From an optimization exercise on the open Yosys and OpenROAD flow, aimed at small area; shortcuts taken in it are not production practice. Only simulation tests tie the RTL to the original design; equivalence was not proved. Some runs may be left out. An edit can pass the tests and still lose a function that they never use. No driver is modelled on the clock port, so clocking that relies on it looks cheaper here than on a real chip.

### design/flow/run.sh
#!/bin/bash
# synth_recipe.tcl (not shown) runs the flow's synth.tcl, then flattens the netlist and writes it again
# the make line also repeats each setting of config.mk as NAME=value (left out here)
make -C /OpenROAD-flow-scripts/flow DESIGN_CONFIG=/design/flow/config.mk WORK_HOME=/design/flow/orfs CLKGATE_MAP_FILE= SYNTH_SCRIPT=/design/flow/synth_recipe.tcl finish
### design/flow/config.mk
export PLATFORM = sky130hd
export DESIGN_NAME = uart_apb_master
export DESIGN_NICKNAME = uart_apb_master
export VERILOG_FILES = /design/flow/design.v
export SDC_FILE = /design/flow/constraint.sdc
export NUM_CORES = 4
export LEC_CHECK = 0
export CAP_MARGIN = 20
export CORE_MARGIN = 2
export CORE_UTILIZATION = 40
export SLEW_MARGIN = 20
### design/flow/constraint.sdc
create_clock -name core_clock -period 20.0 [get_ports {PCLK}]
set_input_delay 4.0000 -clock core_clock [delete_from_list [all_inputs] [get_ports {PCLK}]]
set_output_delay 4.0000 -clock core_clock [all_outputs]
set_load 0.01 [all_outputs]
### design/flow/design.v
module uart_rx #(
    parameter  FIFO_EA   = 0              
) (
    input  wire        rstn,
    input  wire        clk,
    input  wire        i_uart_rx,
    input  wire        o_tready,
    output reg         o_tvalid,
    output reg  [ 7:0] o_tdata,
    output reg         o_overflow
);
localparam uart_baud    = 50000000 / 115200;
localparam S_IDLE       = 4'b0001;
localparam S_START      = 4'b0010;
localparam S_SEND_BYTE  = 4'b0100;
localparam S_STOP       = 4'b1000;
reg[3:0]                state;
reg[3:0]                next_state;
reg                     rx_q0;
reg                     rx_q1;
wire                    rx_negedge;
reg                     rx_start;                        
reg[3:0]                rx_clk_edge_cnt;          		 
reg                     rx_clk_edge_level;               
reg                     rx_done;
reg[15:0]               rx_clk_cnt;
reg[15:0]               rx_div_cnt;
reg[7:0]                rx_data;
reg                     rx_over;
reg                     rx_rcv_ing;
always @ (posedge clk or negedge rstn) begin
    if (!rstn) begin
        state <= S_IDLE;
    end else begin
        state <= next_state;
    end
end
always @ (*) begin
    case (state)
        S_IDLE: begin
            if (rx_negedge) begin
                next_state = S_START;
            end else begin
                next_state = S_IDLE;
            end
        end
        S_START: begin
            if (rx_clk_edge_cnt == 4'd9) begin
                next_state = S_STOP;
            end else begin
                next_state = S_START;
            end
        end
        S_STOP: begin
            if (rx_over) begin
                next_state = S_IDLE;
            end else begin
                next_state = S_STOP;
            end
        end
        default: begin
            next_state = S_IDLE;
        end
    endcase
end
always @ (posedge clk or negedge rstn) begin
    if (!rstn) begin
        rx_q0 <= 1'b0;
        rx_q1 <= 1'b0;	
    end else begin
        rx_q0 <= i_uart_rx;
        rx_q1 <= rx_q0;
    end
end
assign rx_negedge = rx_q1 & (~rx_q0);
always @ (posedge clk or negedge rstn) begin
    if (!rstn) begin
        rx_start <= 1'b0;
    end else begin
        if (state==S_IDLE && rx_negedge) begin
            rx_start <= 1'b1;
        end else if (state==S_START && rx_clk_edge_cnt == 4'd9) begin
            rx_start <= 1'b0;
        end else if(state==S_STOP) begin
            rx_start <= 1'b0;
        end
    end
end
always @ (posedge clk or negedge rstn) begin
    if (!rstn) begin
        rx_div_cnt <= 16'h0;
    end else begin
        if (rx_start == 1'b1 && rx_clk_edge_cnt == 4'h0) begin
            rx_div_cnt <= {1'b0, uart_baud[15:1]};
        end else begin
            rx_div_cnt <= uart_baud[15:0];
        end
    end
end
always @ (posedge clk or negedge rstn) begin
    if (!rstn) begin
        rx_clk_cnt <= 16'h0;
    end else if (rx_start == 1'b1) begin
        if (rx_clk_cnt == rx_div_cnt) begin
            rx_clk_cnt <= 16'h0;
        end else begin
            rx_clk_cnt <= rx_clk_cnt + 16'h1;
        end
    end else begin
        rx_clk_cnt <= 16'h0;
    end
end
always @ (posedge clk or negedge rstn) begin
    if (!rstn) begin
        rx_clk_edge_cnt <= 4'h0;
        rx_clk_edge_level <= 1'b0;
    end else if (rx_start == 1'b1) begin
        if (rx_clk_cnt == rx_div_cnt) begin
            if (rx_clk_edge_cnt == 4'd9) begin
                rx_clk_edge_cnt <= 4'h0;
                rx_clk_edge_level <= 1'b0;
            end else begin
                rx_clk_edge_cnt <= rx_clk_edge_cnt + 4'h1;
                rx_clk_edge_level <= 1'b1;
            end
        end else begin
            rx_clk_edge_level <= 1'b0;
        end
    end else begin
        rx_clk_edge_cnt <= 4'h0;
        rx_clk_edge_level <= 1'b0;
    end
end
always @ (posedge clk or negedge rstn) begin
    if (!rstn) begin
        rx_data <= 8'h0;
        rx_over <= 1'b0;
    end else begin
        if (rx_start == 1'b1) begin
            if (rx_clk_edge_level == 1'b1) begin
                case (rx_clk_edge_cnt)
                    1: begin
                    end
                    2: begin
                        if (i_uart_rx) begin
                            rx_data <= 8'h80;
                        end else begin
                            rx_data <= 8'h0;
                        end
                    end
                    3, 4, 5, 6, 7, 8, 9: begin
                        rx_data <= {i_uart_rx, rx_data[7:1]};
                        if (rx_clk_edge_cnt == 4'h9) begin
                            rx_over <= 1'b1;
                        end
                    end
                endcase
            end
        end else begin
            rx_data <= 8'h0;
            rx_over <= 1'b0;
        end
    end
end
wire                     f_tvalid = rx_over;
wire [7:0]               f_tdata  = rx_data;
wire f_tready;
generate if (FIFO_EA <= 0) begin           
    assign       f_tready = o_tready;
    always @ (*) o_tvalid = f_tvalid;
    always @ (*) o_tdata  = f_tdata;
end else begin                             
    localparam        EA     = (FIFO_EA <= 2) ? 2 : FIFO_EA;
    reg  [7:0] buffer [ ((1<<EA)-1) : 0 ];
    localparam [EA:0] A_ZERO = {{EA{1'b0}}, 1'b0};
    localparam [EA:0] A_ONE  = {{EA{1'b0}}, 1'b1};
    reg  [EA:0] wptr;
    reg  [EA:0] wptr_d1;
    reg  [EA:0] wptr_d2;
    reg  [EA:0] rptr;
    wire [EA:0] rptr_next = (o_tvalid & o_tready) ? (rptr+A_ONE) : rptr;
    assign f_tready = ( wptr != {~rptr[EA], rptr[EA-1:0]} );
    always @ (posedge clk or negedge rstn)
        if (~rstn) begin
            wptr    <= A_ZERO;
            wptr_d1 <= A_ZERO;
            wptr_d2 <= A_ZERO;
        end else begin
            if (f_tvalid & f_tready)
                wptr <= wptr + A_ONE;
            wptr_d1 <= wptr;
            wptr_d2 <= wptr_d1;
        end
    always @ (posedge clk)
        if (f_tvalid & f_tready)
            buffer[wptr[EA-1:0]] <= f_tdata;
    always @ (posedge clk or negedge rstn)
        if (~rstn) begin
            rptr <= A_ZERO;
            o_tvalid <= 1'b0;
        end else begin
            rptr <= rptr_next;
            o_tvalid <= (rptr_next != wptr_d2);
        end
    always @ (posedge clk)
        o_tdata <= buffer[rptr_next[EA-1:0]];
end endgenerate
always @ (posedge clk or negedge rstn)
    if (~rstn)
        o_overflow <= 1'b0;
    else
        o_overflow <= (f_tvalid & (~f_tready));
endmodule
module uart_tx #(
    parameter  FIFO_EA                   = 0            
) (
    input  wire                    rstn,
    input  wire                    clk,
    output wire                    o_tready,
    input  wire                    i_tvalid,
    input  wire [8-1:0]            i_tdata,
    input  wire [1-1:0]            i_tkeep,
    input  wire                    i_tlast,
    output wire                    o_uart_tx
);
wire                    f_tready;
reg                     f_tvalid;
reg  [8-1:0]            f_tdata;
reg  [  1-1:0]          f_tkeep;
reg                     f_tlast;
generate if (FIFO_EA <= 0) begin           
    assign       o_tready = f_tready;
    always @ (*) f_tvalid = i_tvalid;
    always @ (*) f_tdata  = i_tdata;
    always @ (*) f_tkeep  = i_tkeep;
    always @ (*) f_tlast  = i_tlast;
end else begin                             
    localparam        EA     = (FIFO_EA<=2) ? 2 : FIFO_EA;
    localparam        DW     = ( 1 + 1 + 8 );      
    reg  [DW-1:0] buffer [ ((1<<EA)-1) : 0 ];
    localparam [EA:0] A_ZERO = {{EA{1'b0}}, 1'b0};
    localparam [EA:0] A_ONE  = {{EA{1'b0}}, 1'b1};
    reg  [EA:0] wptr;
    reg  [EA:0] wptr_d1;
    reg  [EA:0] wptr_d2;
    reg  [EA:0] rptr;
    wire [EA:0] rptr_next = (f_tvalid & f_tready) ? (rptr+A_ONE) : rptr;
    assign o_tready = ( wptr != {~rptr[EA], rptr[EA-1:0]} );
    always @ (posedge clk or negedge rstn)
        if (~rstn) begin
            wptr    <= A_ZERO;
            wptr_d1 <= A_ZERO;
            wptr_d2 <= A_ZERO;
        end else begin
            if (i_tvalid & o_tready)
                wptr <= wptr + A_ONE;
            wptr_d1 <= wptr;
            wptr_d2 <= wptr_d1;
        end
    always @ (posedge clk)
        if (i_tvalid & o_tready)
            buffer[wptr[EA-1:0]] <= {i_tlast, i_tkeep, i_tdata};
    always @ (posedge clk or negedge rstn)
        if (~rstn) begin
            rptr <= A_ZERO;
            f_tvalid <= 1'b0;
        end else begin
            rptr <= rptr_next;
            f_tvalid <= (rptr_next != wptr_d2);
        end
    always @ (posedge clk)
        {f_tlast, f_tkeep, f_tdata} <= buffer[rptr_next[EA-1:0]];
end endgenerate
localparam uart_baud    = 50000000 / 115200;
localparam S_IDLE       = 4'b0001;
localparam S_START      = 4'b0010;
localparam S_SEND_BYTE  = 4'b0100;
localparam S_STOP       = 4'b1000;
reg[3:0]                state;
reg[3:0]                next_state;
reg[15:0]               cycle_cnt;
reg                     tx_bit;
reg[3:0]                bit_cnt;
assign f_tready = state==S_STOP && next_state==S_IDLE;
always @ (posedge clk or negedge rstn) begin
    if (!rstn) begin
        state <= S_IDLE;
    end else begin
        state <= next_state;
    end
end
always @ (*) begin
    case (state)
        S_IDLE: begin
            if (f_tvalid) begin
                next_state = S_START;
            end else begin
                next_state = S_IDLE;
            end
        end
        S_START: begin
            if (cycle_cnt == uart_baud[15:0]) begin
                next_state = S_SEND_BYTE;
            end else begin
                next_state = S_START;
            end
        end
        S_SEND_BYTE: begin
            if ((cycle_cnt == uart_baud[15:0]) & (bit_cnt == 4'd7)) begin
                next_state = S_STOP;
            end else begin
                next_state = S_SEND_BYTE;
            end
        end
        S_STOP: begin
            if (cycle_cnt == uart_baud[15:0]) begin
                next_state = S_IDLE;
            end else begin
                next_state = S_STOP;
            end
        end
        default: begin
            next_state = S_IDLE;
        end
    endcase
end
always @ (posedge clk or negedge rstn) begin
    if (!rstn) begin
        cycle_cnt <= 16'h0;
    end else begin
        if (state == S_IDLE) begin
            cycle_cnt <= 16'h0;
        end else begin
            if (cycle_cnt == uart_baud[15:0]) begin
                cycle_cnt <= 16'h0;
            end else begin
                cycle_cnt <= cycle_cnt + 16'h1;
            end
        end
    end
end
always @ (posedge clk or negedge rstn) begin
    if (!rstn) begin
        bit_cnt <= 4'h0;
    end else begin
        case (state)
            S_IDLE: begin
                bit_cnt <= 4'h0;
            end
            S_SEND_BYTE: begin
                if (cycle_cnt == uart_baud[15:0]) begin
                    bit_cnt <= bit_cnt + 4'h1;
                end
            end
        endcase
    end
end
always @ (posedge clk or negedge rstn) begin
    if (!rstn) begin
        tx_bit <= 1'b0;
    end else begin
        case (state)
            S_IDLE, S_STOP: begin
                tx_bit <= 1'b1;
            end
            S_START: begin
                tx_bit <= 1'b0;
            end
            S_SEND_BYTE: begin
                tx_bit <= f_tdata[bit_cnt];
            end
        endcase
    end
end
assign o_uart_tx = tx_bit;
endmodule
module uart_apb_master(
input wire PCLK,
input wire PRESETn,
output wire o_uart_tx,
input wire i_uart_rx,
output reg PSEL,
output reg PENABLE,
output reg PWRITE,
input wire PREADY,
input wire PSLVERR,
output reg [31:0] PADDR,
output reg [31:0] PWDATA,
input wire [31:0] PRDATA
);
        parameter MASTER_RESPONCE_CNT = 9;   
            localparam      [ 1:0] APB_IDLE     = 2'd0;
            localparam      [ 1:0] APB_SETUP  	= 2'd1;
            localparam      [ 1:0] APB_ENABLE 	= 2'd2;
            localparam      [ 1:0] APB_FINISH   = 2'd3;
        wire                    rx_valid;
        wire [ 7:0]             rx_byte;
        wire                    rx_char_w  = (rx_valid && (rx_byte == 8'h57 || rx_byte == 8'h77));     
        wire                    rx_char_r  = (rx_valid && (rx_byte == 8'h52 || rx_byte == 8'h72));     
        wire                    rx_is_hex  = (rx_valid && ((rx_byte>=8'h30 && rx_byte<=8'h39) || (rx_byte>=8'h41 && rx_byte<=8'h46) || (rx_byte>=8'h61 && rx_byte<=8'h66)));     
        wire [3:0] 		   	    rx_hex     = (rx_byte>=8'h30 && rx_byte<=8'h39) ? rx_byte[3:0] : (rx_byte[3:0] + 4'd9);        
        reg             [ 2:0]  apb_c_state,apb_n_state  ;
        reg                   user_w;		     
        reg                   user_r;  	         
        reg  [31:0]           user_addr;	     
        reg  [31:0]           user_wdata;	     
        reg  [31:0]           user_rdata;        
        reg  [31:0] 		  user_wcnt;	     
        reg  [3 :0]           maseter_rcnt;      
          wire user_valid = apb_c_state == APB_IDLE;
            always @(posedge PCLK or negedge PRESETn) begin
                if (!PRESETn) begin
                    user_wcnt <= 0;
                end else if(apb_c_state==APB_FINISH) begin
                    user_wcnt <= 0;
                end else if(rx_valid) begin	
                    user_wcnt <= user_wcnt + 1;
                end else begin
                    user_wcnt <= user_wcnt;  
                end
            end
            always @(posedge PCLK or negedge PRESETn) begin
                if (!PRESETn) begin
                    user_w <= 0;
                end else if(apb_c_state==APB_FINISH && maseter_rcnt == MASTER_RESPONCE_CNT) begin
                    user_w <= 0;
                end else if(apb_c_state==APB_IDLE && rx_char_w) begin
                    user_w <= 1;
                end	else begin
                    user_w <= user_w;  
                end
            end
            always @(posedge PCLK or negedge PRESETn) begin
                if (!PRESETn) begin
                    user_r <= 0;
                end else if(apb_c_state==APB_FINISH && maseter_rcnt == MASTER_RESPONCE_CNT) begin
                    user_r <= 0;
                end else if(apb_c_state==APB_IDLE && rx_char_r) begin
                    user_r <= 1;
                end else begin
                    user_r <= user_r;  
                end
            end
            always @(posedge PCLK or negedge PRESETn) begin
                if (!PRESETn) begin
                    user_addr <= 0;
                end else if(apb_c_state==APB_FINISH && maseter_rcnt == MASTER_RESPONCE_CNT) begin
                    user_addr <= 0;
                end else if(user_wcnt>=1 && user_wcnt<9 && rx_is_hex) begin
                    user_addr <= user_addr<<4 | {28'b0,rx_hex[3:0]};
                end	else begin
                    user_addr <= user_addr;	 
                end
            end
            always @(posedge PCLK or negedge PRESETn) begin
                if (!PRESETn) begin
                    user_wdata <= 0;
                end else if(apb_c_state==APB_FINISH && maseter_rcnt == MASTER_RESPONCE_CNT) begin
                    user_wdata <= 0;
                end else if(user_w && user_wcnt>=9 && user_wcnt<17 && rx_is_hex) begin
                    user_wdata <= user_wdata<<4 | {28'b0,rx_hex[3:0]};		
                end else begin
                    user_wdata <= user_wdata;  
                end
            end
            wire rx_w_rcv_end = user_w && user_wcnt==17;
            wire rx_r_rcv_end = user_r && user_wcnt==9;
            always @(posedge PCLK or negedge PRESETn) begin
                if (!PRESETn) begin
                    apb_c_state <= APB_IDLE;
                end else begin
                    apb_c_state <= apb_n_state;
                end
            end
            always @(*) begin
                case (apb_c_state)
                    APB_IDLE: begin
                        if (rx_w_rcv_end | rx_r_rcv_end) begin
                            apb_n_state = APB_SETUP;
                        end else begin
                            apb_n_state = APB_IDLE;
                        end
                    end
                    APB_SETUP: begin
                        apb_n_state = APB_ENABLE;
                    end
                    APB_ENABLE: begin
                        if (PENABLE && PREADY) begin
                            apb_n_state = APB_FINISH;
                        end else begin
                            apb_n_state = APB_ENABLE;
                        end
                    end
                    APB_FINISH: begin				 
                        if(maseter_rcnt == MASTER_RESPONCE_CNT)   apb_n_state = APB_IDLE;
                        else                    apb_n_state = APB_FINISH;
                    end
                    default: begin
                        apb_n_state = APB_IDLE;
                    end
                endcase
            end
            always @(posedge PCLK) begin
                if (!PRESETn) begin
                    PSEL     <= 0;
                    PENABLE  <= 0;
                    PWRITE   <= 0;
                    PADDR    <= 0;
                    PWDATA   <= 0;
                end else begin
                    case (apb_c_state)
                        APB_IDLE: begin
                            PSEL    <= 0;
                            PENABLE <= 0;
                        end
                        APB_SETUP: begin
                            PSEL   <= 1;
                            PWRITE <= user_w;
                            PADDR  <= user_addr;
                            if (user_w) begin
                                PWDATA <= user_wdata;
                            end	else begin
                                PWDATA <= 0;
                            end
                        end
                        APB_ENABLE: begin
                            if (PENABLE && PREADY) begin
                                PENABLE <= 0;
                                PSEL    <= 0;
                            end else begin
                                PENABLE <= 1;
                            end
                        end
                        APB_FINISH: begin
                            PENABLE <= 0;
                            PSEL <= 0;
                        end
                        default: begin
                            PSEL <= 0;
                            PENABLE <= 0;
                        end
                    endcase
                end
            end
            always @(posedge PCLK) begin
                if (!PRESETn) begin
                    user_rdata <= 0;
                end else if (user_r && PSEL & PENABLE & PREADY) begin
                    user_rdata <= PRDATA;
                end	else begin
                    user_rdata <= user_rdata;
                end
            end 
            reg 			tx_valid;	 
            reg [7:0] 		tx_byte; 	 
            wire 			tx_ready;	 
            always @(posedge PCLK or negedge PRESETn)begin
                if(!PRESETn)begin
                    maseter_rcnt <= 0;
                end else begin
                    if(tx_ready && apb_c_state == APB_FINISH)   maseter_rcnt <= maseter_rcnt + 1;
                    else if(apb_c_state == APB_IDLE)            maseter_rcnt <= 0;
                    else                                    maseter_rcnt <= maseter_rcnt;
                end
            end
            always @(posedge PCLK) begin
                if (!PRESETn) begin
                    tx_valid     <= 0;
                end else if(apb_c_state==APB_IDLE) begin 
                    tx_valid     <= 0;
                end else if(apb_c_state==APB_FINISH) begin
                    tx_valid     <= 1;
                end	else begin
                    tx_valid 	<= 0;
                end
            end 
            always @(posedge PCLK or negedge PRESETn) begin
                if(!PRESETn) begin
                    tx_byte <= 0;
                end else begin
                    case(maseter_rcnt)
                        0: tx_byte <= (user_w ? 8'h77 : 8'h72);  
                        1: tx_byte <= (user_w ? user_wdata[31:28] : user_rdata[31:28]) + ((user_w ? user_wdata[31:28] : user_rdata[31:28]) < 4'd10 ? 8'h30 : 8'h37);
                        2: tx_byte <= (user_w ? user_wdata[27:24] : user_rdata[27:24]) + ((user_w ? user_wdata[27:24] : user_rdata[27:24]) < 4'd10 ? 8'h30 : 8'h37);
                        3: tx_byte <= (user_w ? user_wdata[23:20] : user_rdata[23:20]) + ((user_w ? user_wdata[23:20] : user_rdata[23:20]) < 4'd10 ? 8'h30 : 8'h37);
                        4: tx_byte <= (user_w ? user_wdata[19:16] : user_rdata[19:16]) + ((user_w ? user_wdata[19:16] : user_rdata[19:16]) < 4'd10 ? 8'h30 : 8'h37);
                        5: tx_byte <= (user_w ? user_wdata[15:12] : user_rdata[15:12]) + ((user_w ? user_wdata[15:12] : user_rdata[15:12]) < 4'd10 ? 8'h30 : 8'h37);
                        6: tx_byte <= (user_w ? user_wdata[11:8]  : user_rdata[11:8])  + ((user_w ? user_wdata[11:8]  : user_rdata[11:8])  < 4'd10 ? 8'h30 : 8'h37);
                        7: tx_byte <= (user_w ? user_wdata[7:4]   : user_rdata[7:4])   + ((user_w ? user_wdata[7:4]   : user_rdata[7:4])   < 4'd10 ? 8'h30 : 8'h37);
                        8: tx_byte <= (user_w ? user_wdata[3:0]   : user_rdata[3:0])   + ((user_w ? user_wdata[3:0]   : user_rdata[3:0])   < 4'd10 ? 8'h30 : 8'h37);
                        9: tx_byte <= 8'h24;     
                    endcase
                end
            end
  uart_rx #(
.FIFO_EA(4)
) 
uart_rx1(
    .clk(PCLK),
    .rstn(PRESETn),
    .i_uart_rx(i_uart_rx),
    .o_tready(user_valid),
    .o_tvalid(rx_valid),
    .o_tdata(rx_byte),
    .o_overflow()
);
  uart_tx #(
.FIFO_EA(4)
) 
uart_tx2(
    .clk(PCLK),
    .rstn(PRESETn),
    .i_tvalid(tx_valid),
    .i_tdata(tx_byte),
    .i_tkeep(1'b0),
    .i_tlast(1'b0),
    .o_uart_tx(o_uart_tx),
    .o_tready(tx_ready)
);
endmodule     
### The worst timing path, run 1

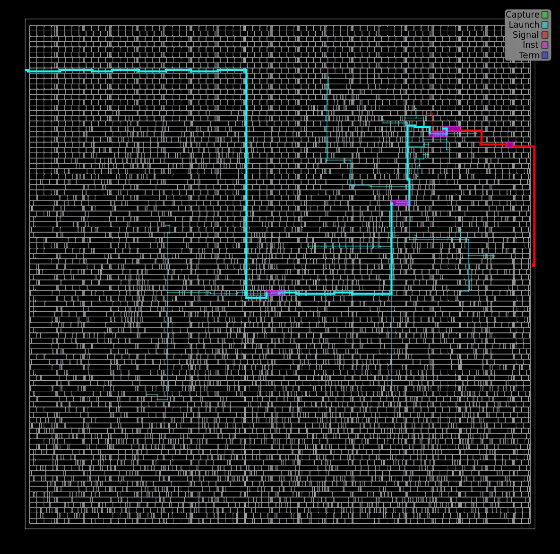
minimum clock period: 5652 ps
Final WS setup: 14350 ps
Total Negative Setup Slacks: 0 ps
Final Non-Filler Cells: 3267

### I/O nets highlighted, run 1

(2 px per um)
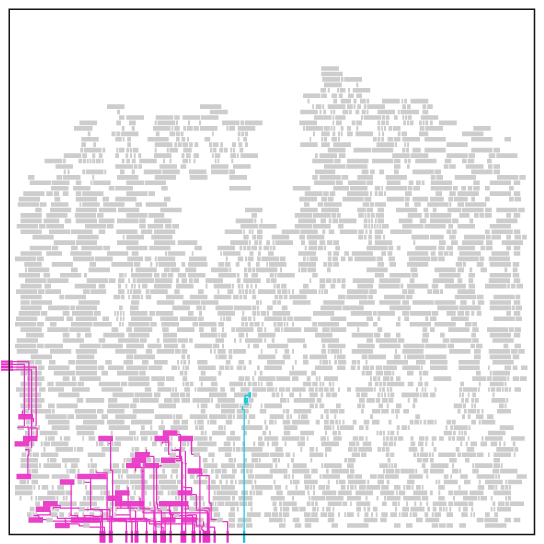
cyan -> PREADY  # direction input, edge south, end cells 2, wire 72.4 um
magenta -> PADDR  # direction output, edge 28 south, 4 west, end cells 32, wire 1310 um

### The metal 3 layer, run 1

(2 px per um)
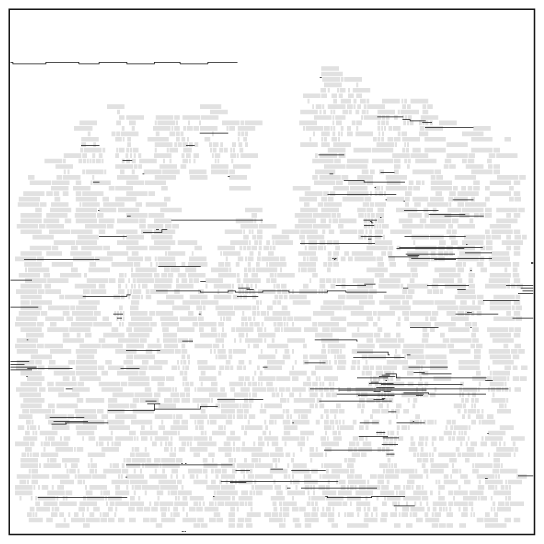
longest straight run = 98.9 um
nets with wire on the layer = 94
wire length on this layer = 2320 um

==> flow_metrics.env, run 1 <==
export IMPL_busiest_layer="met2"
export IMPL_cp_top_family="buffers and inverters"
export IMPL_critPathBufInv=1
export IMPL_clock_latency_ps=640
export IMPL_synth_compound_area_frac=0.08993
export IMPL_hold_end="uart_tx2.genblk1.wptr_d2[4]$_DFF_PN0_"
export IMPL_ys_flop_type="edfxtp_1"
export IMPL_numCtsBuffers=59
export IMPL_final_layout_size_suffix_gt1_frac=0.08156
export IMPL_ys_ff_latch=572
export IMPL_layout_commonest_cell="mux2i_1"
export IMPL_cp_endpoint="o_uart_tx"
export IMPL_yosysWarnings=3
export IMPL_tritoncts="done"
export IMPL_ctsHoldBuffers=0
export IMPL_drc=0
export IMPL_wl_met3_um=2322
export IMPL_yosysSeqAreaShare=0.5620
export IMPL_cp_depth=1
export IMPL_dr_pass1_iters=5
export IMPL_worstPathCellList="clkdlybuf4s50_1"
export IMPL_cts_setup_buffers=0
export IMPL_min_delay_start="uart_tx2.genblk1.wptr_d1[4]$_DFF_PN0_"
export IMPL_ys_async_sr_fraction=0.3794
export IMPL_start_kind="register"
export IMPL_syn_inst=2287
export IMPL_rsz0062_at_grt="false"
export IMPL_overflow=0
export IMPL_io_pins=105
export IMPL_cp_slowest_stage_delay_ps=610
export IMPL_final_hold_violation_count=0
export IMPL_area_growth_pct=15.39
export IMPL_synth_top_family_by_area="simple AND/OR/NAND/NOR gates"
export IMPL_clock_skew_ps=30.53
export IMPL_whs_path_depth=0
export IMPL_crit_path_start="uart_tx2.tx_bit$_DFFE_PN0P_"
export IMPL_syn_area_per_cell_um2=11.63
export IMPL_r2r_start="user_w$_DFFE_PN0P_"
export IMPL_clockRootBuffer="clkbuf_16"
export IMPL_worstSetupPathType="reg -> out"
export IMPL_antenna_found_initial=0
export IMPL_setup_viol=0
export IMPL_drv_cap=0
export IMPL_numPortBuffers=103
export IMPL_htreeDepth=2
export IMPL_rr_worst_depth=10
export IMPL_end_kind="primary output"
export IMPL_yosys_area_share_xor_xnor=0.03492
export IMPL_post_drt_via_cell_ratio=5.340
export IMPL_core_um2=65750
export IMPL_rows=94
export IMPL_fp_dieArea_um2=68550
export IMPL_fmax_mhz=176.9
export IMPL_grt_pass1_wl_um=96830
export IMPL_rr_endpoint="tx_byte[3]$_DFFE_PN0P_"
export IMPL_route_antenna_remaining_nets=0
export IMPL_synth_cell_type_count=82
export IMPL_relSlewSlack=0.2803
export IMPL_grtUsageMet2=0.2976
export IMPL_grtUsageMet1=0.2450
export IMPL_nets=2438
export IMPL_status="no timing/DRC/antenna violations"
export IMPL_fillerInstances=5870
export IMPL_yosys_area_share_simple=0.1316
export IMPL_grt_pass1_vias=17390
export IMPL_highest_layer="met4"
export IMPL_die_y_um=261.8
export IMPL_clock_path_buffers=3
export IMPL_holdWs_ps=344.8
export IMPL_final_cell_mix="mux2i_1, nand2_1, edfxtp_1, dfrtp_1, nor2_1"
export IMPL_drv_slew=0
export IMPL_drtIter0Drc=1188
export IMPL_dieWidth_um=261.8
export IMPL_track_usage=0.1786
export IMPL_synthAdderAreaFrac=0.02532
export IMPL_min_period_over_period=0.2826
run 1: synthesized netlist by cell type (13+ instances only):
library cell	number	area, um2
a21boi_0	84	630.6
a21oi_1	52	260.3
a22oi_1	51	382.9
and2_1	35	219.0
and3_1	20	125.1
and4_1	13	113.9
buf_2	22	110.1
clkbuf_1	74	277.8
dfrtp_1	215	5380
dfxtp_1	115	2302
edfxtp_1	240	7207
ha_1	41	513.0
inv_1	55	206.5
mux2_2	22	247.7
mux2i_1	258	2582
mux4_2	17	382.9
nand2_1	254	953.4
nand2b_1	16	100.1
nand3_1	70	350.3
nand4_1	31	193.9
nor2_1	186	698.2
nor2b_1	24	150.1
nor3_1	25	125.1
nor4_1	14	87.58
o211ai_1	20	150.1
o21ai_0	53	265.3
xnor2_1	43	376.6
xor2_1	58	508.0
run 1: layout make-up:
class,count,area [um2],share of cell area
clock inverters,34,509.2,0.01660
flip-flops and latches,572,14950,0.4873
multi-input cells,1538,10970,0.3577
inverters,56,210.2,0.006851
well taps,864,1081,0.03524
repair buffers,125,1245,0.04058
clock buffers,78,1713,0.05583
run 1: sequential cells by signal (all words and copies together), names as in the netlist, 5 cells and up:
register                  cells
uart_tx2.genblk1.wptr_d1      5
uart_rx1.genblk1.wptr_d2      5
uart_rx1.genblk1.wptr_d1      5
PADDR                        32
uart_rx1.o_tdata              8
uart_tx2.cycle_cnt           16
user_wcnt                    32
uart_tx2.genblk1.wptr         5
uart_tx2.genblk1.wptr_d2      5
user_rdata                   32
uart_tx2.f_tdata              7
uart_rx1.genblk1.wptr         5
uart_rx1.rx_data              8
tx_byte                       7
user_wdata                   32
user_addr                    32
uart_tx2.genblk1.buffer     112
uart_rx1.genblk1.buffer     128
uart_rx1.rx_clk_cnt          16
PWDATA                       32
uart_tx2.genblk1.rptr         5
uart_rx1.genblk1.rptr         5
run 1: per-stage QoR:
stage	utilization	std cells	instance area [um2]
final	0.4667	3267	30680
after global routing	0.4667	3267	30680
after CTS	0.4657	3264	30620
after detailed placement	0.4319	3152	28400
after global placement	0.4319	3152	28400
after floorplan	-	2287	26590
run 1: worst reg2reg max path: cells and delay by family, from the launching register on:
family,cells,cell delay [ps]
compound gates,6,1530
fa+ha+maj,1,330
buf+inv,1,700
flops,1,600
simple gates,2,530
--- run 2 (changed files replaced; the others as in run 1) ---
removed: design/flow/run.sh
==> design/flow/design.v <==
module uart_apb_master(
input wire PCLK,
input wire PRESETn,
output wire o_uart_tx,
input wire i_uart_rx,
output wire PSEL,
output wire PENABLE,
output wire PWRITE,
input wire PREADY,
input wire PSLVERR,
output wire [31:0] PADDR,
output wire [31:0] PWDATA,
input wire [31:0] PRDATA
);
  localparam [2:0] S_RXIDLE = 3'd0;
  localparam [2:0] S_RXBIT  = 3'd1;
  localparam [2:0] S_MOVE   = 3'd2;
  localparam [2:0] S_SETUP  = 3'd3;
  localparam [2:0] S_ACCESS = 3'd4;
  localparam [2:0] S_TX     = 3'd5;
  reg  [2:0]  st;
  reg  [8:0]  tmr;       
  reg  [3:0]  bitcnt;    
  reg  [4:0]  charcnt;   
  reg         wflag;
  reg  [31:0] a;
  reg  [31:0] d;
  wire tick     = (tmr == 9'd434);
  wire s_rxidle = (st == S_RXIDLE);
  wire s_rxbit  = (st == S_RXBIT);
  wire s_move   = (st == S_MOVE);
  wire s_setup  = (st == S_SETUP);
  wire s_access = (st == S_ACCESS);
  wire s_tx     = (st == S_TX);
  wire cmd_end  = wflag ? charcnt[4] : charcnt[3];
  wire rx_shift = s_rxbit & tick & (bitcnt >= 4'd1) & (bitcnt <= 4'd4);
  wire rx_corr  = s_rxbit & tick & (bitcnt == 4'd5) & ~i_uart_rx;
  wire capture  = s_access & PREADY & ~wflag;
  wire tx_shift = s_tx & (bitcnt == 4'd9) & (tmr[8:2] == 7'd0) & (charcnt != 5'd0);
  wire shift    = rx_shift | s_move | capture | tx_shift;
  wire sin      = s_rxbit & i_uart_rx;
  wire [31:0] prd;
  genvar g;
  generate
    for (g = 0; g < 32; g = g + 1) begin : perm
      assign prd[(g & ~3) | (3 - (g & 3))] = PRDATA[g];
      assign PADDR[g]  = a[(g & ~3) | (3 - (g & 3))];
      assign PWDATA[g] = d[(g & ~3) | (3 - (g & 3))];
    end
  endgenerate
  always @(posedge PCLK) begin
    if (shift) begin
      a <= {a[30:0], d[31]};
      d <= {d[30:0], sin} | (capture ? prd : 32'd0);
    end else if (rx_corr) begin
      d[3] <= ~d[3];
      d[2] <= d[2] ^ d[3];
      d[1] <= d[1] | (d[2] & d[3]);
      d[0] <= 1'b1;
    end
  end
  always @(posedge PCLK) begin
    if (s_rxbit & tick & (bitcnt == 4'd1) & (charcnt == 5'd0))
      wflag <= i_uart_rx;
  end
  always @(posedge PCLK) begin
    if (s_rxidle) begin
      tmr    <= 9'd217;
      bitcnt <= 4'd0;
    end else if (s_move) begin
      tmr    <= tmr + 9'd1;
    end else if (s_access) begin
      tmr    <= 9'd0;
      bitcnt <= 4'd0;
    end else if (tick) begin
      tmr    <= 9'd0;
      bitcnt <= (bitcnt == 4'd9) ? 4'd0 : bitcnt + 4'd1;
    end else begin
      tmr    <= tmr + 9'd1;
    end
  end
  always @(posedge PCLK or negedge PRESETn) begin
    if (!PRESETn) begin
      st      <= S_RXIDLE;
      charcnt <= 5'd0;
    end else begin
      case (st)
        S_RXIDLE: if (!i_uart_rx) st <= S_RXBIT;
        S_RXBIT: if (tick && bitcnt == 4'd9) begin
          charcnt <= charcnt + 5'd1;
          if (charcnt != 5'd0 && cmd_end) st <= wflag ? S_SETUP : S_MOVE;
          else st <= S_RXIDLE;
        end
        S_MOVE: if (tmr[4:0] == 5'd31) st <= S_SETUP;
        S_SETUP: st <= S_ACCESS;
        S_ACCESS: if (PREADY) begin
          st      <= S_TX;
          charcnt <= 5'd0;
        end
        S_TX: if (tick && bitcnt == 4'd9) begin
          charcnt <= charcnt + 5'd1;
          if (charcnt == 5'd9) begin
            st      <= S_RXIDLE;
            charcnt <= 5'd0;
          end
        end
        default: st <= S_RXIDLE;
      endcase
    end
  end
  wire [3:0] nib = {d[28], d[29], d[30], d[31]};
  wire [7:0] hexch = (nib < 4'd10) ? {4'h3, nib} : (8'h37 + {4'd0, nib});
  wire [7:0] txch = (charcnt == 5'd0) ? (wflag ? 8'h77 : 8'h72) :
                    (charcnt == 5'd9) ? 8'h24 : hexch;
  wire txbit = (bitcnt == 4'd0) ? 1'b0 :
               (bitcnt == 4'd9) ? 1'b1 : txch[bitcnt - 4'd1];
  assign o_uart_tx = s_tx ? txbit : 1'b1;
  assign PSEL      = s_setup | s_access;
  assign PENABLE   = s_access;
  assign PWRITE    = wflag;
endmodule
==> design/flow/flow/run.sh <==
#!/bin/bash
# Standard ORFS layout; only the port buffer cell and the clock tree options differ.
set -euo pipefail
bash standard.sh \
  BUFFER_PORTS_ARGS="-buffer_cell sky130_fd_sc_hd__buf_1" \
  CTS_ARGS="-sink_clustering_enable -repair_clock_nets -dont_use_dummy_load" \
  finish > flow_make.log 2>&1
==> design/flow/standard.sh <==
#!/bin/bash
# synth_recipe.tcl (not shown) runs the flow's synth.tcl, then flattens the netlist and writes it again
# the make line also repeats each setting of config.mk as NAME=value (left out here)
make -C /OpenROAD-flow-scripts/flow DESIGN_CONFIG=/design/flow/config.mk WORK_HOME=/design/flow/orfs CLKGATE_MAP_FILE= SYNTH_SCRIPT=/design/flow/synth_recipe.tcl "${@:-finish}"
==> run 2 against run 1 <==
  * Maximum frequency shrank 13%
  * Die area fell by 85%
  * Critical endpoint unchanged
  * Sequential share of layout area increased by 5.5 points
  * Setup slack lost 870 ps
  * Still clean
==> flow_metrics.env, run 2 <==
export IMPL_status="no timing/DRC/antenna violations"
export IMPL_fin_area_um2=4448
export IMPL_core_um2=9240
export IMPL_routedWlPerCell_um=13.97
export IMPL_layout_commonest_cell="buf_1"
export IMPL_crit_fanout=13
export IMPL_highest_layer="met4"
export IMPL_clockRootBuffer="clkbuf_8"
export IMPL_path_clk_slew_ps=80
export IMPL_grt_pass1_wl_um=11590
export IMPL_vias=2767
export IMPL_setup_viol=0
export IMPL_cp_slowest_stage_delay_ps=570
export IMPL_grt_max_degree=50
export IMPL_min_path_type="reg -> reg"
export IMPL_dr_pass1_iters=4
export IMPL_final_layout_size_suffix_gt1_frac=0.04358
export IMPL_synth_top_family_by_area="compound AO/OA/AOI/OAI gates"
export IMPL_synthTopCellsByArea="edfxtp_1, dfxtp_1, a21o_1"
export IMPL_nets=464
export IMPL_synth_cell_type_count=45
export IMPL_met1_length_um=3650
export IMPL_synth_top_cell_area_share=0.5138
export IMPL_critical_path_arrival_ps=2520
export IMPL_synthMuxAreaShare=0.01054
export IMPL_syn_inst=311
export IMPL_syn_cell_area_um2=3799
export IMPL_worstPathCellList="inv_1 -> ha_1 -> a21o_1 -> a2111oi_0 -> o32a_1 -> buf_1"
export IMPL_regArea_um2=2412
export IMPL_min_period_over_period=0.3260
export IMPL_antenna_found_initial=0
export IMPL_routed_wl_um=7573
export IMPL_route_antenna_remaining_nets=0
export IMPL_htreeDepth=3
export IMPL_grt_pass1_vias=2399
export IMPL_synth_edff_count=65
export IMPL_crit_path_start="bitcnt[0]$_SDFFE_PN0P_"
export IMPL_yosysSeqAreaShare=0.6350
export IMPL_place_gp_congestion=0.7417
export IMPL_worstSetupPathType="reg -> out"
export IMPL_clock_skew_ps=26.20
export IMPL_numPortBuffers=103
export IMPL_synth_compound_area_frac=0.1393
export IMPL_min_delay_start="a[15]$_DFFE_PN_"
export IMPL_synthAdderAreaFrac=0.03953
export IMPL_numCtsBuffers=9
export IMPL_final_hold_violation_count=0
export IMPL_diodes=0
export IMPL_ys_flop_type="edfxtp_1"
export IMPL_dieWidth_um=101.5
export IMPL_drv_slew=0
export IMPL_dp_hpwl_um=5464
export IMPL_yosys_area_share_simple=0.1252
export IMPL_multi_input_area_um2=1270
export IMPL_yosysWarnings=1
export IMPL_fin_tns_setup_ps=0
export IMPL_fp_dieArea_um2=10290
export IMPL_placed_area_um2=4324
export IMPL_area_growth_pct=17.09
export IMPL_fmax_mhz=153.4
export IMPL_rows=35
export IMPL_cp_required_ps=16000
export IMPL_critPathSlowestCell="dfxtp_1"
export IMPL_drc=0
export IMPL_cts_setup_buffers=0
export IMPL_yosys_area_share_xor_xnor=0.01845
export IMPL_synth_most_common_cell="edfxtp_1"
export IMPL_relSlewSlack=0.5534
export IMPL_r2r_slack_ps=17180
export IMPL_final_cell_mix="buf_1, edfxtp_1, a21o_1, nor2_1, inv_1"
export IMPL_drv_cap=0
export IMPL_ys_ff_latch=86
export IMPL_r2r_start="bitcnt[0]$_SDFFE_PN0P_"
export IMPL_drtIter0Drc=141
export IMPL_syn_area_per_cell_um2=12.21
export IMPL_start_util=0.4111
export IMPL_fillerInstances=883
export IMPL_rsz0062_at_grt="false"
export IMPL_netlist_top_cell_by_area="edfxtp_1"
export IMPL_clock_sinks=86
export IMPL_wl_met2_um=3401
export IMPL_tritoncts="done"
export IMPL_ys_async_sr_fraction=0.09302
export IMPL_track_usage=0.1450
export IMPL_die_y_um=101.5
export IMPL_clock_latency_ps=350
export IMPL_tightest_slew_ps=662.9
export IMPL_synth_commonest_cells="edfxtp_1, a21o_1, nor2_1"
export IMPL_pre_cts_ws_ps=13830
export IMPL_overflow=0
export IMPL_ctsHoldBuffers=0
export IMPL_post_drt_via_cell_ratio=5.105
export IMPL_io_pins=105
export IMPL_cts_resized=0
export IMPL_end_kind="primary output"
export IMPL_wl_met3_um=477
export IMPL_clock_path_buffers=2
export IMPL_synth_fp_nets=360
export IMPL_start_kind="register"
==> run 2: final timing paths <==
kind                                     end  depth (start not counted)
min in group asynchronous  st[1]$_DFFE_PN0P_                          1
max reg2reg                   a[0]$_DFFE_PN_                          7
max in group asynchronous  st[0]$_DFFE_PN0P_                          1
min reg2reg                  a[16]$_DFFE_PN_                          0
max                                o_uart_tx                          6
min                          a[16]$_DFFE_PN_                          0
==> run 2: cell families after synthesis <==
| group | count (synthesis) |
|---|---|
| xor gates and xnor gates | 8 |
| buffers and inverters | 32 |
| muxes | 4 |
| AOI/OAI and AO/OA | 82 |
| and+or+nand+nor | 87 |
| DFF | 86 |
| adders and majority gates | 12 |
==> run 2: per-layer routing <==
| metal | up-vias | track usage |
|---|---|---|
| li1 | 1352 | - |
| met1 | 1314 | 0.2010 |
| met2 | 97 | 0.2206 |
| met3 | 4 | 0.04417 |
| met4 | 0 | 0.04366 |
| met5 | - | 0 |
==> run 2: final cells by class <==
cell class,instances,share of cell area
Sequential cell,86,0.5423
Tap cell,129,0.03629
Inverter,19,0.01603
Multi-Input combinational cell,193,0.2855
Timing Repair Buffer,106,0.09198
Clock buffer,9,0.02785
==> run 2: critical path: cells and delay by family (launching register included) <==
| kind | cells | cell delay, ps |
|---|---|---|
| compound gates | 3 | 830 |
| fa+ha+maj | 1 | 420 |
| buf+inv | 2 | 360 |
| flops | 1 | 570 |
==> run 2: stage by stage <==
stage,cells,hold WS [ps]
2_1_floorplan,311,475.3
3_3_place_gp,533,430.3
3_5_place_dp,533,433.3
4_1_cts,542,446.4
5_1_grt,542,462.2
6_report,542,444.3
### Where the registers sit, run 2

(6 px per um) Other sequential cells in the stronger grey, the rest of the logic in the fainter grey.
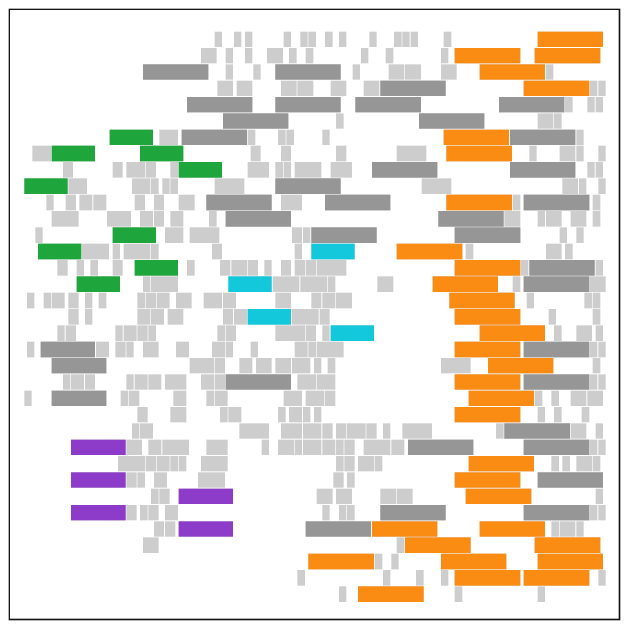
purple -> charcnt  # sequential cells 5, where south-west
orange -> a  # sequential cells 32, where a vertical strip on the right
green -> tmr  # sequential cells 9
cyan -> bitcnt  # sequential cells 4, where centre
not coloured = 36

### The worst timing path, run 2

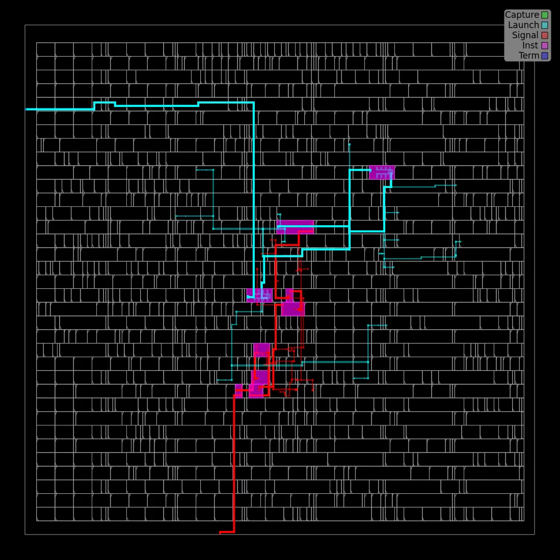
Util after Layout: 0.4814
Final Non-Filler Cells: 542
Final WS setup: 13480 ps
minimum clock period: 6519 ps

### Routed metal, one colour a layer, run 2

(4 px per um) Only two layers are drawn.
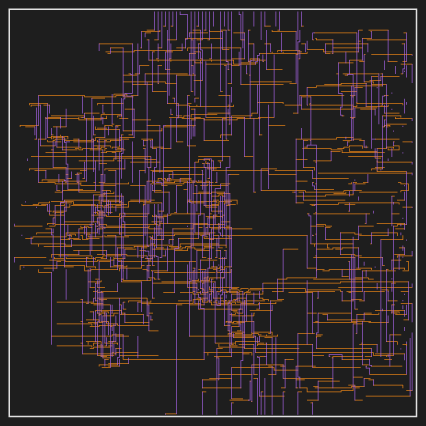
purple -> M2  # wire length 3400 um
orange -> M1  # wire length 3650 um

==> inputs of run 3 (changes only) <==
==> design/flow/run.sh (new file) <==
#!/bin/bash
# synth_recipe.tcl (not shown) runs the flow's synth.tcl, then flattens the netlist and writes it again
# the make line also repeats each setting of config.mk as NAME=value (left out here)
make -C /OpenROAD-flow-scripts/flow DESIGN_CONFIG=/design/flow/config.mk WORK_HOME=/design/flow/orfs CLKGATE_MAP_FILE= SYNTH_SCRIPT=/design/flow/synth_recipe.tcl finish
removed: design/flow/flow/run.sh
removed: design/flow/standard.sh
### The worst timing path, run 3

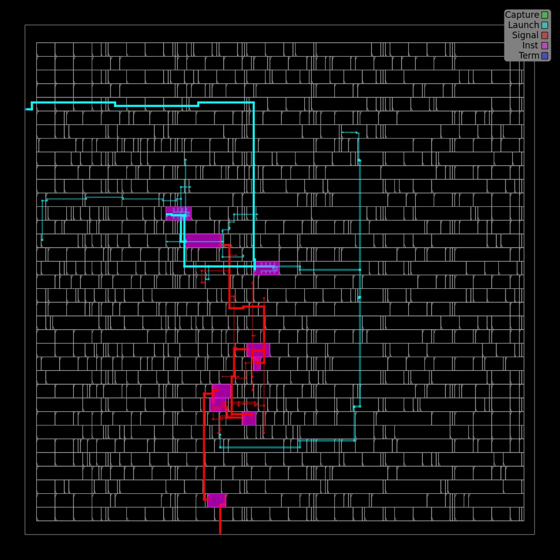
Final Non-Filler Cells: 549
Final WS setup: 13130 ps
minimum clock period: 6873 ps

### Routed metal, one colour a layer, run 3

(4 px per um) Only two layers are drawn.
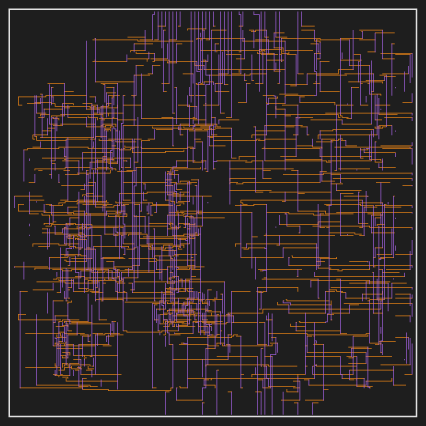
purple -> M2  # wire length 3710 um
orange -> M1  # wire length 3980 um

==> run 3 against run 2 <==
  * Still clean
  * Final cell count increased by 1.3%
  * Via count increased by 1.3%
  * Sequential share of layout area decreased by 7.7 points
  * Routed wire length increased by 8.3%
  * First-iteration DRC count decreased by 15%
  * Die area unchanged
==> flow_metrics.env, run 3 <==
export IMPL_routed_wl_um=8198
export IMPL_cts_setup_buffers=0
export IMPL_ctsHoldBuffers=0
export IMPL_min_period_over_period=0.3436
export IMPL_synth_edff_count=65
export IMPL_ys_flop_type="edfxtp_1"
export IMPL_synth_fp_nets=360
export IMPL_vias=2804
export IMPL_dp_hpwl_um=5787
export IMPL_synth_cell_type_count=45
export IMPL_pre_cts_ws_ps=13480
export IMPL_yosysWarnings=1
export IMPL_clockRootBuffer="clkbuf_8"
export IMPL_ys_ff_latch=86
export IMPL_final_layout_size_suffix_gt1_frac=0.05476
export IMPL_overflow=0
export IMPL_syn_area_per_cell_um2=12.21
export IMPL_holdWs_ps=452.5
export IMPL_grtUsageMet1=0.2197
export IMPL_fin_tns_setup_ps=0
export IMPL_ys_async_sr_fraction=0.09302
export IMPL_start_util=0.4111
export IMPL_tightest_slew_ps=697.7
export IMPL_drv_slew=0
export IMPL_routedWlPerCell_um=14.93
export IMPL_critical_path_arrival_ps=2870
export IMPL_crit_fanout=13
export IMPL_rsz0062_at_grt="false"
export IMPL_die_y_um=101.5
export IMPL_fin_area_um2=5181
export IMPL_placed_area_um2=4969
export IMPL_numCtsBuffers=9
export IMPL_track_usage=0.1586
export IMPL_busiest_layer="met2"
export IMPL_critPathSlowestCell="dfxtp_1"
export IMPL_setup_viol=0
export IMPL_dp_cells=533
export IMPL_clock_sinks=86
export IMPL_clock_path_buffers=2
export IMPL_critPathBufInv=2
export IMPL_layout_commonest_cell="clkdlybuf4s50_1"
export IMPL_end_kind="primary output"
export IMPL_route_antenna_remaining_nets=0
export IMPL_use_met3=0.03658
export IMPL_tritoncts="done"
export IMPL_drc=0
export IMPL_synth_most_common_cell="edfxtp_1"
export IMPL_min_path_type="reg -> reg"
export IMPL_final_cell_mix="clkdlybuf4s50_1, edfxtp_1, a21o_1, nor2_1, inv_1"
export IMPL_yosysSeqAreaShare=0.6350
export IMPL_numPortBuffers=103
export IMPL_utilization=0.5607
export IMPL_grtUsageMet2=0.2476
export IMPL_cp_required_ps=16000
export IMPL_grt_pass1_wl_um=12700
export IMPL_antenna_found_initial=0
export IMPL_area_growth_pct=36.40
export IMPL_cp_slowest_stage_delay_ps=580
export IMPL_worstPathCellList="inv_1 -> ha_1 -> a21o_1 -> a2111oi_0 -> o32a_1 -> clkdlybuf4s50_1"
export IMPL_worstSetupPathType="reg -> out"
export IMPL_post_drt_via_cell_ratio=5.107
export IMPL_drtIter0Drc=120
export IMPL_cts_resized=0
export IMPL_fp_dieArea_um2=10290
export IMPL_htreeDepth=3
export IMPL_cp_top_family="compound AO/OA/AOI/OAI gates"
export IMPL_synthTopCellsByArea="edfxtp_1, dfxtp_1, a21o_1"
export IMPL_rows=35
export IMPL_grt_max_degree=37
export IMPL_final_hold_violation_count=0
export IMPL_grt_pass1_vias=2636
export IMPL_diodes=0
export IMPL_syn_cell_area_um2=3799
export IMPL_fmax_mhz=145.5
export IMPL_path_clk_slew_ps=90
export IMPL_dr_pass1_iters=4
export IMPL_place_gp_congestion=0.8289
export IMPL_syn_inst=311
export IMPL_synth_top_cell_area_share=0.5138
export IMPL_clock_latency_ps=350
export IMPL_core_um2=9240
export IMPL_netlist_top_cell_by_area="edfxtp_1"
export IMPL_start_kind="register"
export IMPL_clock_skew_ps=10.01
export IMPL_nets=464
export IMPL_io_pins=105
export IMPL_drv_cap=0
export IMPL_relSlewSlack=0.5332
export IMPL_status="no timing/DRC/antenna violations"
export IMPL_dieWidth_um=101.5
export IMPL_synth_commonest_cells="edfxtp_1, a21o_1, nor2_1"
### I/O nets highlighted, run 3

(4 px per um)
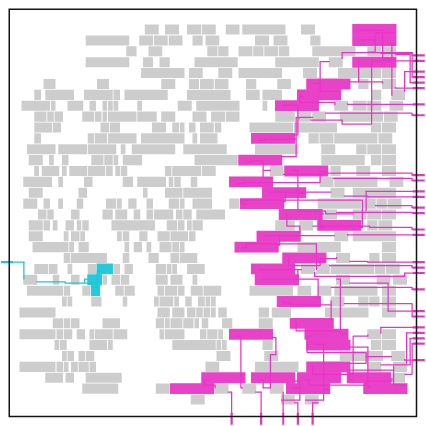
magenta -> PADDR  # direction output, edge 27 east, 5 south, end cells 32, wire 1110 um
cyan -> PREADY  # direction input, edge west, end cells 3, wire 30.6 um

==> run 3: changes by cell type in the layout (fill, tap and decap cells not counted) <==
cell | before | now
buf_1 | 103 | 0
clkinv_2 | 0 | 1
clkbuf_1 | 0 | 2
clkdlybuf4s50_1 | 0 | 103
bufinv_16 | 0 | 2
inv_6 | 0 | 1
clkinvlp_4 | 0 | 1
==> run 3: layer usage <==
layer,routed length [um],vias to the layer above
li1,-,1355
met1,3976,1360
met2,3714,81
met3,416,8
met4,90,0
met5,0,-
==> run 3: kinds of logic after synthesis <==
family                     after synthesis  share of synthesized area
adders and majority gates               12                    0.03952
DFF                                     86                     0.6350
buffers and inverters                   32                    0.03195
AOI/OAI and AO/OA                       82                     0.1393
xor gates and xnor gates                 8                    0.01844
muxes                                    4                    0.01054
and+or+nand+nor                         87                     0.1252
==> run 3: final timing paths <==
path | from | endpoint | slack (ps) | depth (start not counted)
max | bitcnt[0]$_SDFFE_PN0P_ | o_uart_tx | 13130 | 6
max reg2reg | bitcnt[0]$_SDFFE_PN0P_ | a[4]$_DFFE_PN_ | 17060 | 7
min | a[26]$_DFFE_PN_ | a[27]$_DFFE_PN_ | 450 | 0
min reg2reg | a[26]$_DFFE_PN_ | a[27]$_DFFE_PN_ | 450 | 0
min in group asynchronous | PRESETn | st[1]$_DFFE_PN0P_ | 3930 | 1
max in group asynchronous | PRESETn | st[0]$_DFFE_PN0P_ | 15800 | 1
==> run 3: worst register-to-register path: stages (launching register included) <==
cell     delay [ps]
dfxtp_1         580
ha_1            290
inv_1            70
nor3b_1         240
buf_4           210
a31oi_1         130
nand2_2         540
buf_4           530
==> run 3: area by class of cell <==
| cell class | count | area (um2) |
|---|---|---|
| clock buffers | 11 | 131.4 |
| clock inverters | 5 | 81.33 |
| fillers | 807 | 4059 |
| inverters | 19 | 71.32 |
| multi-input cells | 193 | 1270 |
| flip-flops and latches | 86 | 2412 |
| well taps | 129 | 161.4 |
| repair buffers | 106 | 1054 |
## Run 4: files that changed since run 3, shown whole
removed: design/flow/run.sh
==> design/flow/design.v <==
module uart_apb_master(
input wire PCLK,
input wire PRESETn,
output wire o_uart_tx,
input wire i_uart_rx,
output wire PSEL,
output wire PENABLE,
output wire PWRITE,
input wire PREADY,
input wire PSLVERR,
output wire [31:0] PADDR,
output wire [31:0] PWDATA,
input wire [31:0] PRDATA
);
  localparam [2:0] S_RX     = 3'b000;
  localparam [2:0] S_MOVE   = 3'b001;
  localparam [2:0] S_TX     = 3'b010;
  localparam [2:0] S_SETUP  = 3'b100;
  localparam [2:0] S_ACCESS = 3'b110;
  reg  [2:0]  st;
  reg  [8:0]  tmr;       
  reg  [3:0]  bitcnt;    
  reg  [4:0]  charcnt;   
  reg         wflag;
  reg  [31:0] a;
  reg  [31:0] d;
  wire tick     = (tmr == 9'd434);
  wire s_rx     = (st == S_RX);
  wire s_move   = (st == S_MOVE);
  wire s_tx     = (st == S_TX);
  wire s_setup  = (st == S_SETUP);
  wire s_access = (st == S_ACCESS);
  wire rx_wait  = s_rx & (bitcnt == 4'd0) & i_uart_rx;    
  wire b_end    = tick & (bitcnt == 4'd7);                
  wire cmd_end  = (charcnt != 5'd0) & (wflag ? charcnt[4] : charcnt[3]);
  wire tx_first = (charcnt[3:0] == 4'd0);
  wire tx_last  = charcnt[3] & charcnt[0];
  wire rx_shift = s_rx & tick & (bitcnt[3:2] == 2'b11);
  wire rx_corr  = s_rx & tick & (bitcnt == 4'd11) & ~i_uart_rx;
  wire capture  = s_access & PREADY & ~wflag;
  wire tx_shift = s_tx & (bitcnt == 4'd7) & (tmr[8:2] == 7'd0) & ~tx_first;
  wire shift    = rx_shift | (s_move & ~tmr[5]) | capture | tx_shift;
  wire sin      = bitcnt[3] & i_uart_rx;
  wire [31:0] prd;
  genvar g;
  generate
    for (g = 0; g < 32; g = g + 1) begin : perm
      assign prd[(g & ~3) | (3 - (g & 3))] = PRDATA[g];
      assign PADDR[g]  = a[(g & ~3) | (3 - (g & 3))];
      assign PWDATA[g] = d[(g & ~3) | (3 - (g & 3))];
    end
  endgenerate
  always @(posedge PCLK) begin
    if (shift) begin
      a <= {a[30:0], d[31]};
      d <= {d[30:0], sin} | (capture ? prd : 32'd0);
    end else if (rx_corr) begin
      d[3] <= ~d[3];
      d[2] <= d[2] ^ d[3];
      d[1] <= d[1] | (d[2] & d[3]);
      d[0] <= 1'b1;
    end
  end
  always @(posedge PCLK) begin
    if (s_rx & tick & (bitcnt == 4'd15) & (charcnt == 5'd0))
      wflag <= i_uart_rx;
  end
  always @(posedge PCLK) begin
    if (rx_wait)
      tmr <= 9'd217;
    else if (tick | s_access)
      tmr <= 9'd0;
    else
      tmr <= tmr + 9'd1;
  end
  always @(posedge PCLK or negedge PRESETn) begin
    if (!PRESETn)
      bitcnt <= 4'd0;
    else if (s_access | b_end)
      bitcnt <= 4'd0;
    else if (tick)
      bitcnt <= bitcnt - 4'd1;
  end
  always @(posedge PCLK or negedge PRESETn) begin
    if (!PRESETn) begin
      st      <= S_RX;
      charcnt <= 5'd0;
    end else begin
      case (st)
        S_RX: if (b_end) begin
          charcnt <= charcnt + 5'd1;
          if (cmd_end) st <= wflag ? S_SETUP : S_MOVE;
        end
        S_MOVE: if (tmr[5]) st <= S_SETUP;
        S_SETUP: st <= S_ACCESS;
        S_ACCESS: if (PREADY) begin
          st      <= S_TX;
          charcnt <= 5'd0;
        end
        S_TX: if (b_end) begin
          charcnt <= charcnt + 5'd1;
          if (tx_last) begin
            st      <= S_RX;
            charcnt <= 5'd0;
          end
        end
        default: st <= S_RX;
      endcase
    end
  end
  wire [3:0] n = {d[28], d[29], d[30], d[31]};
  wire letter = n[3] & (n[2] | n[1]);
  wire [3:0] v = letter ? (n + 4'd7) : n;
  wire [7:0] hexch = {1'b0, letter, ~letter, ~letter, v};
  wire [7:0] txch = tx_first ? {5'b01110, wflag, 1'b1, wflag} :
                    tx_last  ? 8'h24 : hexch;
  wire txbit = bitcnt[3] ? txch[~bitcnt[2:0]] : bitcnt[0];
  assign o_uart_tx = ~s_tx | txbit;
  assign PSEL      = st[2];
  assign PENABLE   = st[2] & st[1];
  assign PWRITE    = wflag;
endmodule
==> design/flow/flow/run.sh <==
#!/bin/bash
# Standard ORFS layout; only the port buffer cell and the clock tree options differ.
set -euo pipefail
bash standard.sh \
  BUFFER_PORTS_ARGS="-buffer_cell sky130_fd_sc_hd__buf_1" \
  CTS_ARGS="-sink_clustering_enable -repair_clock_nets -dont_use_dummy_load" \
  finish > flow_make.log 2>&1
==> design/flow/standard.sh <==
#!/bin/bash
# synth_recipe.tcl (not shown) runs the flow's synth.tcl, then flattens the netlist and writes it again
# the make line also repeats each setting of config.mk as NAME=value (left out here)
make -C /OpenROAD-flow-scripts/flow DESIGN_CONFIG=/design/flow/config.mk WORK_HOME=/design/flow/orfs CLKGATE_MAP_FILE= SYNTH_SCRIPT=/design/flow/synth_recipe.tcl "${@:-finish}"
==> run 4 against run 3 <==
  * Sequential cell count unchanged
  * Largest cell class unchanged
  * Sequential share of layout area increased by 10 points
==> flow_metrics.env, run 4 <==
export IMPL_status="no timing/DRC/antenna violations"
export IMPL_fillerInstances=841
export IMPL_route_antenna_remaining_nets=0
export IMPL_regArea_um2=2432
export IMPL_start_kind="register"
export IMPL_numCtsBuffers=9
export IMPL_cts_setup_buffers=0
export IMPL_start_util=0.4174
export IMPL_diodes=0
export IMPL_min_period_over_period=0.3132
export IMPL_final_cell_mix="buf_1, edfxtp_1, a21o_1, nor2_1, nand2_1"
export IMPL_multi_input_area_um2=1140
export IMPL_rsz0062_at_grt="false"
export IMPL_numPortBuffers=103
export IMPL_htreeDepth=3
export IMPL_end_kind="primary output"
export IMPL_syn_cell_area_um2=3676
export IMPL_clockRootBuffer="clkbuf_8"
export IMPL_final_cells=497
export IMPL_synth_fp_nets=331
export IMPL_synth_edff_count=65
export IMPL_ys_async_sr_fraction=0.1395
export IMPL_final_hold_violation_count=0
export IMPL_min_path_type="reg -> reg"
export IMPL_clock_skew_ps=31.45
export IMPL_drv_slew=0
export IMPL_critPathBufInv=2
export IMPL_cp_required_ps=16000
export IMPL_synth_top_cell_area_share=0.5310
export IMPL_syn_area_per_cell_um2=12.90
export IMPL_pre_cts_ws_ps=14110
export IMPL_routedWlPerCell_um=15.27
export IMPL_critPathSlowestCell="dfrtp_1"
export IMPL_place_gp_congestion=0.7854
export IMPL_dr_pass1_iters=4
export IMPL_core_um2=8806
[run 4: cell types whose count changed in the layout (fill, tap and decap cells not counted), moves of 5 or more]
cell	change
a21oi_1	-6
buf_1	+103
clkdlybuf4s50_1	-103
inv_1	-6
nand2_1	+11
o21ai_0	-5
[run 4: worst paths after layout]
check	slack, ps	to	startpoint	depth (start not counted)
min in group asynchronous	3680	bitcnt[3]$_DFFE_PN0P_	PRESETn	1
min reg2reg	440	a[21]$_DFFE_PN_	a[20]$_DFFE_PN_	0
min	440	a[21]$_DFFE_PN_	a[20]$_DFFE_PN_	0
max reg2reg	17210	d[0]$_SDFFCE_PP1P_	bitcnt[1]$_DFFE_PN0P_	7
max in group asynchronous	15870	bitcnt[2]$_DFFE_PN0P_	PRESETn	1
max	13740	o_uart_tx	charcnt[0]$_DFFE_PN0P_	8
[run 4: cells by family (layout without fill, tap and decap cells)]
kind of cell / count (synthesis) / after routing / share of synthesized area
simple gates: 86 / 86 / 0.1167
mux: 5 / 5 / 0.01396
xor+xnor: 9 / 9 / 0.02144
flops: 86 / 86 / 0.6617
compound gates: 66 / 66 / 0.1266
fa+ha+maj: 9 / 9 / 0.03063
buf+inv: 24 / 128 / 0.02893
[run 4: per-layer routing]
layer	wire length, um	vias to the layer above	track usage	part of all wire
li1	-	1261	-	-
met1	3653	1268	0.2082	0.48
met2	3389	79	0.2349	0.45
met3	408	15	0.03412	0.054
met4	140	0	0.07271	0.018
met5	0	-	0	0
[run 4: final cells by class]
class,instances,area share
tap,108,0.03151
sequential,86,0.5671
multi-input combinational,175,0.2658
clock buffer,9,0.02888
timing repair buffer,106,0.09539
inverter,13,0.01138
[run 4: through the flow]
stage	utilization	hold slack, ps
after global placement	0.4730	430.0
after CTS	0.4871	442.2
final	0.4871	440.9
after floorplan	-	487.1
after detailed placement	0.4730	433.8
after global routing	0.4871	458.7
### I/O nets highlighted, run 4

(4 px per um)
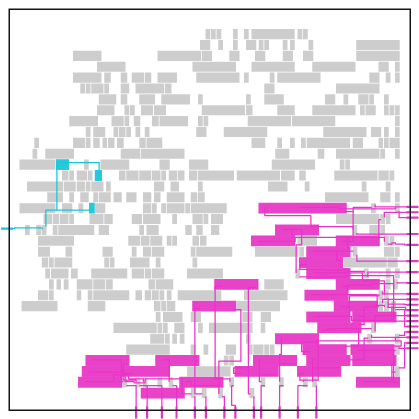
magenta -> PADDR  # direction output, edge 19 east, 13 south, end cells 32, wire 889 um
cyan -> PREADY  # direction input, edge west, end cells 3, wire 49.8 um

### Routed metal, one colour a layer, run 4

(4 px per um) Only two layers are drawn.
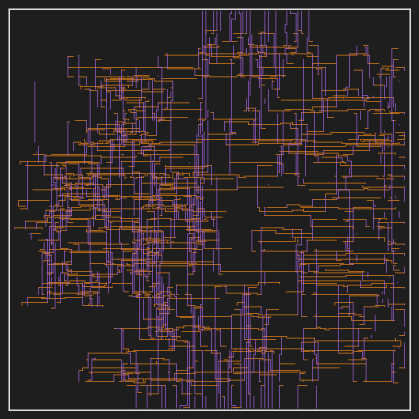
orange -> M1  # wire length 3650 um
purple -> M2  # wire length 3390 um

### The metal 3 layer, run 4

(6 px per um)
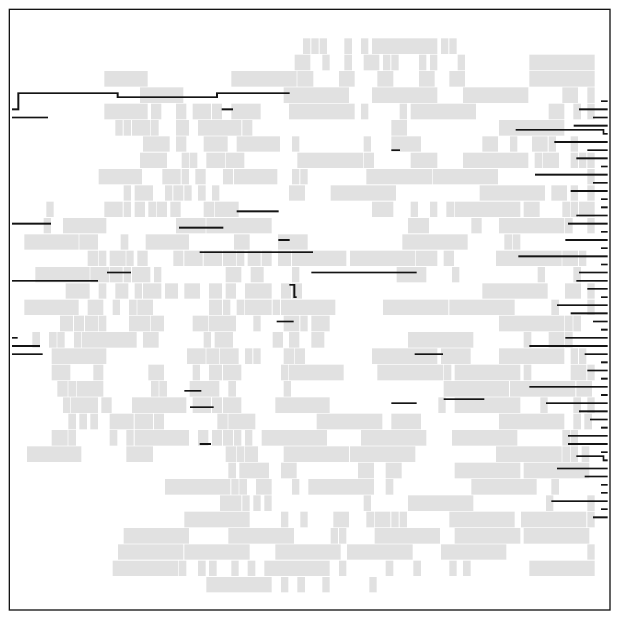
share of all routed wire = 5.4%
main direction = horizontal
longest straight run = 18.6 um
wire length on this layer = 408 um
nets with wire on the layer = 65

### The worst timing path, run 4

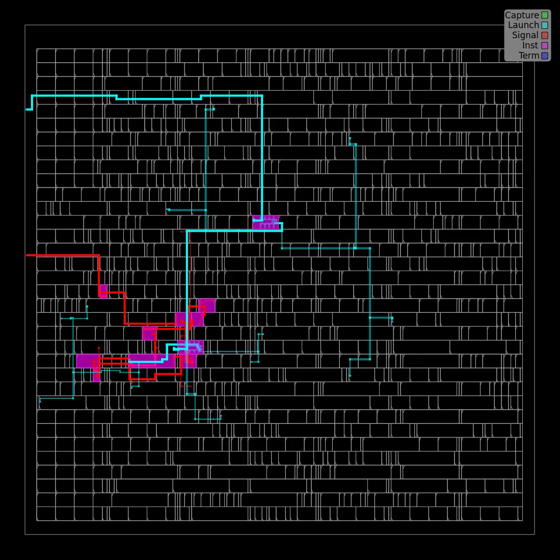

## Run 5: files that changed since run 4, shown whole
==> design/flow/design.v <==
module uart_apb_master(
input wire PCLK,
input wire PRESETn,
output wire o_uart_tx,
input wire i_uart_rx,
output wire PSEL,
output wire PENABLE,
output wire PWRITE,
input wire PREADY,
input wire PSLVERR,
output wire [31:0] PADDR,
output wire [31:0] PWDATA,
input wire [31:0] PRDATA
);
  reg  [8:0]  tmr;       
  reg  [3:0]  bitcnt;    
  reg  [4:0]  phase;
  reg         wflag;
  reg  [31:0] a;
  reg  [31:0] d;
  wire tick     = (tmr == 9'd434);
  wire s_tx     = phase[4] & (phase[3] | (phase[2] & phase[1]));
  wire s_sel    = phase[4] & ~phase[3] & phase[2] & ~phase[1];
  wire s_access = s_sel & phase[0];
  wire s_rx     = ~s_tx & ~s_sel;
  wire rx_wait  = s_rx & (bitcnt == 4'd0) & i_uart_rx;    
  wire b_end    = tick & (bitcnt == 4'd7);                
  wire cmd_last = s_rx & (wflag ? phase[4] : phase[3]);   
  wire tx_first = (phase[3:0] == 4'd6);
  wire rx_shift = s_rx & tick & (bitcnt[3:2] == 2'b11);
  wire rx_corr  = s_rx & tick & (bitcnt == 4'd11) & ~i_uart_rx;
  wire move     = cmd_last & ~wflag & (bitcnt == 4'd7) & (tmr[8:5] == 4'd0);
  wire capture  = s_access & PREADY & ~wflag;
  wire tx_shift = s_tx & (bitcnt == 4'd7) & (tmr[8:2] == 7'd0) & ~tx_first;
  wire shift    = rx_shift | move | capture | tx_shift;
  wire sin      = bitcnt[3] & i_uart_rx;
  wire [31:0] prd;
  genvar g;
  generate
    for (g = 0; g < 32; g = g + 1) begin : perm
      assign prd[(g & ~3) | (3 - (g & 3))] = PRDATA[g];
      assign PADDR[g]  = a[(g & ~3) | (3 - (g & 3))];
      assign PWDATA[g] = d[(g & ~3) | (3 - (g & 3))];
    end
  endgenerate
  always @(posedge PCLK) begin
    if (shift) begin
      a <= {a[30:0], d[31]};
      d <= {d[30:0], sin} | (capture ? prd : 32'd0);
    end else if (rx_corr) begin
      d[3] <= ~d[3];
      d[2] <= d[2] ^ d[3];
      d[1] <= d[1] | (d[2] & d[3]);
      d[0] <= 1'b1;
    end
  end
  always @(posedge PCLK) begin
    if (s_rx & tick & (bitcnt == 4'd15) & (phase == 5'd0))
      wflag <= i_uart_rx;
  end
  always @(posedge PCLK) begin
    if (rx_wait)
      tmr <= 9'd217;
    else if (tick | s_access)
      tmr <= 9'd0;
    else
      tmr <= tmr + 9'd1;
  end
  always @(posedge PCLK or negedge PRESETn) begin
    if (!PRESETn)
      bitcnt <= 4'd0;
    else if (s_access | b_end)
      bitcnt <= 4'd0;
    else if (tick)
      bitcnt <= bitcnt - 4'd1;
  end
  always @(posedge PCLK or negedge PRESETn) begin
    if (!PRESETn)
      phase <= 5'd0;
    else if (b_end & cmd_last)
      phase <= 5'd20;
    else if (b_end | (s_sel & (~phase[0] | PREADY)))
      phase <= phase + 5'd1;
  end
  wire [3:0] n = {d[28], d[29], d[30], d[31]};
  wire letter = n[3] & (n[2] | n[1]);
  wire [3:0] v = letter ? (n + 4'd7) : n;
  wire [7:0] hexch = {1'b0, letter, ~letter, ~letter, v};
  wire [7:0] txch = tx_first ? {5'b01110, wflag, 1'b1, wflag} :
                    (&phase[3:0]) ? 8'h24 : hexch;
  wire txbit = bitcnt[3] ? txch[~bitcnt[2:0]] : bitcnt[0];
  assign o_uart_tx = ~s_tx | txbit;
  assign PSEL      = s_sel;
  assign PENABLE   = s_access;
  assign PWRITE    = wflag;
endmodule
==> design/flow/flow/run.sh <==
#!/bin/bash
# Standard synthesis, then an area-oriented re-mapping of its combinational
# logic (registers untouched), then the standard ORFS layout with buf_1 port
# buffers and a clock tree without dummy loads.
set -euo pipefail
R=orfs/results/sky130hd/uart_apb_master/base
LIB=$FLOW_HOME/platforms/sky130hd/lib/sky130_fd_sc_hd__tt_025C_1v80.lib

bash standard.sh synth > flow_synth.log 2>&1

cp $LIB lib.lib
yosys -q -p "read_liberty -ignore_miss_func lib.lib; write_verilog -noattr models_all.v" > models.log 2>&1
awk '/^module /{buf=""; keep=1} {buf=buf $0 "\n"} /always|^ *reg /{keep=0} /^endmodule/{if(keep) printf "%s", buf}' models_all.v > comb_models.v
cp $R/1_2_yosys.v std.v
yosys -s flow/resyn.ys > resyn.log 2>&1
cp new.v $R/1_2_yosys.v
rm -f $R/1_synth.odb $R/1_synth.sdc

bash standard.sh \
  BUFFER_PORTS_ARGS="-buffer_cell sky130_fd_sc_hd__buf_1" \
  CTS_ARGS="-sink_clustering_enable -repair_clock_nets -dont_use_dummy_load" \
  PRE_GLOBAL_PLACE_TCL="$PWD/flow/downsize.tcl" \
  finish > flow_make.log 2>&1
==> design/flow/flow/downsize.tcl <==
# Swap every combinational cell to the smallest drive strength of the same function.
set n 0
foreach inst [get_cells *] {
  set m [get_property $inst ref_name]
  if {[regexp {^(sky130_fd_sc_hd__)([a-z0-9]+)_([0-9]+)$} $m -> pfx base drv]} {
    if {[regexp {^(df|edf|sdf|sedf|dl|tap|fill|decap|conb|clk)} $base]} continue
    foreach d {0 1 2} {
      if {$d >= $drv} break
      set cand [get_lib_cells -quiet ${pfx}${base}_${d}]
      if {[llength $cand]} {
        replace_cell $inst $cand
        incr n
        break
      }
    }
  }
}
puts "downsized $n cells"
==> design/flow/flow/resyn.abc <==
&get -n
&st
&syn2
&dch -f
&nf -R 1000
&put
mfs2
&get -n
&st
&dch -f
&nf -R 1000
&put
==> design/flow/flow/resyn.ys <==
# Re-map the combinational logic of the standard synthesis netlist for area.
# Registers are liberty black boxes here, so they keep their cells and names.
read_liberty -lib lib.lib
read_verilog -overwrite comb_models.v
read_verilog std.v
hierarchy -top uart_apb_master
flatten
rename -hide w:*.*
techmap
opt_expr
opt_clean -purge
abc -liberty lib.lib -dont_use *probe* -dont_use *lpflow* -script flow/resyn.abc
read_liberty -lib -overwrite lib.lib
opt_clean -purge
splitnets
opt_clean -purge
hilomap -singleton -hicell sky130_fd_sc_hd__conb_1 HI -locell sky130_fd_sc_hd__conb_1 LO
opt_clean -purge
check -assert -mapped
stat -liberty lib.lib
write_verilog -noattr -nohex -nodec new.v
### The worst timing path, run 5

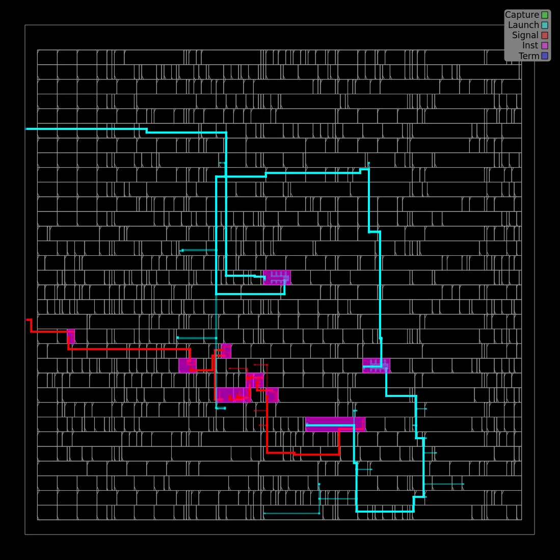
Util after Layout: 0.5032
Final Non-Filler Cells: 460
minimum clock period: 6101 ps

### I/O nets highlighted, run 5

(4 px per um)
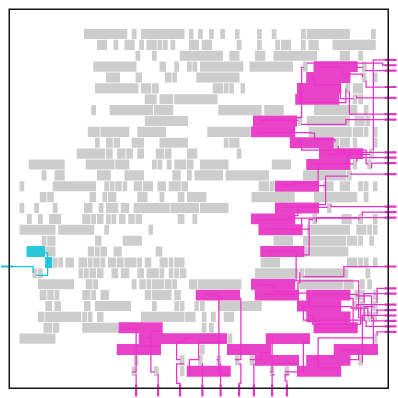
magenta -> PADDR  # direction output, edge 23 east, 9 south, end cells 32, wire 903 um
cyan -> PREADY  # direction input, edge west, end cells 2, wire 16.6 um

==> run 5 against run 4 <==
  * Still clean on timing, DRC and antenna
  * Maximum frequency increased by 2.7%
  * Highest routed layer unchanged
==> flow_metrics.env, run 5 <==
export IMPL_route_antenna_remaining_nets=0
export IMPL_dp_cells=451
export IMPL_wl_met2_um=2947
export IMPL_drv_slew=0
export IMPL_grt_pass1_wl_um=10450
export IMPL_final_layout_size_suffix_gt1_frac=0.03631
export IMPL_tightest_slew_ps=725.9
export IMPL_status="no timing/DRC/antenna violations"
export IMPL_core_um2=7807
export IMPL_layout_commonest_cell="buf_1"
export IMPL_rr_endpoint="d[2]$_DFFE_PP_"
export IMPL_grt_pass1_vias=2044
export IMPL_placed_area_um2=3805
export IMPL_min_period_over_period=0.3050
export IMPL_relSlewSlack=0.5143
export IMPL_min_path_type="reg -> reg"
export IMPL_start_util=0.4186
export IMPL_routedWlPerCell_um=14.61
export IMPL_holdWs_ps=451.4
export IMPL_r2r_start="phase[3]$_DFFE_PN0P_"
export IMPL_final_hold_violation_count=0
export IMPL_clock_sinks=83
export IMPL_nets=397
export IMPL_worstSetupPathType="reg -> out"
export IMPL_grt_max_degree=36
export IMPL_syn_inst=244
export IMPL_fin_tns_setup_ps=0
export IMPL_synth_fp_nets=281
export IMPL_rr_worst_depth=9
export IMPL_syn_cell_area_um2=3268
export IMPL_cts_setup_buffers=0
export IMPL_r2r_slack_ps=16580
export IMPL_fmax_mhz=163.9
export IMPL_start_kind="register"
export IMPL_numCtsBuffers=9
export IMPL_clockRootBuffer="clkbuf_8"
export IMPL_rows=32
export IMPL_track_usage=0.1539
export IMPL_hold_end="a[26]$_DFFE_PP_"
export IMPL_rsz0062_at_grt="false"
export IMPL_met1_length_um=3181
export IMPL_highest_layer="met4"
export IMPL_numPortBuffers=103
export IMPL_cts_resized=0
export IMPL_routed_wl_um=6722
export IMPL_fin_area_um2=3929
export IMPL_syn_area_per_cell_um2=13.39
export IMPL_critical_path_arrival_ps=2100
export IMPL_area_growth_pct=20.21
export IMPL_min_delay_start="a[25]$_DFFE_PP_"
export IMPL_whs_path_depth=0
export IMPL_dp_hpwl_um=4730
export IMPL_overflow=0
export IMPL_final_cell_mix="buf_1, edfxtp_1, a21o_1, nand2_1, nor2_1"
export IMPL_clock_skew_ps=24.62
export IMPL_dieWidth_um=94.39
export IMPL_clock_path_buffers=2
export IMPL_clock_latency_ps=340
export IMPL_drv_cap=0
export IMPL_antenna_found_initial=0
export IMPL_tritoncts="done"
export IMPL_drc=0
export IMPL_yosysWarnings=1
export IMPL_cp_required_ps=16000
export IMPL_ctsHoldBuffers=0
export IMPL_dr_pass1_iters=5
export IMPL_post_drt_via_cell_ratio=5.135
export IMPL_drtIter0Drc=107
export IMPL_vias=2362
export IMPL_setup_viol=0
export IMPL_fp_dieArea_um2=8909
export IMPL_io_pins=105
export IMPL_crit_fanout=5
export IMPL_htreeDepth=3
export IMPL_die_y_um=94.39
export IMPL_place_gp_congestion=0.8001
export IMPL_end_kind="primary output"
export IMPL_path_clk_slew_ps=80
export IMPL_diodes=0
export IMPL_wl_met3_um=505
### Where the registers sit, run 5

(6 px per um) Other sequential cells in the stronger grey, the rest of the logic in the fainter grey.
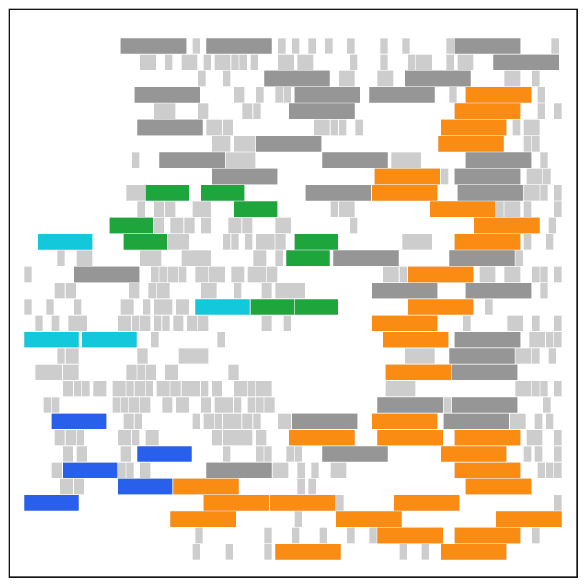
green -> tmr  # sequential cells 9, where centre
orange -> a  # sequential cells 32
cyan -> bitcnt  # sequential cells 4, where west
blue -> phase  # sequential cells 5, where south-west

## run 5: changes by cell type in the layout (fill, tap and decap cells not counted), sizes merged, moves of 4 or more
cell    change
a21oi      +10
inv        -13
or3         -4
clkinv      +4
ha          -9
and3        +5
## run 5: routing by layer
metal	track usage	vias to the layer above
met3	0.03352	9
li1	-	1164
met1	0.2311	1105
met2	0.2214	84
met4	0.05435	0
met5	0	-
## run 5: area by class of cell
cell class                      count  area [um2]
Inverter                            4       15.01
Multi-Input combinational cell    157       903.4
Fill cell                         752        3879
Tap cell                          102       127.6
Sequential cell                    83        2357
Clock buffer                        9       123.9
Timing Repair Buffer              105       401.6
## run 5: stage by stage
stage	util	setup WS (ps)
after floorplan	-	12030
after global placement	0.4873	13560
after detailed placement	0.4873	13510
after CTS	0.5032	13870
after global routing	0.5032	13690
final	0.5032	13900
## run 5: worst max-delay path by stage
stage	start	endpoint	slack, ps	cells past startpoint
4_1_cts	phase[3]$_DFFE_PN0P_	o_uart_tx	13870	7
6_report	d[30]$_DFFE_PP_	o_uart_tx	13900	9
5_1_grt	PREADY	d[1]$_DFFE_PP_	13690	7
3_3_place_gp	PREADY	d[2]$_DFFE_PP_	13560	7
3_5_place_dp	PREADY	d[2]$_DFFE_PP_	13510	7
2_1_floorplan	PREADY	d[0]$_SDFFCE_PN1P_	12030	4
## run 5: critical path, cell delays in order, from the launching register on
cell      delay, ps
edfxtp_1        450
nand2b_1        190
o21ai_0         220
nand2_1          80
nand2_1          60
o21ai_0          70
a32oi_1         220
nand3_1         100
o311ai_0        150
buf_1           210
### The metal 3 layer, run 5

(6 px per um)
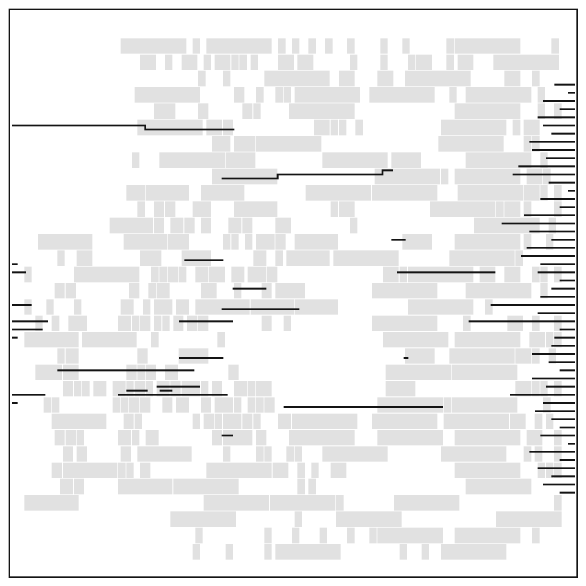

==> inputs of run 6 (changes only) <==
--- a/design/flow/design.v
+++ b/design/flow/design.v
@@ -13,21 +13,21 @@
 input wire [31:0] PRDATA
 );
-  reg  [8:0]  tmr;       
-  reg  [3:0]  bitcnt;    
+  reg  [8:0]  tmr;
+  reg  [3:0]  bitcnt;
   reg  [4:0]  phase;
   reg         wflag;
   reg  [31:0] a;
   reg  [31:0] d;
-  wire tick     = (tmr == 9'd434);
+  wire tick     = tmr[8] & tmr[7] & tmr[5] & tmr[4] & tmr[1];   
   wire s_tx     = phase[4] & (phase[3] | (phase[2] & phase[1]));
   wire s_sel    = phase[4] & ~phase[3] & phase[2] & ~phase[1];
   wire s_access = s_sel & phase[0];
-  wire s_rx     = ~s_tx & ~s_sel;
-  wire rx_wait  = s_rx & (bitcnt == 4'd0) & i_uart_rx;    
-  wire b_end    = tick & (bitcnt == 4'd7);                
-  wire cmd_last = s_rx & (wflag ? phase[4] : phase[3]);   
-  wire tx_first = (phase[3:0] == 4'd6);
-  wire rx_shift = s_rx & tick & (bitcnt[3:2] == 2'b11);
-  wire rx_corr  = s_rx & tick & (bitcnt == 4'd11) & ~i_uart_rx;
+  wire rx_wait  = ~s_tx & (bitcnt == 4'd0) & i_uart_rx;   
+  wire b_end    = tick & (bitcnt == 4'd7);                 
+  wire cmd_last = ~s_tx & (wflag ? phase[4] : phase[3]);   
+  wire tx_first = ~phase[3] & ~phase[0];                   
+  wire tx_last  = phase[3] & phase[2] & phase[1] & phase[0];
+  wire rx_shift = ~s_tx & tick & bitcnt[3] & bitcnt[2];
+  wire rx_corr  = ~s_tx & tick & (bitcnt == 4'd11) & ~i_uart_rx;
   wire move     = cmd_last & ~wflag & (bitcnt == 4'd7) & (tmr[8:5] == 4'd0);
   wire capture  = s_access & PREADY & ~wflag;
@@ -56,12 +56,12 @@
   end
   always @(posedge PCLK) begin
-    if (s_rx & tick & (bitcnt == 4'd15) & (phase == 5'd0))
-      wflag <= i_uart_rx;
+    if (phase == 5'd0)
+      wflag <= d[3];
   end
   always @(posedge PCLK) begin
-    if (rx_wait)
-      tmr <= 9'd217;
-    else if (tick | s_access)
+    if (tick | s_access)
       tmr <= 9'd0;
+    else if (rx_wait)
+      tmr <= 9'd256;
     else
       tmr <= tmr + 9'd1;
@@ -88,5 +88,5 @@
   wire [7:0] hexch = {1'b0, letter, ~letter, ~letter, v};
   wire [7:0] txch = tx_first ? {5'b01110, wflag, 1'b1, wflag} :
-                    (&phase[3:0]) ? 8'h24 : hexch;
+                    tx_last  ? 8'h24 : hexch;
   wire txbit = bitcnt[3] ? txch[~bitcnt[2:0]] : bitcnt[0];
   assign o_uart_tx = ~s_tx | txbit;
--- a/design/flow/flow/run.sh
+++ b/design/flow/flow/run.sh
@@ -19,5 +19,6 @@
 bash standard.sh \
   BUFFER_PORTS_ARGS="-buffer_cell sky130_fd_sc_hd__buf_1" \
-  CTS_ARGS="-sink_clustering_enable -repair_clock_nets -dont_use_dummy_load" \
+  CTS_ARGS="${X_CTS_ARGS:--sink_clustering_enable -repair_clock_nets -dont_use_dummy_load -buf_list sky130_fd_sc_hd__clkbuf_4}" \
   PRE_GLOBAL_PLACE_TCL="$PWD/flow/downsize.tcl" \
+  POST_CTS_TCL="$PWD/flow/post_cts.tcl" \
   finish > flow_make.log 2>&1
==> design/flow/flow/post_cts.tcl (new file) <==
# Upsize the clock tree's leaf buffers that drive more than 10 register clock
# pins from clkbuf_4 to clkbuf_8, to keep the clock-pin slew well under limit.
set block [ord::get_db_block]
set db [ord::get_db]
set clk [$block findNet PCLK]
foreach it [$clk getITerms] {
  set root [$it getInst]
  if {![string match "*clkbuf*" [[$root getMaster] getName]]} continue
  foreach rt [$root getITerms] {
    if {[[$rt getMTerm] getIoType] ne "OUTPUT"} continue
    foreach lt [[$rt getNet] getITerms] {
      set leaf [$lt getInst]
      if {$leaf eq $root || ![string match "*clkbuf*" [[$leaf getMaster] getName]]} continue
      foreach ot [$leaf getITerms] {
        if {[[$ot getMTerm] getIoType] ne "OUTPUT"} continue
        set n [expr {[llength [[$ot getNet] getITerms]] - 1}]
        if {$n > 10} {
          $leaf swapMaster [$db findMaster sky130_fd_sc_hd__clkbuf_8]
          puts "post_cts: [$leaf getName] drives $n pins, now clkbuf_8"
        }
      }
    }
  }
}
detailed_placement
estimate_parasitics -placement
==> design/flow/flow/resyn.abc (replaced) <==
&get -n
&st
&deepsyn -J 2000 -T 100
&dch -f
&nf -R 1000
&put
--- a/design/flow/config.mk
+++ b/design/flow/config.mk
@@ -8,4 +8,4 @@
 export CAP_MARGIN = 20
 export CORE_MARGIN = 2
-export CORE_UTILIZATION = 40
+export CORE_UTILIZATION = 75
 export SLEW_MARGIN = 20
### The metal 3 layer, run 6

(8 px per um)
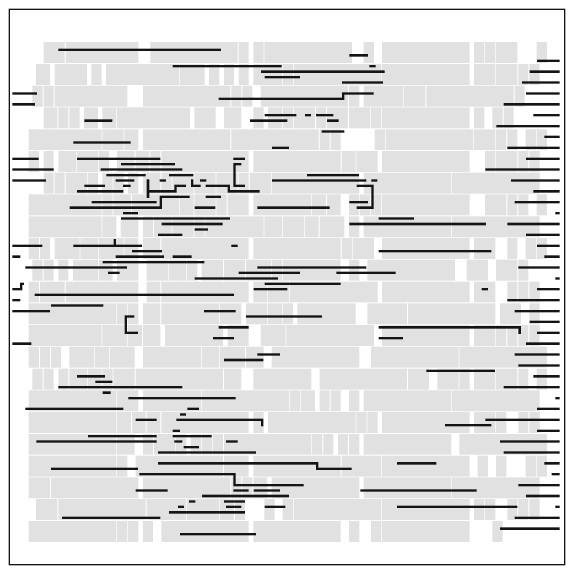
longest straight run = 24.6 um
main direction = horizontal

### I/O nets highlighted, run 6

(6 px per um)
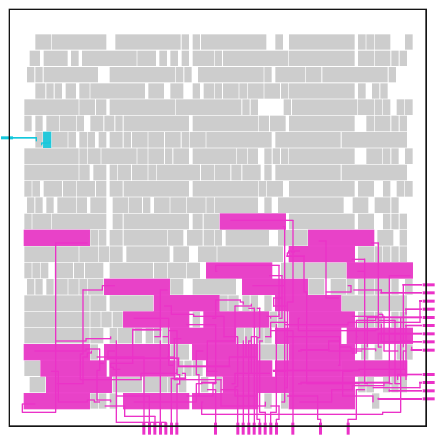
magenta -> PADDR  # direction output, edge 19 south, 13 east, end cells 32, wire 1210 um
cyan -> PREADY  # direction input, edge west, end cells 1, wire 6.50 um

==> run 6 against run 5 <==
  * Sequential cell count did not move
  * Worst hold slack got worse by 13 ps
  * Highest routed layer unchanged
==> flow_metrics.env, run 6 <==
export IMPL_synth_fp_nets=257
export IMPL_rr_endpoint="d[1]$_DFFE_PP_"
export IMPL_start_util=0.7869
export IMPL_grt_pass1_wl_um=13030
export IMPL_clock_latency_ps=440
export IMPL_place_gp_congestion=0.8791
export IMPL_critical_path_arrival_ps=2410
export IMPL_fin_tns_setup_ps=0
export IMPL_tritoncts="done"
export IMPL_cp_top_family="compound AO/OA/AOI/OAI gates"
export IMPL_drv_cap=0
export IMPL_track_usage=0.3676
export IMPL_fp_dieArea_um2=4796
export IMPL_path_common_cell="o21ai_0"
export IMPL_end_kind="primary output"
export IMPL_clock_sinks=83
export IMPL_final_cell_mix="buf_1, edfxtp_1, a21o_1, nor2_1, nand2_1"
export IMPL_routedWlPerCell_um=22.08
export IMPL_dieWidth_um=69.25
export IMPL_drc=0
export IMPL_final_hold_violation_count=0
export IMPL_dr_pass1_iters=6
export IMPL_diodes=0
export IMPL_drv_slew=0
export IMPL_grt_pass1_vias=2374
export IMPL_yosysWarnings=1
export IMPL_clock_skew_ps=33.09
export IMPL_syn_inst=220
export IMPL_area_growth_pct=17.87
export IMPL_io_pins=105
export IMPL_post_drt_via_cell_ratio=6.669
export IMPL_route_antenna_remaining_nets=0
export IMPL_dp_cells=375
export IMPL_layout_commonest_cell="buf_1"
export IMPL_tightest_slew_ps=849.2
export IMPL_rsz0062_at_grt="false"
export IMPL_status="no timing/DRC/antenna violations"
export IMPL_critPathSlowestCell="edfxtp_1"
export IMPL_r2r_start="phase[1]$_DFFE_PN0P_"
export IMPL_final_layout_size_suffix_gt1_frac=0.03892
export IMPL_dp_hpwl_um=5844
export IMPL_core_um2=4058
export IMPL_rows=23
export IMPL_min_delay_start="a[2]$_DFFE_PN_"
export IMPL_rr_worst_depth=8
export IMPL_overflow=0
export IMPL_antenna_found_initial=0
export IMPL_placed_area_um2=3671
export IMPL_grt_max_degree=60
export IMPL_cp_slowest_stage_delay_ps=490
export IMPL_whs_path_depth=0
export IMPL_nets=373
export IMPL_fmax_mhz=155.9
### Routed metal, one colour a layer, run 6

(6 px per um) Only two layers are drawn.
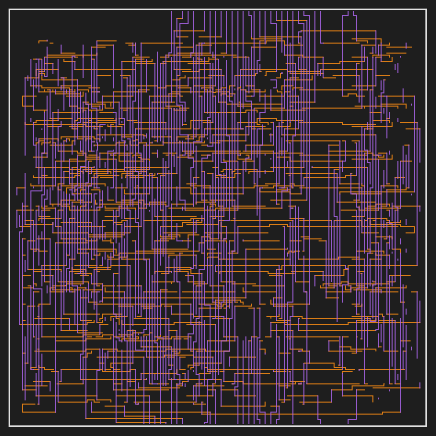
orange -> M1  # wire length 2850 um
purple -> M2  # wire length 4310 um

[run 6: how the worst max path moves through the flow]
| stage | to | cells past startpoint | slack (ps) | from |
|---|---|---|---|---|
| 2_1_floorplan | d[2]$_DFFE_PP_ | 3 | 10410 | PREADY |
| 3_3_place_gp | d[1]$_DFFE_PP_ | 6 | 14210 | PREADY |
| 3_5_place_dp | o_uart_tx | 7 | 14130 | d[29]$_DFFE_PN_ |
| 5_1_grt | o_uart_tx | 7 | 13430 | d[29]$_DFFE_PN_ |
| 6_report | o_uart_tx | 7 | 13590 | d[29]$_DFFE_PN_ |
[run 6: metal layers]
layer / GRT usage / share of wire
met5: 0 / 0
met4: 0.1547 / 0.043
met3: 0.1047 / 0.11
met2: 0.6186 / 0.51
met1: 0.4494 / 0.34
[run 6: area by class of cell]
type	count	area, um2
Fill cell	133	294.0
Sequential cell	83	2357
Tap cell	50	62.56
Inverter	1	3.754
Timing Repair Buffer	105	401.6
Multi-Input combinational cell	136	845.8
Clock buffer	9	92.59
[run 6: stage by stage]
step           setup slack, ps  hold slack, ps
2_1_floorplan            10410           433.2
3_3_place_gp             14210           429.0
3_5_place_dp             14130           436.5
5_1_grt                  13430           452.5
6_report                 13590           438.0
==> inputs of run 7 (changes only) <==
--- a/design/flow/flow/run.sh
+++ b/design/flow/flow/run.sh
@@ -13,6 +13,21 @@
 awk '/^module /{buf=""; keep=1} {buf=buf $0 "\n"} /always|^ *reg /{keep=0} /^endmodule/{if(keep) printf "%s", buf}' models_all.v > comb_models.v
 cp $R/1_2_yosys.v std.v
-yosys -s flow/resyn.ys > resyn.log 2>&1
-cp new.v $R/1_2_yosys.v
+# four seeds of the re-mapping in parallel; keep the smallest netlist
+for S in 0 7 33 61; do
+  mkdir -p rs_$S
+  sed "s/SEED/$S/" flow/resyn.abc > rs_$S/resyn.abc
+  (cd rs_$S && yosys -s ../flow/resyn.ys > resyn.log 2>&1) &
+done
+wait
+best=""
+for S in 0 7 33 61; do
+  a=$(grep "Chip area" rs_$S/resyn.log | tail -1 | awk '{print $NF}') || true
+  echo "seed $S area ${a:-failed}" >> resyn_pick.log
+  if [[ -n "$a" && -f rs_$S/new.v ]] && { [[ -z "$best" ]] || awk -v x="$a" -v y="$ba" 'BEGIN{exit !(x<y)}'; }; then
+    best=$S; ba=$a
+  fi
+done
+echo "picked seed $best" >> resyn_pick.log
+cp rs_$best/new.v $R/1_2_yosys.v
 rm -f $R/1_synth.odb $R/1_synth.sdc
 
==> design/flow/flow/resyn.abc (replaced) <==
&get -n
&st
&deepsyn -T 100 -S SEED
&dch -f
&nf -R 1000
&put
==> design/flow/flow/resyn.ys (replaced) <==
# Re-map the combinational logic of the standard synthesis netlist for area.
# Registers are liberty black boxes here, so they keep their cells and names.
read_liberty -lib ../lib.lib
read_verilog -overwrite ../comb_models.v
read_verilog ../std.v
hierarchy -top uart_apb_master
flatten
rename -hide w:*.*
techmap
opt_expr
opt_clean -purge
abc -liberty ../lib.lib -dont_use *probe* -dont_use *lpflow* -script resyn.abc
read_liberty -lib -overwrite ../lib.lib
opt_clean -purge
splitnets
opt_clean -purge
hilomap -singleton -hicell sky130_fd_sc_hd__conb_1 HI -locell sky130_fd_sc_hd__conb_1 LO
opt_clean -purge
check -assert -mapped
stat -liberty ../lib.lib
write_verilog -noattr -nohex -nodec new.v
==> run 7 against run 6 <==
  * Critical endpoint unchanged
  * Sequential cell count unchanged
  * Routed wire length increased by 1.5%
  * Critical path depth increased by 1
  * Sequential share of layout area increased by 0.13 points
  * Still clean
==> flow_metrics.env, run 7 <==
export IMPL_status="no timing/DRC/antenna violations"
export IMPL_pre_cts_ws_ps=13690
export IMPL_final_cell_mix="buf_1, edfxtp_1, a21o_1, nor2_1, nand2_1"
export IMPL_layout_commonest_cell="buf_1"
export IMPL_synth_fp_nets=257
export IMPL_cp_slowest_stage_delay_ps=490
export IMPL_grt_pass1_vias=2428
export IMPL_critPathSlowestCell="dfrtp_1"
export IMPL_antenna_found_initial=0
export IMPL_regArea_um2=2357
export IMPL_core_um2=4058
export IMPL_routedWlPerCell_um=22.42
export IMPL_overflow=0
export IMPL_syn_inst=220
export IMPL_rr_worst_depth=9
export IMPL_dp_hpwl_um=5539
export IMPL_fmax_mhz=155.4
export IMPL_whs_path_depth=0
export IMPL_clock_skew_ps=48.76
export IMPL_dr_pass1_iters=5
export IMPL_tritoncts="done"
export IMPL_rsz0062_at_grt="false"
export IMPL_r2r_start="phase[1]$_DFFE_PN0P_"
export IMPL_drv_slew=0
export IMPL_rr_endpoint="d[2]$_DFFE_PP_"
export IMPL_fin_tns_setup_ps=0
export IMPL_drc=0
export IMPL_start_util=0.7848
export IMPL_route_antenna_remaining_nets=0
export IMPL_fillerInstances=136
export IMPL_dieWidth_um=69.16
export IMPL_diodes=0
export IMPL_min_delay_start="a[4]$_DFFE_PN_"
export IMPL_nets=373
export IMPL_io_pins=105
export IMPL_fp_dieArea_um2=4783
export IMPL_post_drt_via_cell_ratio=6.706
export IMPL_final_layout_size_suffix_gt1_frac=0.03892
export IMPL_critical_path_arrival_ps=2430
export IMPL_yosysWarnings=1
==> run 7: worst max-delay path by stage <==
stage / startpoint / endpoint / slack [ps] / depth (start not counted)
6_report: phase[0]$_DFFE_PN0P_ / o_uart_tx / 13570 / 8
5_1_grt: phase[0]$_DFFE_PN0P_ / o_uart_tx / 13480 / 8
3_5_place_dp: PREADY / d[0]$_SDFFCE_PP1P_ / 13690 / 7
3_3_place_gp: PREADY / d[0]$_SDFFCE_PP1P_ / 13530 / 7
2_1_floorplan: PREADY / d[0]$_SDFFCE_PP1P_ / 12770 / 5
==> run 7: worst register-to-register path: cells and delay by family, from the launching register on <==
family / cells / cell delay (ps)
simple gates: 4 / 850
flops: 1 / 460
compound gates: 3 / 1310
buf+inv: 2 / 770
==> run 7: cell type report <==
class | count | area share
repair buffers | 105 | 0.1103
inverters | 5 | 0.004997
clock buffers | 9 | 0.02465
well taps | 50 | 0.01666
multi-input cells | 132 | 0.2159
flip-flops and latches | 83 | 0.6276
==> run 7: routing by layer <==
layer	up-vias	share of wire	track usage	wire length [um]
met1	1213	0.33	0.4411	2817
li1	1079	-	-	-
met2	236	0.51	0.6335	4417
met5	-	0	0	0
met3	47	0.11	0.1228	964
met4	0	0.047	0.1721	408
==> run 7: through the flow <==
step / hold slack [ps] / cell area, um2
after floorplan: 433.2 / 3184
after global routing: 463.9 / 3756
after detailed placement: 435.1 / 3664
after global placement: 431.7 / 3643
final: 450.9 / 3756
### The worst timing path, run 7

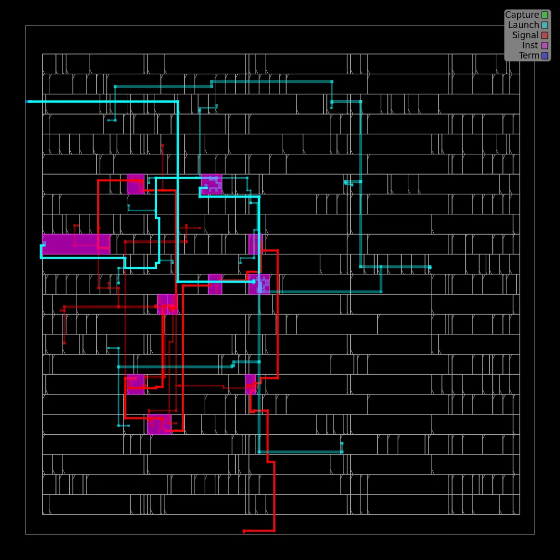
Util after Layout: 0.9257
Final WS setup: 13570 ps
Final Non-Filler Cells: 384
minimum clock period: 6434 ps

### I/O nets highlighted, run 7

(6 px per um)
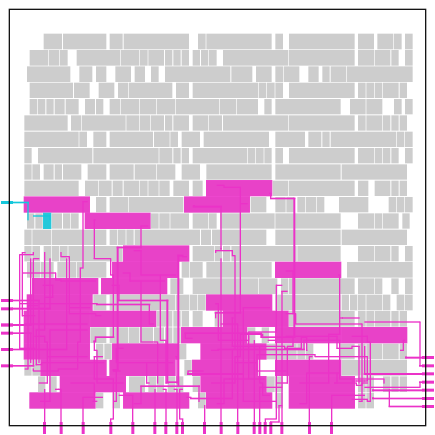
cyan -> PREADY  # direction input, edge west, end cells 1, wire 8.90 um
magenta -> PADDR  # direction output, edge 19 south, 7 east, 6 west, end cells 32, wire 1300 um

### Where the registers sit, run 7

(8 px per um) Other sequential cells in the stronger grey, the rest of the logic in the fainter grey.
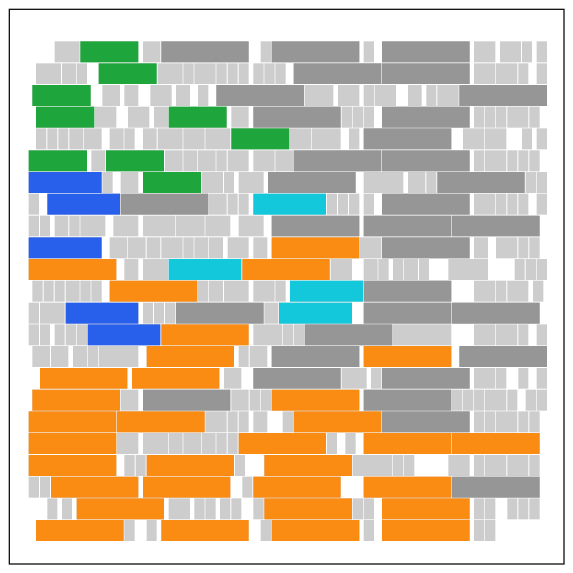
orange -> a  # sequential cells 32
blue -> phase  # sequential cells 5, where west
green -> tmr  # sequential cells 9, where north-west
cyan -> bitcnt  # sequential cells 4, where centre

### The metal 3 layer, run 7

(8 px per um)
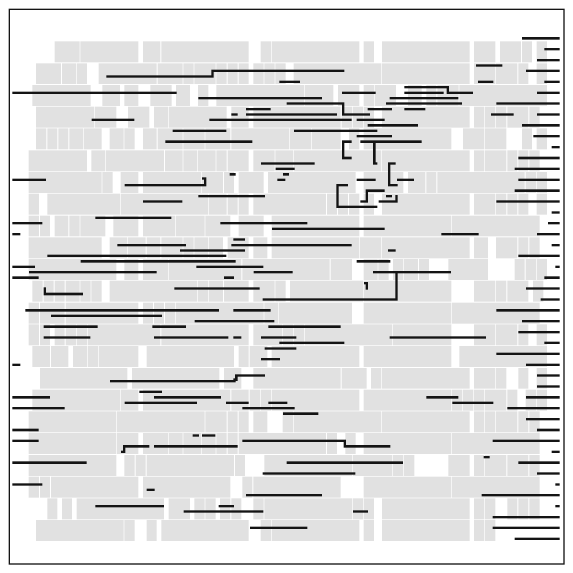

==> inputs of run 8 (changes only) <==
--- a/design/flow/flow/post_cts.tcl
+++ b/design/flow/flow/post_cts.tcl
@@ -1,6 +1,17 @@
-# Upsize the clock tree's leaf buffers that drive more than 10 register clock
-# pins from clkbuf_4 to clkbuf_8, to keep the clock-pin slew well under limit.
 set block [ord::get_db_block]
 set db [ord::get_db]
+estimate_parasitics -placement
+proc leaf_slew {net} {
+  set worst 0
+  foreach it [$net getITerms] {
+    if {[[$it getMTerm] getIoType] ne "INPUT"} continue
+    set pin [get_pins "[[$it getInst] getName]/[[$it getMTerm] getName]"]
+    foreach p {slew_max_rise slew_max_fall} {
+      set s [get_property $pin $p]
+      if {$s > $worst} { set worst $s }
+    }
+  }
+  return $worst
+}
 set clk [$block findNet PCLK]
 foreach it [$clk getITerms] {
@@ -14,8 +25,11 @@
       foreach ot [$leaf getITerms] {
         if {[[$ot getMTerm] getIoType] ne "OUTPUT"} continue
+        set s [leaf_slew [$ot getNet]]
         set n [expr {[llength [[$ot getNet] getITerms]] - 1}]
-        if {$n > 10} {
+        if {$s > 0.095} {
           $leaf swapMaster [$db findMaster sky130_fd_sc_hd__clkbuf_8]
-          puts "post_cts: [$leaf getName] drives $n pins, now clkbuf_8"
+          puts "post_cts: [$leaf getName] drives $n pins, estimated slew $s ns, now clkbuf_8"
+        } else {
+          puts "post_cts: [$leaf getName] drives $n pins, estimated slew $s ns, kept"
         }
       }
### The metal 3 layer, run 8

(8 px per um)
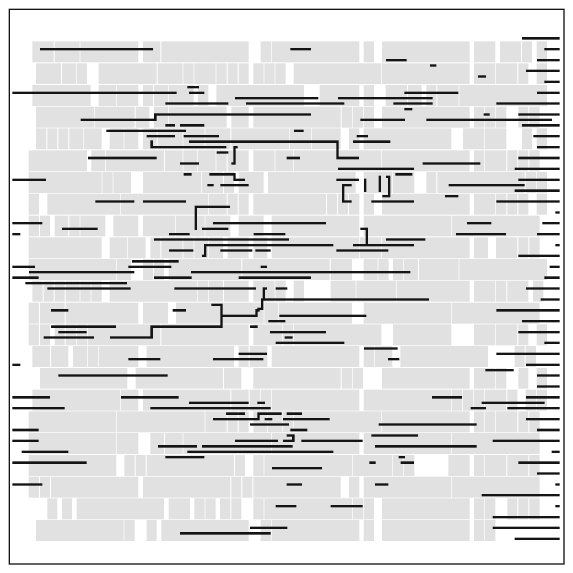
wire length on this layer = 1040 um
main direction = horizontal
nets with wire on the layer = 140
share of all routed wire = 11%
longest straight run = 27.1 um

### Routed metal, one colour a layer, run 8

(6 px per um) Only two layers are drawn.
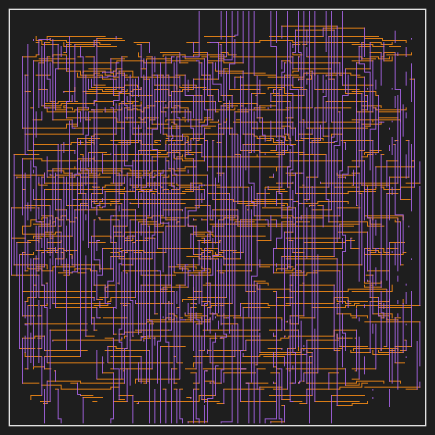
orange -> M1  # wire length 2920 um
purple -> M2  # wire length 4690 um

==> run 8 against run 7 <==
  * Still clean
  * Final cell count is the same
  * Area after synthesis unchanged
  * Sequential cell count is the same
  * Critical path depth did not move
  * Clock-buffer cell count did not move
  * Critical endpoint unchanged
  * Largest cell class unchanged
==> flow_metrics.env, run 8 <==
export IMPL_syn_inst=220
export IMPL_status="no timing/DRC/antenna violations"
export IMPL_period_minus_slack_ps=6431
export IMPL_final_cell_mix="buf_1, edfxtp_1, a21o_1, nor2_1, nand2_1"
export IMPL_holdWs_ps=453.9
export IMPL_dr_pass1_iters=5
export IMPL_drv_slew=0
export IMPL_rows=23
export IMPL_overflow=0
export IMPL_final_layout_size_suffix_gt1_frac=0.03892
export IMPL_clock_latency_ps=440
export IMPL_tritoncts="done"
export IMPL_placed_area_um2=3664
export IMPL_diodes=0
export IMPL_dp_cells=375
export IMPL_fin_tns_setup_ps=0
export IMPL_syn_area_per_cell_um2=14.47
export IMPL_nets=373
export IMPL_die_y_um=69.16
export IMPL_synth_fp_nets=257
export IMPL_start_util=0.7848
export IMPL_antenna_found_initial=0
export IMPL_cp_required_ps=16000
export IMPL_yosysWarnings=1
export IMPL_drc=0
export IMPL_layout_commonest_cell="buf_1"
export IMPL_fp_dieArea_um2=4783
export IMPL_grt_pass1_vias=2454
export IMPL_fin_area_um2=3769
export IMPL_routedWlPerCell_um=23.69
export IMPL_worst_slack_ps=13570
export IMPL_core_um2=4058
export IMPL_r2r_slack_ps=16380
export IMPL_clock_skew_ps=34.84
export IMPL_fmax_mhz=155.5
export IMPL_drtIter0Drc=370
export IMPL_pre_cts_ws_ps=13690
export IMPL_io_pins=105
export IMPL_dieWidth_um=69.16
export IMPL_final_cells=384
export IMPL_critical_path_arrival_ps=2430
export IMPL_post_drt_via_cell_ratio=6.917
export IMPL_dp_hpwl_um=5539
export IMPL_utilization=0.9288
export IMPL_route_antenna_remaining_nets=0
export IMPL_rsz0062_at_grt="false"
### Where the registers sit, run 8

(8 px per um) Other sequential cells in the stronger grey, the rest of the logic in the fainter grey.
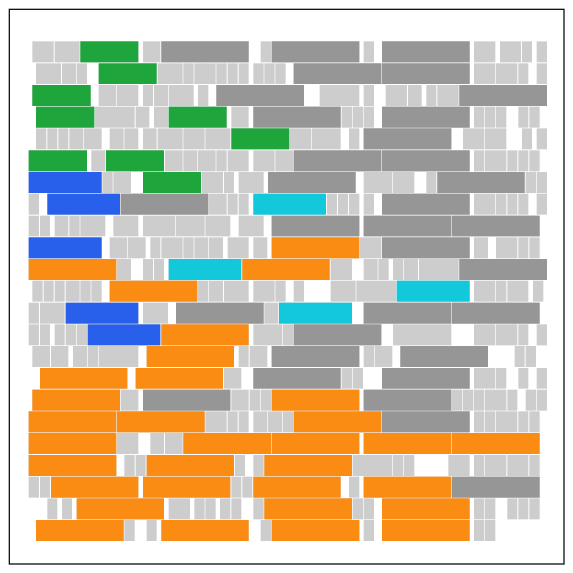
blue -> phase  # sequential cells 5, where west
green -> tmr  # sequential cells 9, where north-west
orange -> a  # sequential cells 32
cyan -> bitcnt  # sequential cells 4, where centre

-- run 8: cell count changes in the layout (fill, tap and decap cells not counted) --
cell      before  now
clkbuf_4       5    3
clkbuf_8       4    6
-- run 8: area by class of cell --
type	instances	area [um2]
tap	50	62.56
timing repair buffer	105	414.1
fill	129	289.0
clock buffer	9	105.1
sequential	83	2357
inverter	5	18.77
multi-input combinational	132	810.8
-- run 8: worst paths after layout --
path	start	to	cells after the start
setup / recovery	phase[0]$_DFFE_PN0P_	o_uart_tx	8
hold / removal	a[4]$_DFFE_PN_	a[5]$_DFFE_PN_	0
setup reg to reg	phase[1]$_DFFE_PN0P_	d[0]$_SDFFCE_PP1P_	9
hold reg to reg	a[4]$_DFFE_PN_	a[5]$_DFFE_PN_	0
max in group asynchronous	PRESETn	phase[3]$_DFFE_PN0P_	1
min in group asynchronous	PRESETn	phase[0]$_DFFE_PN0P_	1
-- run 8: layer usage --
| layer | GRT usage | wire, um | up-vias | share of wire |
|---|---|---|---|---|
| li1 | - | - | 1081 | - |
| met4 | 0.2026 | 453 | 0 | 0.050 |
| met5 | 0 | 0 | - | 0 |
| met3 | 0.08772 | 1035 | 50 | 0.11 |
| met1 | 0.4697 | 2920 | 1229 | 0.32 |
| met2 | 0.6741 | 4687 | 296 | 0.52 |
-- run 8: critical path, stage by stage, from the launching register on --
cell and delay [ps]:
dfrtp_1 490, nand4_1 260, clkinv_1 160, nor2_1 170
o22ai_1 140, a311oi_1 290, o21ai_0 150, nand3_1 120
buf_1 190
==> inputs of run 9 (changes only) <==
--- a/design/flow/design.v
+++ b/design/flow/design.v
@@ -45,6 +45,9 @@
   endgenerate
   always @(posedge PCLK) begin
+    if (rx_shift | move)
+      a <= {a[30:0], d[31]};
+  end
+  always @(posedge PCLK) begin
     if (shift) begin
-      a <= {a[30:0], d[31]};
       d <= {d[30:0], sin} | (capture ? prd : 32'd0);
     end else if (rx_corr) begin
==> run 9 against run 8 <==
  * Still clean
  * Routed wire length fell by 9.0%
  * Die area grew 0.19%
  * Critical path depth down 1
  * Utilization fell by 0.15 points
  * Worst hold slack improved by 2.3 ps
  * First-iteration DRC count up 9.7%
  * Maximum frequency about the same
  * Non-clock buffer count is the same
  * Clock-buffer cell count unchanged
  * Critical path type unchanged
  * Critical endpoint unchanged
==> flow_metrics.env, run 9 <==
export IMPL_status="no timing/DRC/antenna violations"
export IMPL_drtIter0Drc=406
export IMPL_clock_skew_ps=24.35
export IMPL_core_um2=4058
export IMPL_dp_hpwl_um=5703
export IMPL_diodes=0
export IMPL_setup_viol=0
export IMPL_multi_input_area_um2=827.0
export IMPL_tritoncts="done"
export IMPL_end_kind="primary output"
export IMPL_hold_end="a[12]$_DFFE_PP_"
export IMPL_dieWidth_um=69.23
export IMPL_path_clk_slew_ps=80
export IMPL_fillerInstances=128
export IMPL_cp_required_ps=16000
export IMPL_critPathSlowestCell="edfxtp_1"
export IMPL_place_gp_congestion=0.9173
export IMPL_route_antenna_remaining_nets=0
export IMPL_critPathBufInv=1
export IMPL_drc=0
export IMPL_routedWlPerCell_um=21.50
export IMPL_synth_fp_nets=258
export IMPL_r2r_slack_ps=16130
export IMPL_cp_slowest_stage_delay_ps=490
export IMPL_fin_tns_setup_ps=0
export IMPL_grt_pass1_wl_um=13030
export IMPL_layout_commonest_cell="buf_1"
export IMPL_drv_slew=0
export IMPL_start_kind="register"
export IMPL_post_drt_via_cell_ratio=6.595
export IMPL_min_delay_start="a[11]$_DFFE_PP_"
export IMPL_vias=2539
export IMPL_cp_top_family="compound AO/OA/AOI/OAI gates"
export IMPL_grt_max_degree=34
export IMPL_syn_cell_area_um2=3191
export IMPL_syn_inst=221
export IMPL_routed_wl_um=8279
export IMPL_regArea_um2=2357
export IMPL_min_path_type="reg -> reg"
export IMPL_antenna_found_initial=0
export IMPL_nets=374
export IMPL_grt_pass1_vias=2431
export IMPL_fp_dieArea_um2=4792
export IMPL_overflow=0
export IMPL_r2r_start="phase[2]$_DFFE_PN0P_"
export IMPL_dr_pass1_iters=6
export IMPL_rr_worst_depth=9
export IMPL_rsz0062_at_grt="false"
export IMPL_tightest_slew_ps=958.0
export IMPL_numPortBuffers=103
export IMPL_worstSetupPathType="reg -> out"
export IMPL_area_growth_pct=17.92
export IMPL_io_pins=105
export IMPL_clock_sinks=83
export IMPL_min_period_over_period=0.3216
export IMPL_relSlewSlack=0.3574
export IMPL_critical_path_arrival_ps=2430
export IMPL_worstPathCellList="o21ai_0 -> o21ai_0 -> a21oi_1 -> o221ai_1 -> a32oi_1 -> o311ai_0 -> buf_1"
export IMPL_die_y_um=69.23
export IMPL_whs_path_depth=0
export IMPL_yosysWarnings=1
export IMPL_track_usage=0.3660
export IMPL_final_cell_mix="buf_1, edfxtp_1, a21o_1, nor2_1, a21oi_1"
export IMPL_syn_area_per_cell_um2=14.44
export IMPL_final_layout_size_suffix_gt1_frac=0.03881
export IMPL_rr_endpoint="d[11]$_DFFE_PN_"
export IMPL_start_util=0.7863
export IMPL_clock_latency_ps=430
export IMPL_rows=23
export IMPL_final_hold_violation_count=0
export IMPL_drv_cap=0
export IMPL_fmax_mhz=155.5
export IMPL_crit_fanout=7
export IMPL_path_common_cell="o21ai_0"
run 9: stage by stage:
| step | hold slack, ps | setup slack [ps] | util | instances | cell area [um2] |
|---|---|---|---|---|---|
| 3_3_place_gp | 429.1 | 13000 | 0.9013 | 376 | 3657 |
| 2_1_floorplan | 433.6 | 13550 | - | 221 | 3191 |
| 3_5_place_dp | 430.8 | 12700 | 0.9013 | 376 | 3657 |
| 6_report | 456.3 | 13570 | 0.9272 | 385 | 3762 |
| 5_1_grt | 469.3 | 13410 | 0.9272 | 385 | 3762 |
run 9: worst max path at each step:
| stage | start | to | slack (ps) | depth (start not counted) |
|---|---|---|---|---|
| final | d[30]$_DFFE_PN_ | o_uart_tx | 13570 | 7 |
| after global placement | PREADY | d[14]$_DFFE_PN_ | 13000 | 6 |
| after floorplan | PREADY | d[10]$_DFFE_PN_ | 13550 | 4 |
| after global routing | PREADY | d[30]$_DFFE_PN_ | 13410 | 6 |
| after detailed placement | PREADY | d[15]$_DFFE_PN_ | 12700 | 6 |
run 9: final cells by class:
class	instances	area share
inverter	4	0.003991
multi-input combinational	134	0.2198
clock buffer	9	0.02627
sequential	83	0.6265
tap	50	0.01663
timing repair buffer	105	0.1068
run 9: per-layer routing:
layer	wire length, um	vias up	track usage	part of all wire
met3	885	31	0.1061	0.11
met1	2962	1196	0.4747	0.36
met2	4159	230	0.5769	0.50
li1	-	1082	-	-
met5	0	-	0	0
met4	272	0	0.1721	0.033
### Where the registers sit, run 9

(8 px per um) Other sequential cells in the stronger grey, the rest of the logic in the fainter grey.
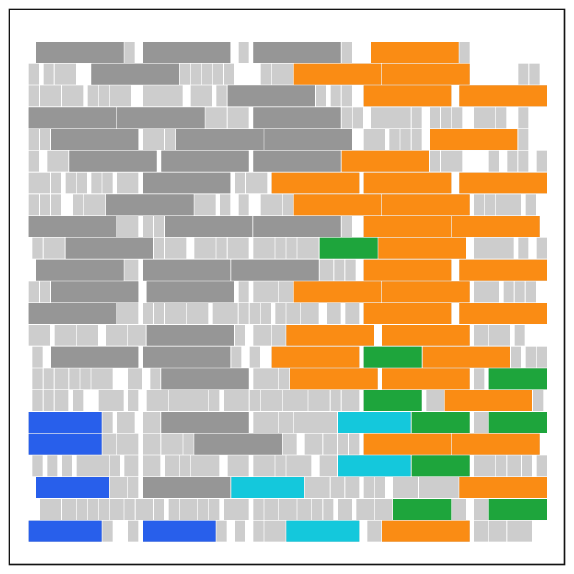
cyan -> bitcnt  # sequential cells 4, where south
blue -> phase  # sequential cells 5, where south-west
green -> tmr  # sequential cells 9
orange -> a  # sequential cells 32

### The metal 3 layer, run 9

(8 px per um)
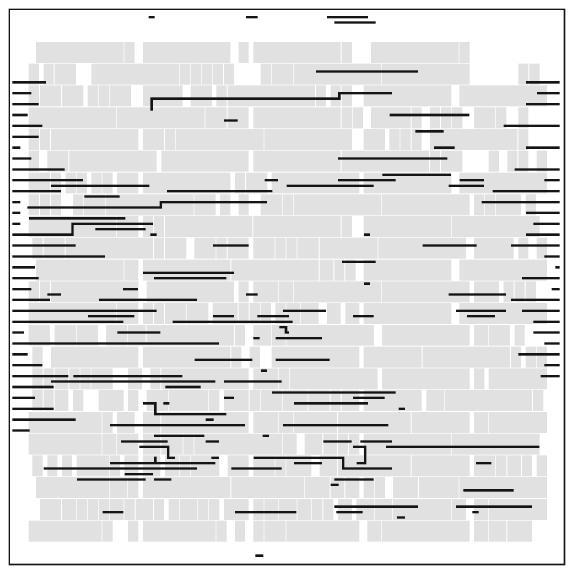
wire length on this layer = 886 um
longest straight run = 25.5 um

### The worst timing path, run 9

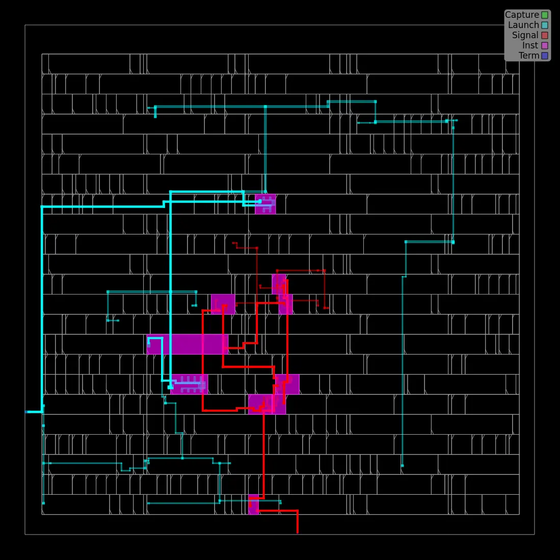
Final WS setup: 13570 ps
Util after Layout: 0.9272
Final Non-Filler Cells: 385
minimum clock period: 6433 ps


==> gallery <==
Where the registers sit.
image #1
(8 px per um) Other sequential cells in the stronger grey, the rest of the logic in the fainter grey.
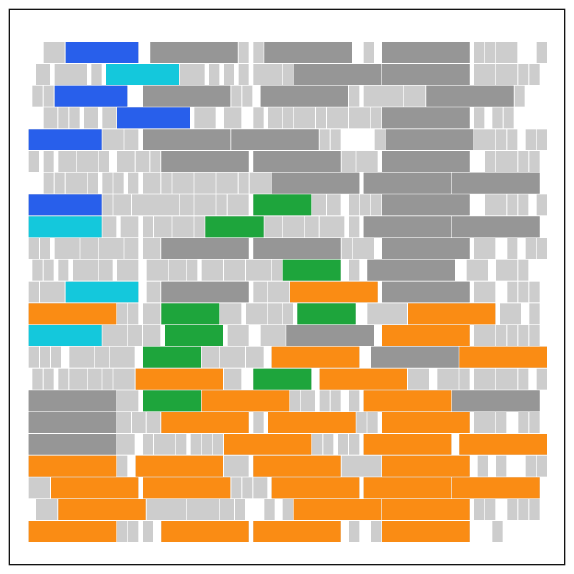
image #2
(2 px per um) Other sequential cells in the stronger grey, the rest of the logic in the fainter grey.
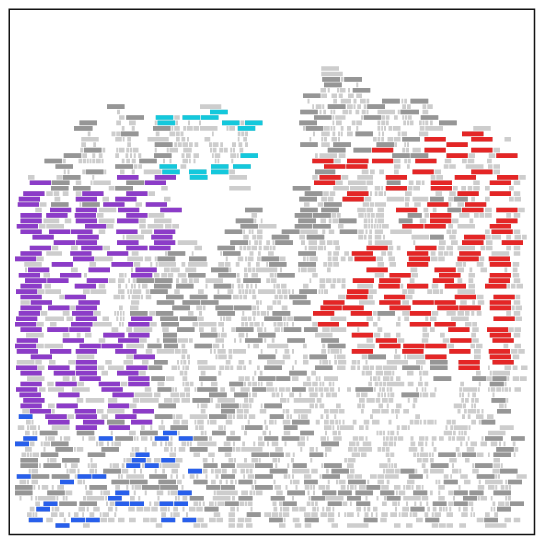
image #3
(6 px per um) Other sequential cells in the stronger grey, the rest of the logic in the fainter grey.
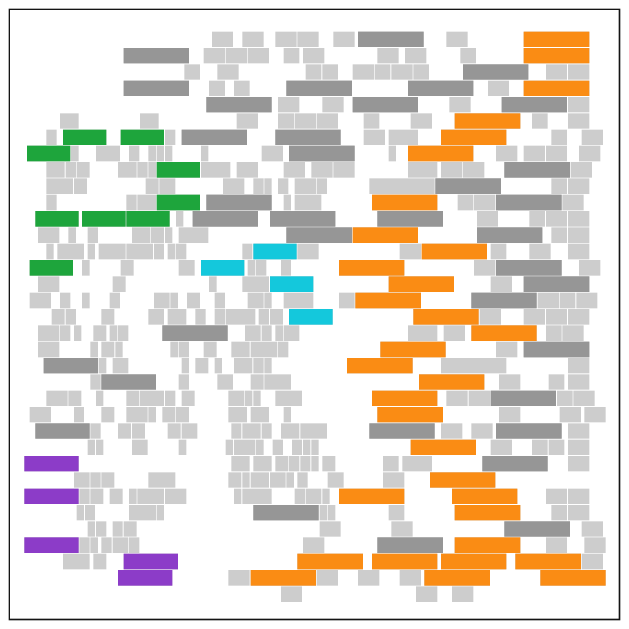
image #4
(6 px per um) Other sequential cells in the stronger grey, the rest of the logic in the fainter grey.
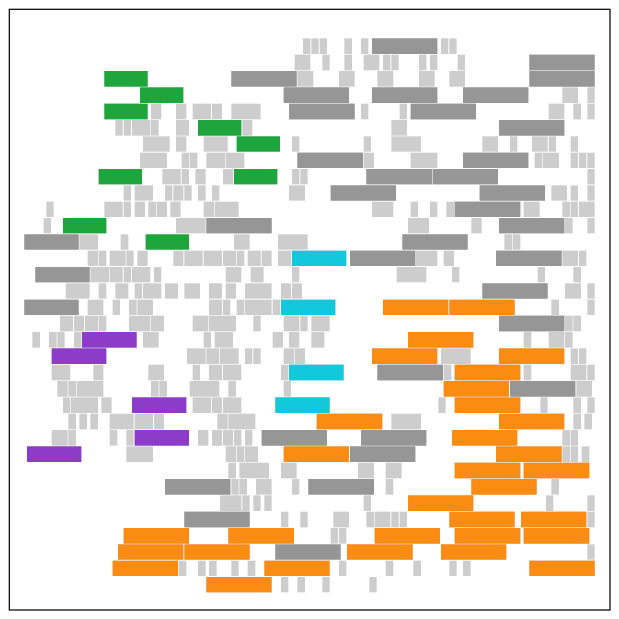
run 1: image #2
run 6: image #1
run 3: image #3
run 4: image #4
The one with the largest die is image #2.

Key to image #2:
cyan -> uart_rx1.rx_clk_cnt  # sequential cells 16, where north
purple -> uart_rx1.genblk1.buffer  # sequential cells 128
blue -> PADDR  # sequential cells 32, where south-west
red -> uart_tx2.genblk1.buffer  # sequential cells 112, where east


==> notes/layouts.md <==
Pictures saved along the way, in no particular order.

Routed metal, one colour a layer.
(a)
(6 px per um) Only two layers are drawn.
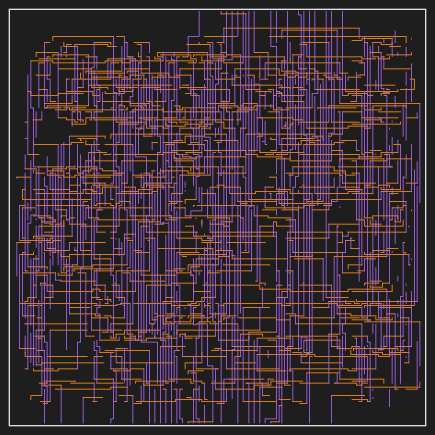
(b)
(4 px per um) Only two layers are drawn.
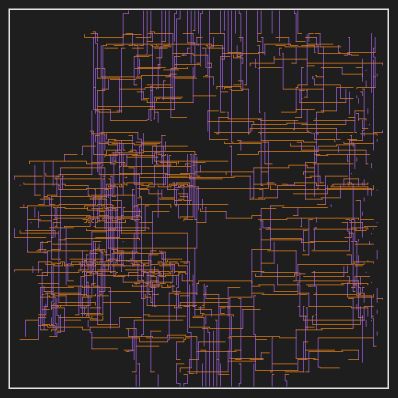
(c)
(6 px per um) Only two layers are drawn.
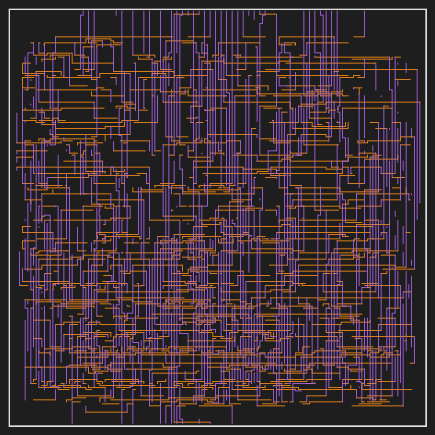
(d)
(2 px per um) Only two layers are drawn.
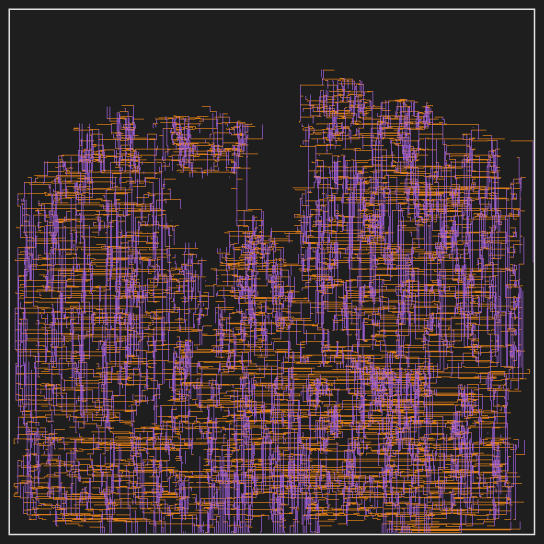
(b): run 5
(d): run 1
(a): run 7
(c): run 9
- most wire: (d)

Key to (c):
purple -> M2  # wire length 4160 um
orange -> M1  # wire length 2960 um

[afterwards: timing with drivers on the ports]
The results above use ideal ports. As a check the final layouts listed here were re-extracted and re-timed, cells and wires unchanged. Step 1 assumes that a clkbuf_16 drives the clock port and a buf_2 every other input. Step 2 moves the port delays by t, midway between the first and last clock arrival at a register: inputs arrive t later, outputs are due t later. That takes back most of the time a late clock gives input paths. Three values: ideal, step 1, step 2; two values: the first two.
run	t, ns	setup slack, ns	hold WS [ns]	slew at the worst register clock pin (ns)
run 1	0.689	14.348 / 14.288 / 14.302	0.345 / 0.345 / 0.345	0.06 / 0.06
run 2	0.370	13.481 / 13.448 / 13.818	0.444 / 0.444 / 0.444	0.09 / 0.09
run 3	0.373	13.127 / 13.097 / 13.470	0.453 / 0.453 / 0.453	0.09 / 0.09
run 4	0.377	13.736 / 13.706 / 14.083	0.441 / 0.441 / 0.441	0.10 / 0.10
run 5	0.359	13.899 / 13.871 / 13.579	0.451 / 0.451 / 0.451	0.08 / 0.08
run 6	0.448	13.587 / 13.560 / 14.008	0.438 / 0.438 / 0.438	0.10 / 0.10
run 7	0.463	13.566 / 13.540 / 13.522	0.451 / 0.451 / 0.451	0.12 / 0.12
run 8	0.450	13.569 / 13.542 / 13.586	0.454 / 0.454 / 0.454	0.10 / 0.10
run 9	0.446	13.567 / 13.540 / 13.253	0.456 / 0.456 / 0.456	0.10 / 0.10
After both steps every run listed still meets setup and hold. For run 5, which loses most, drivers alone change the setup slack by -0.028 ns; drivers and shift together by -0.320 ns.
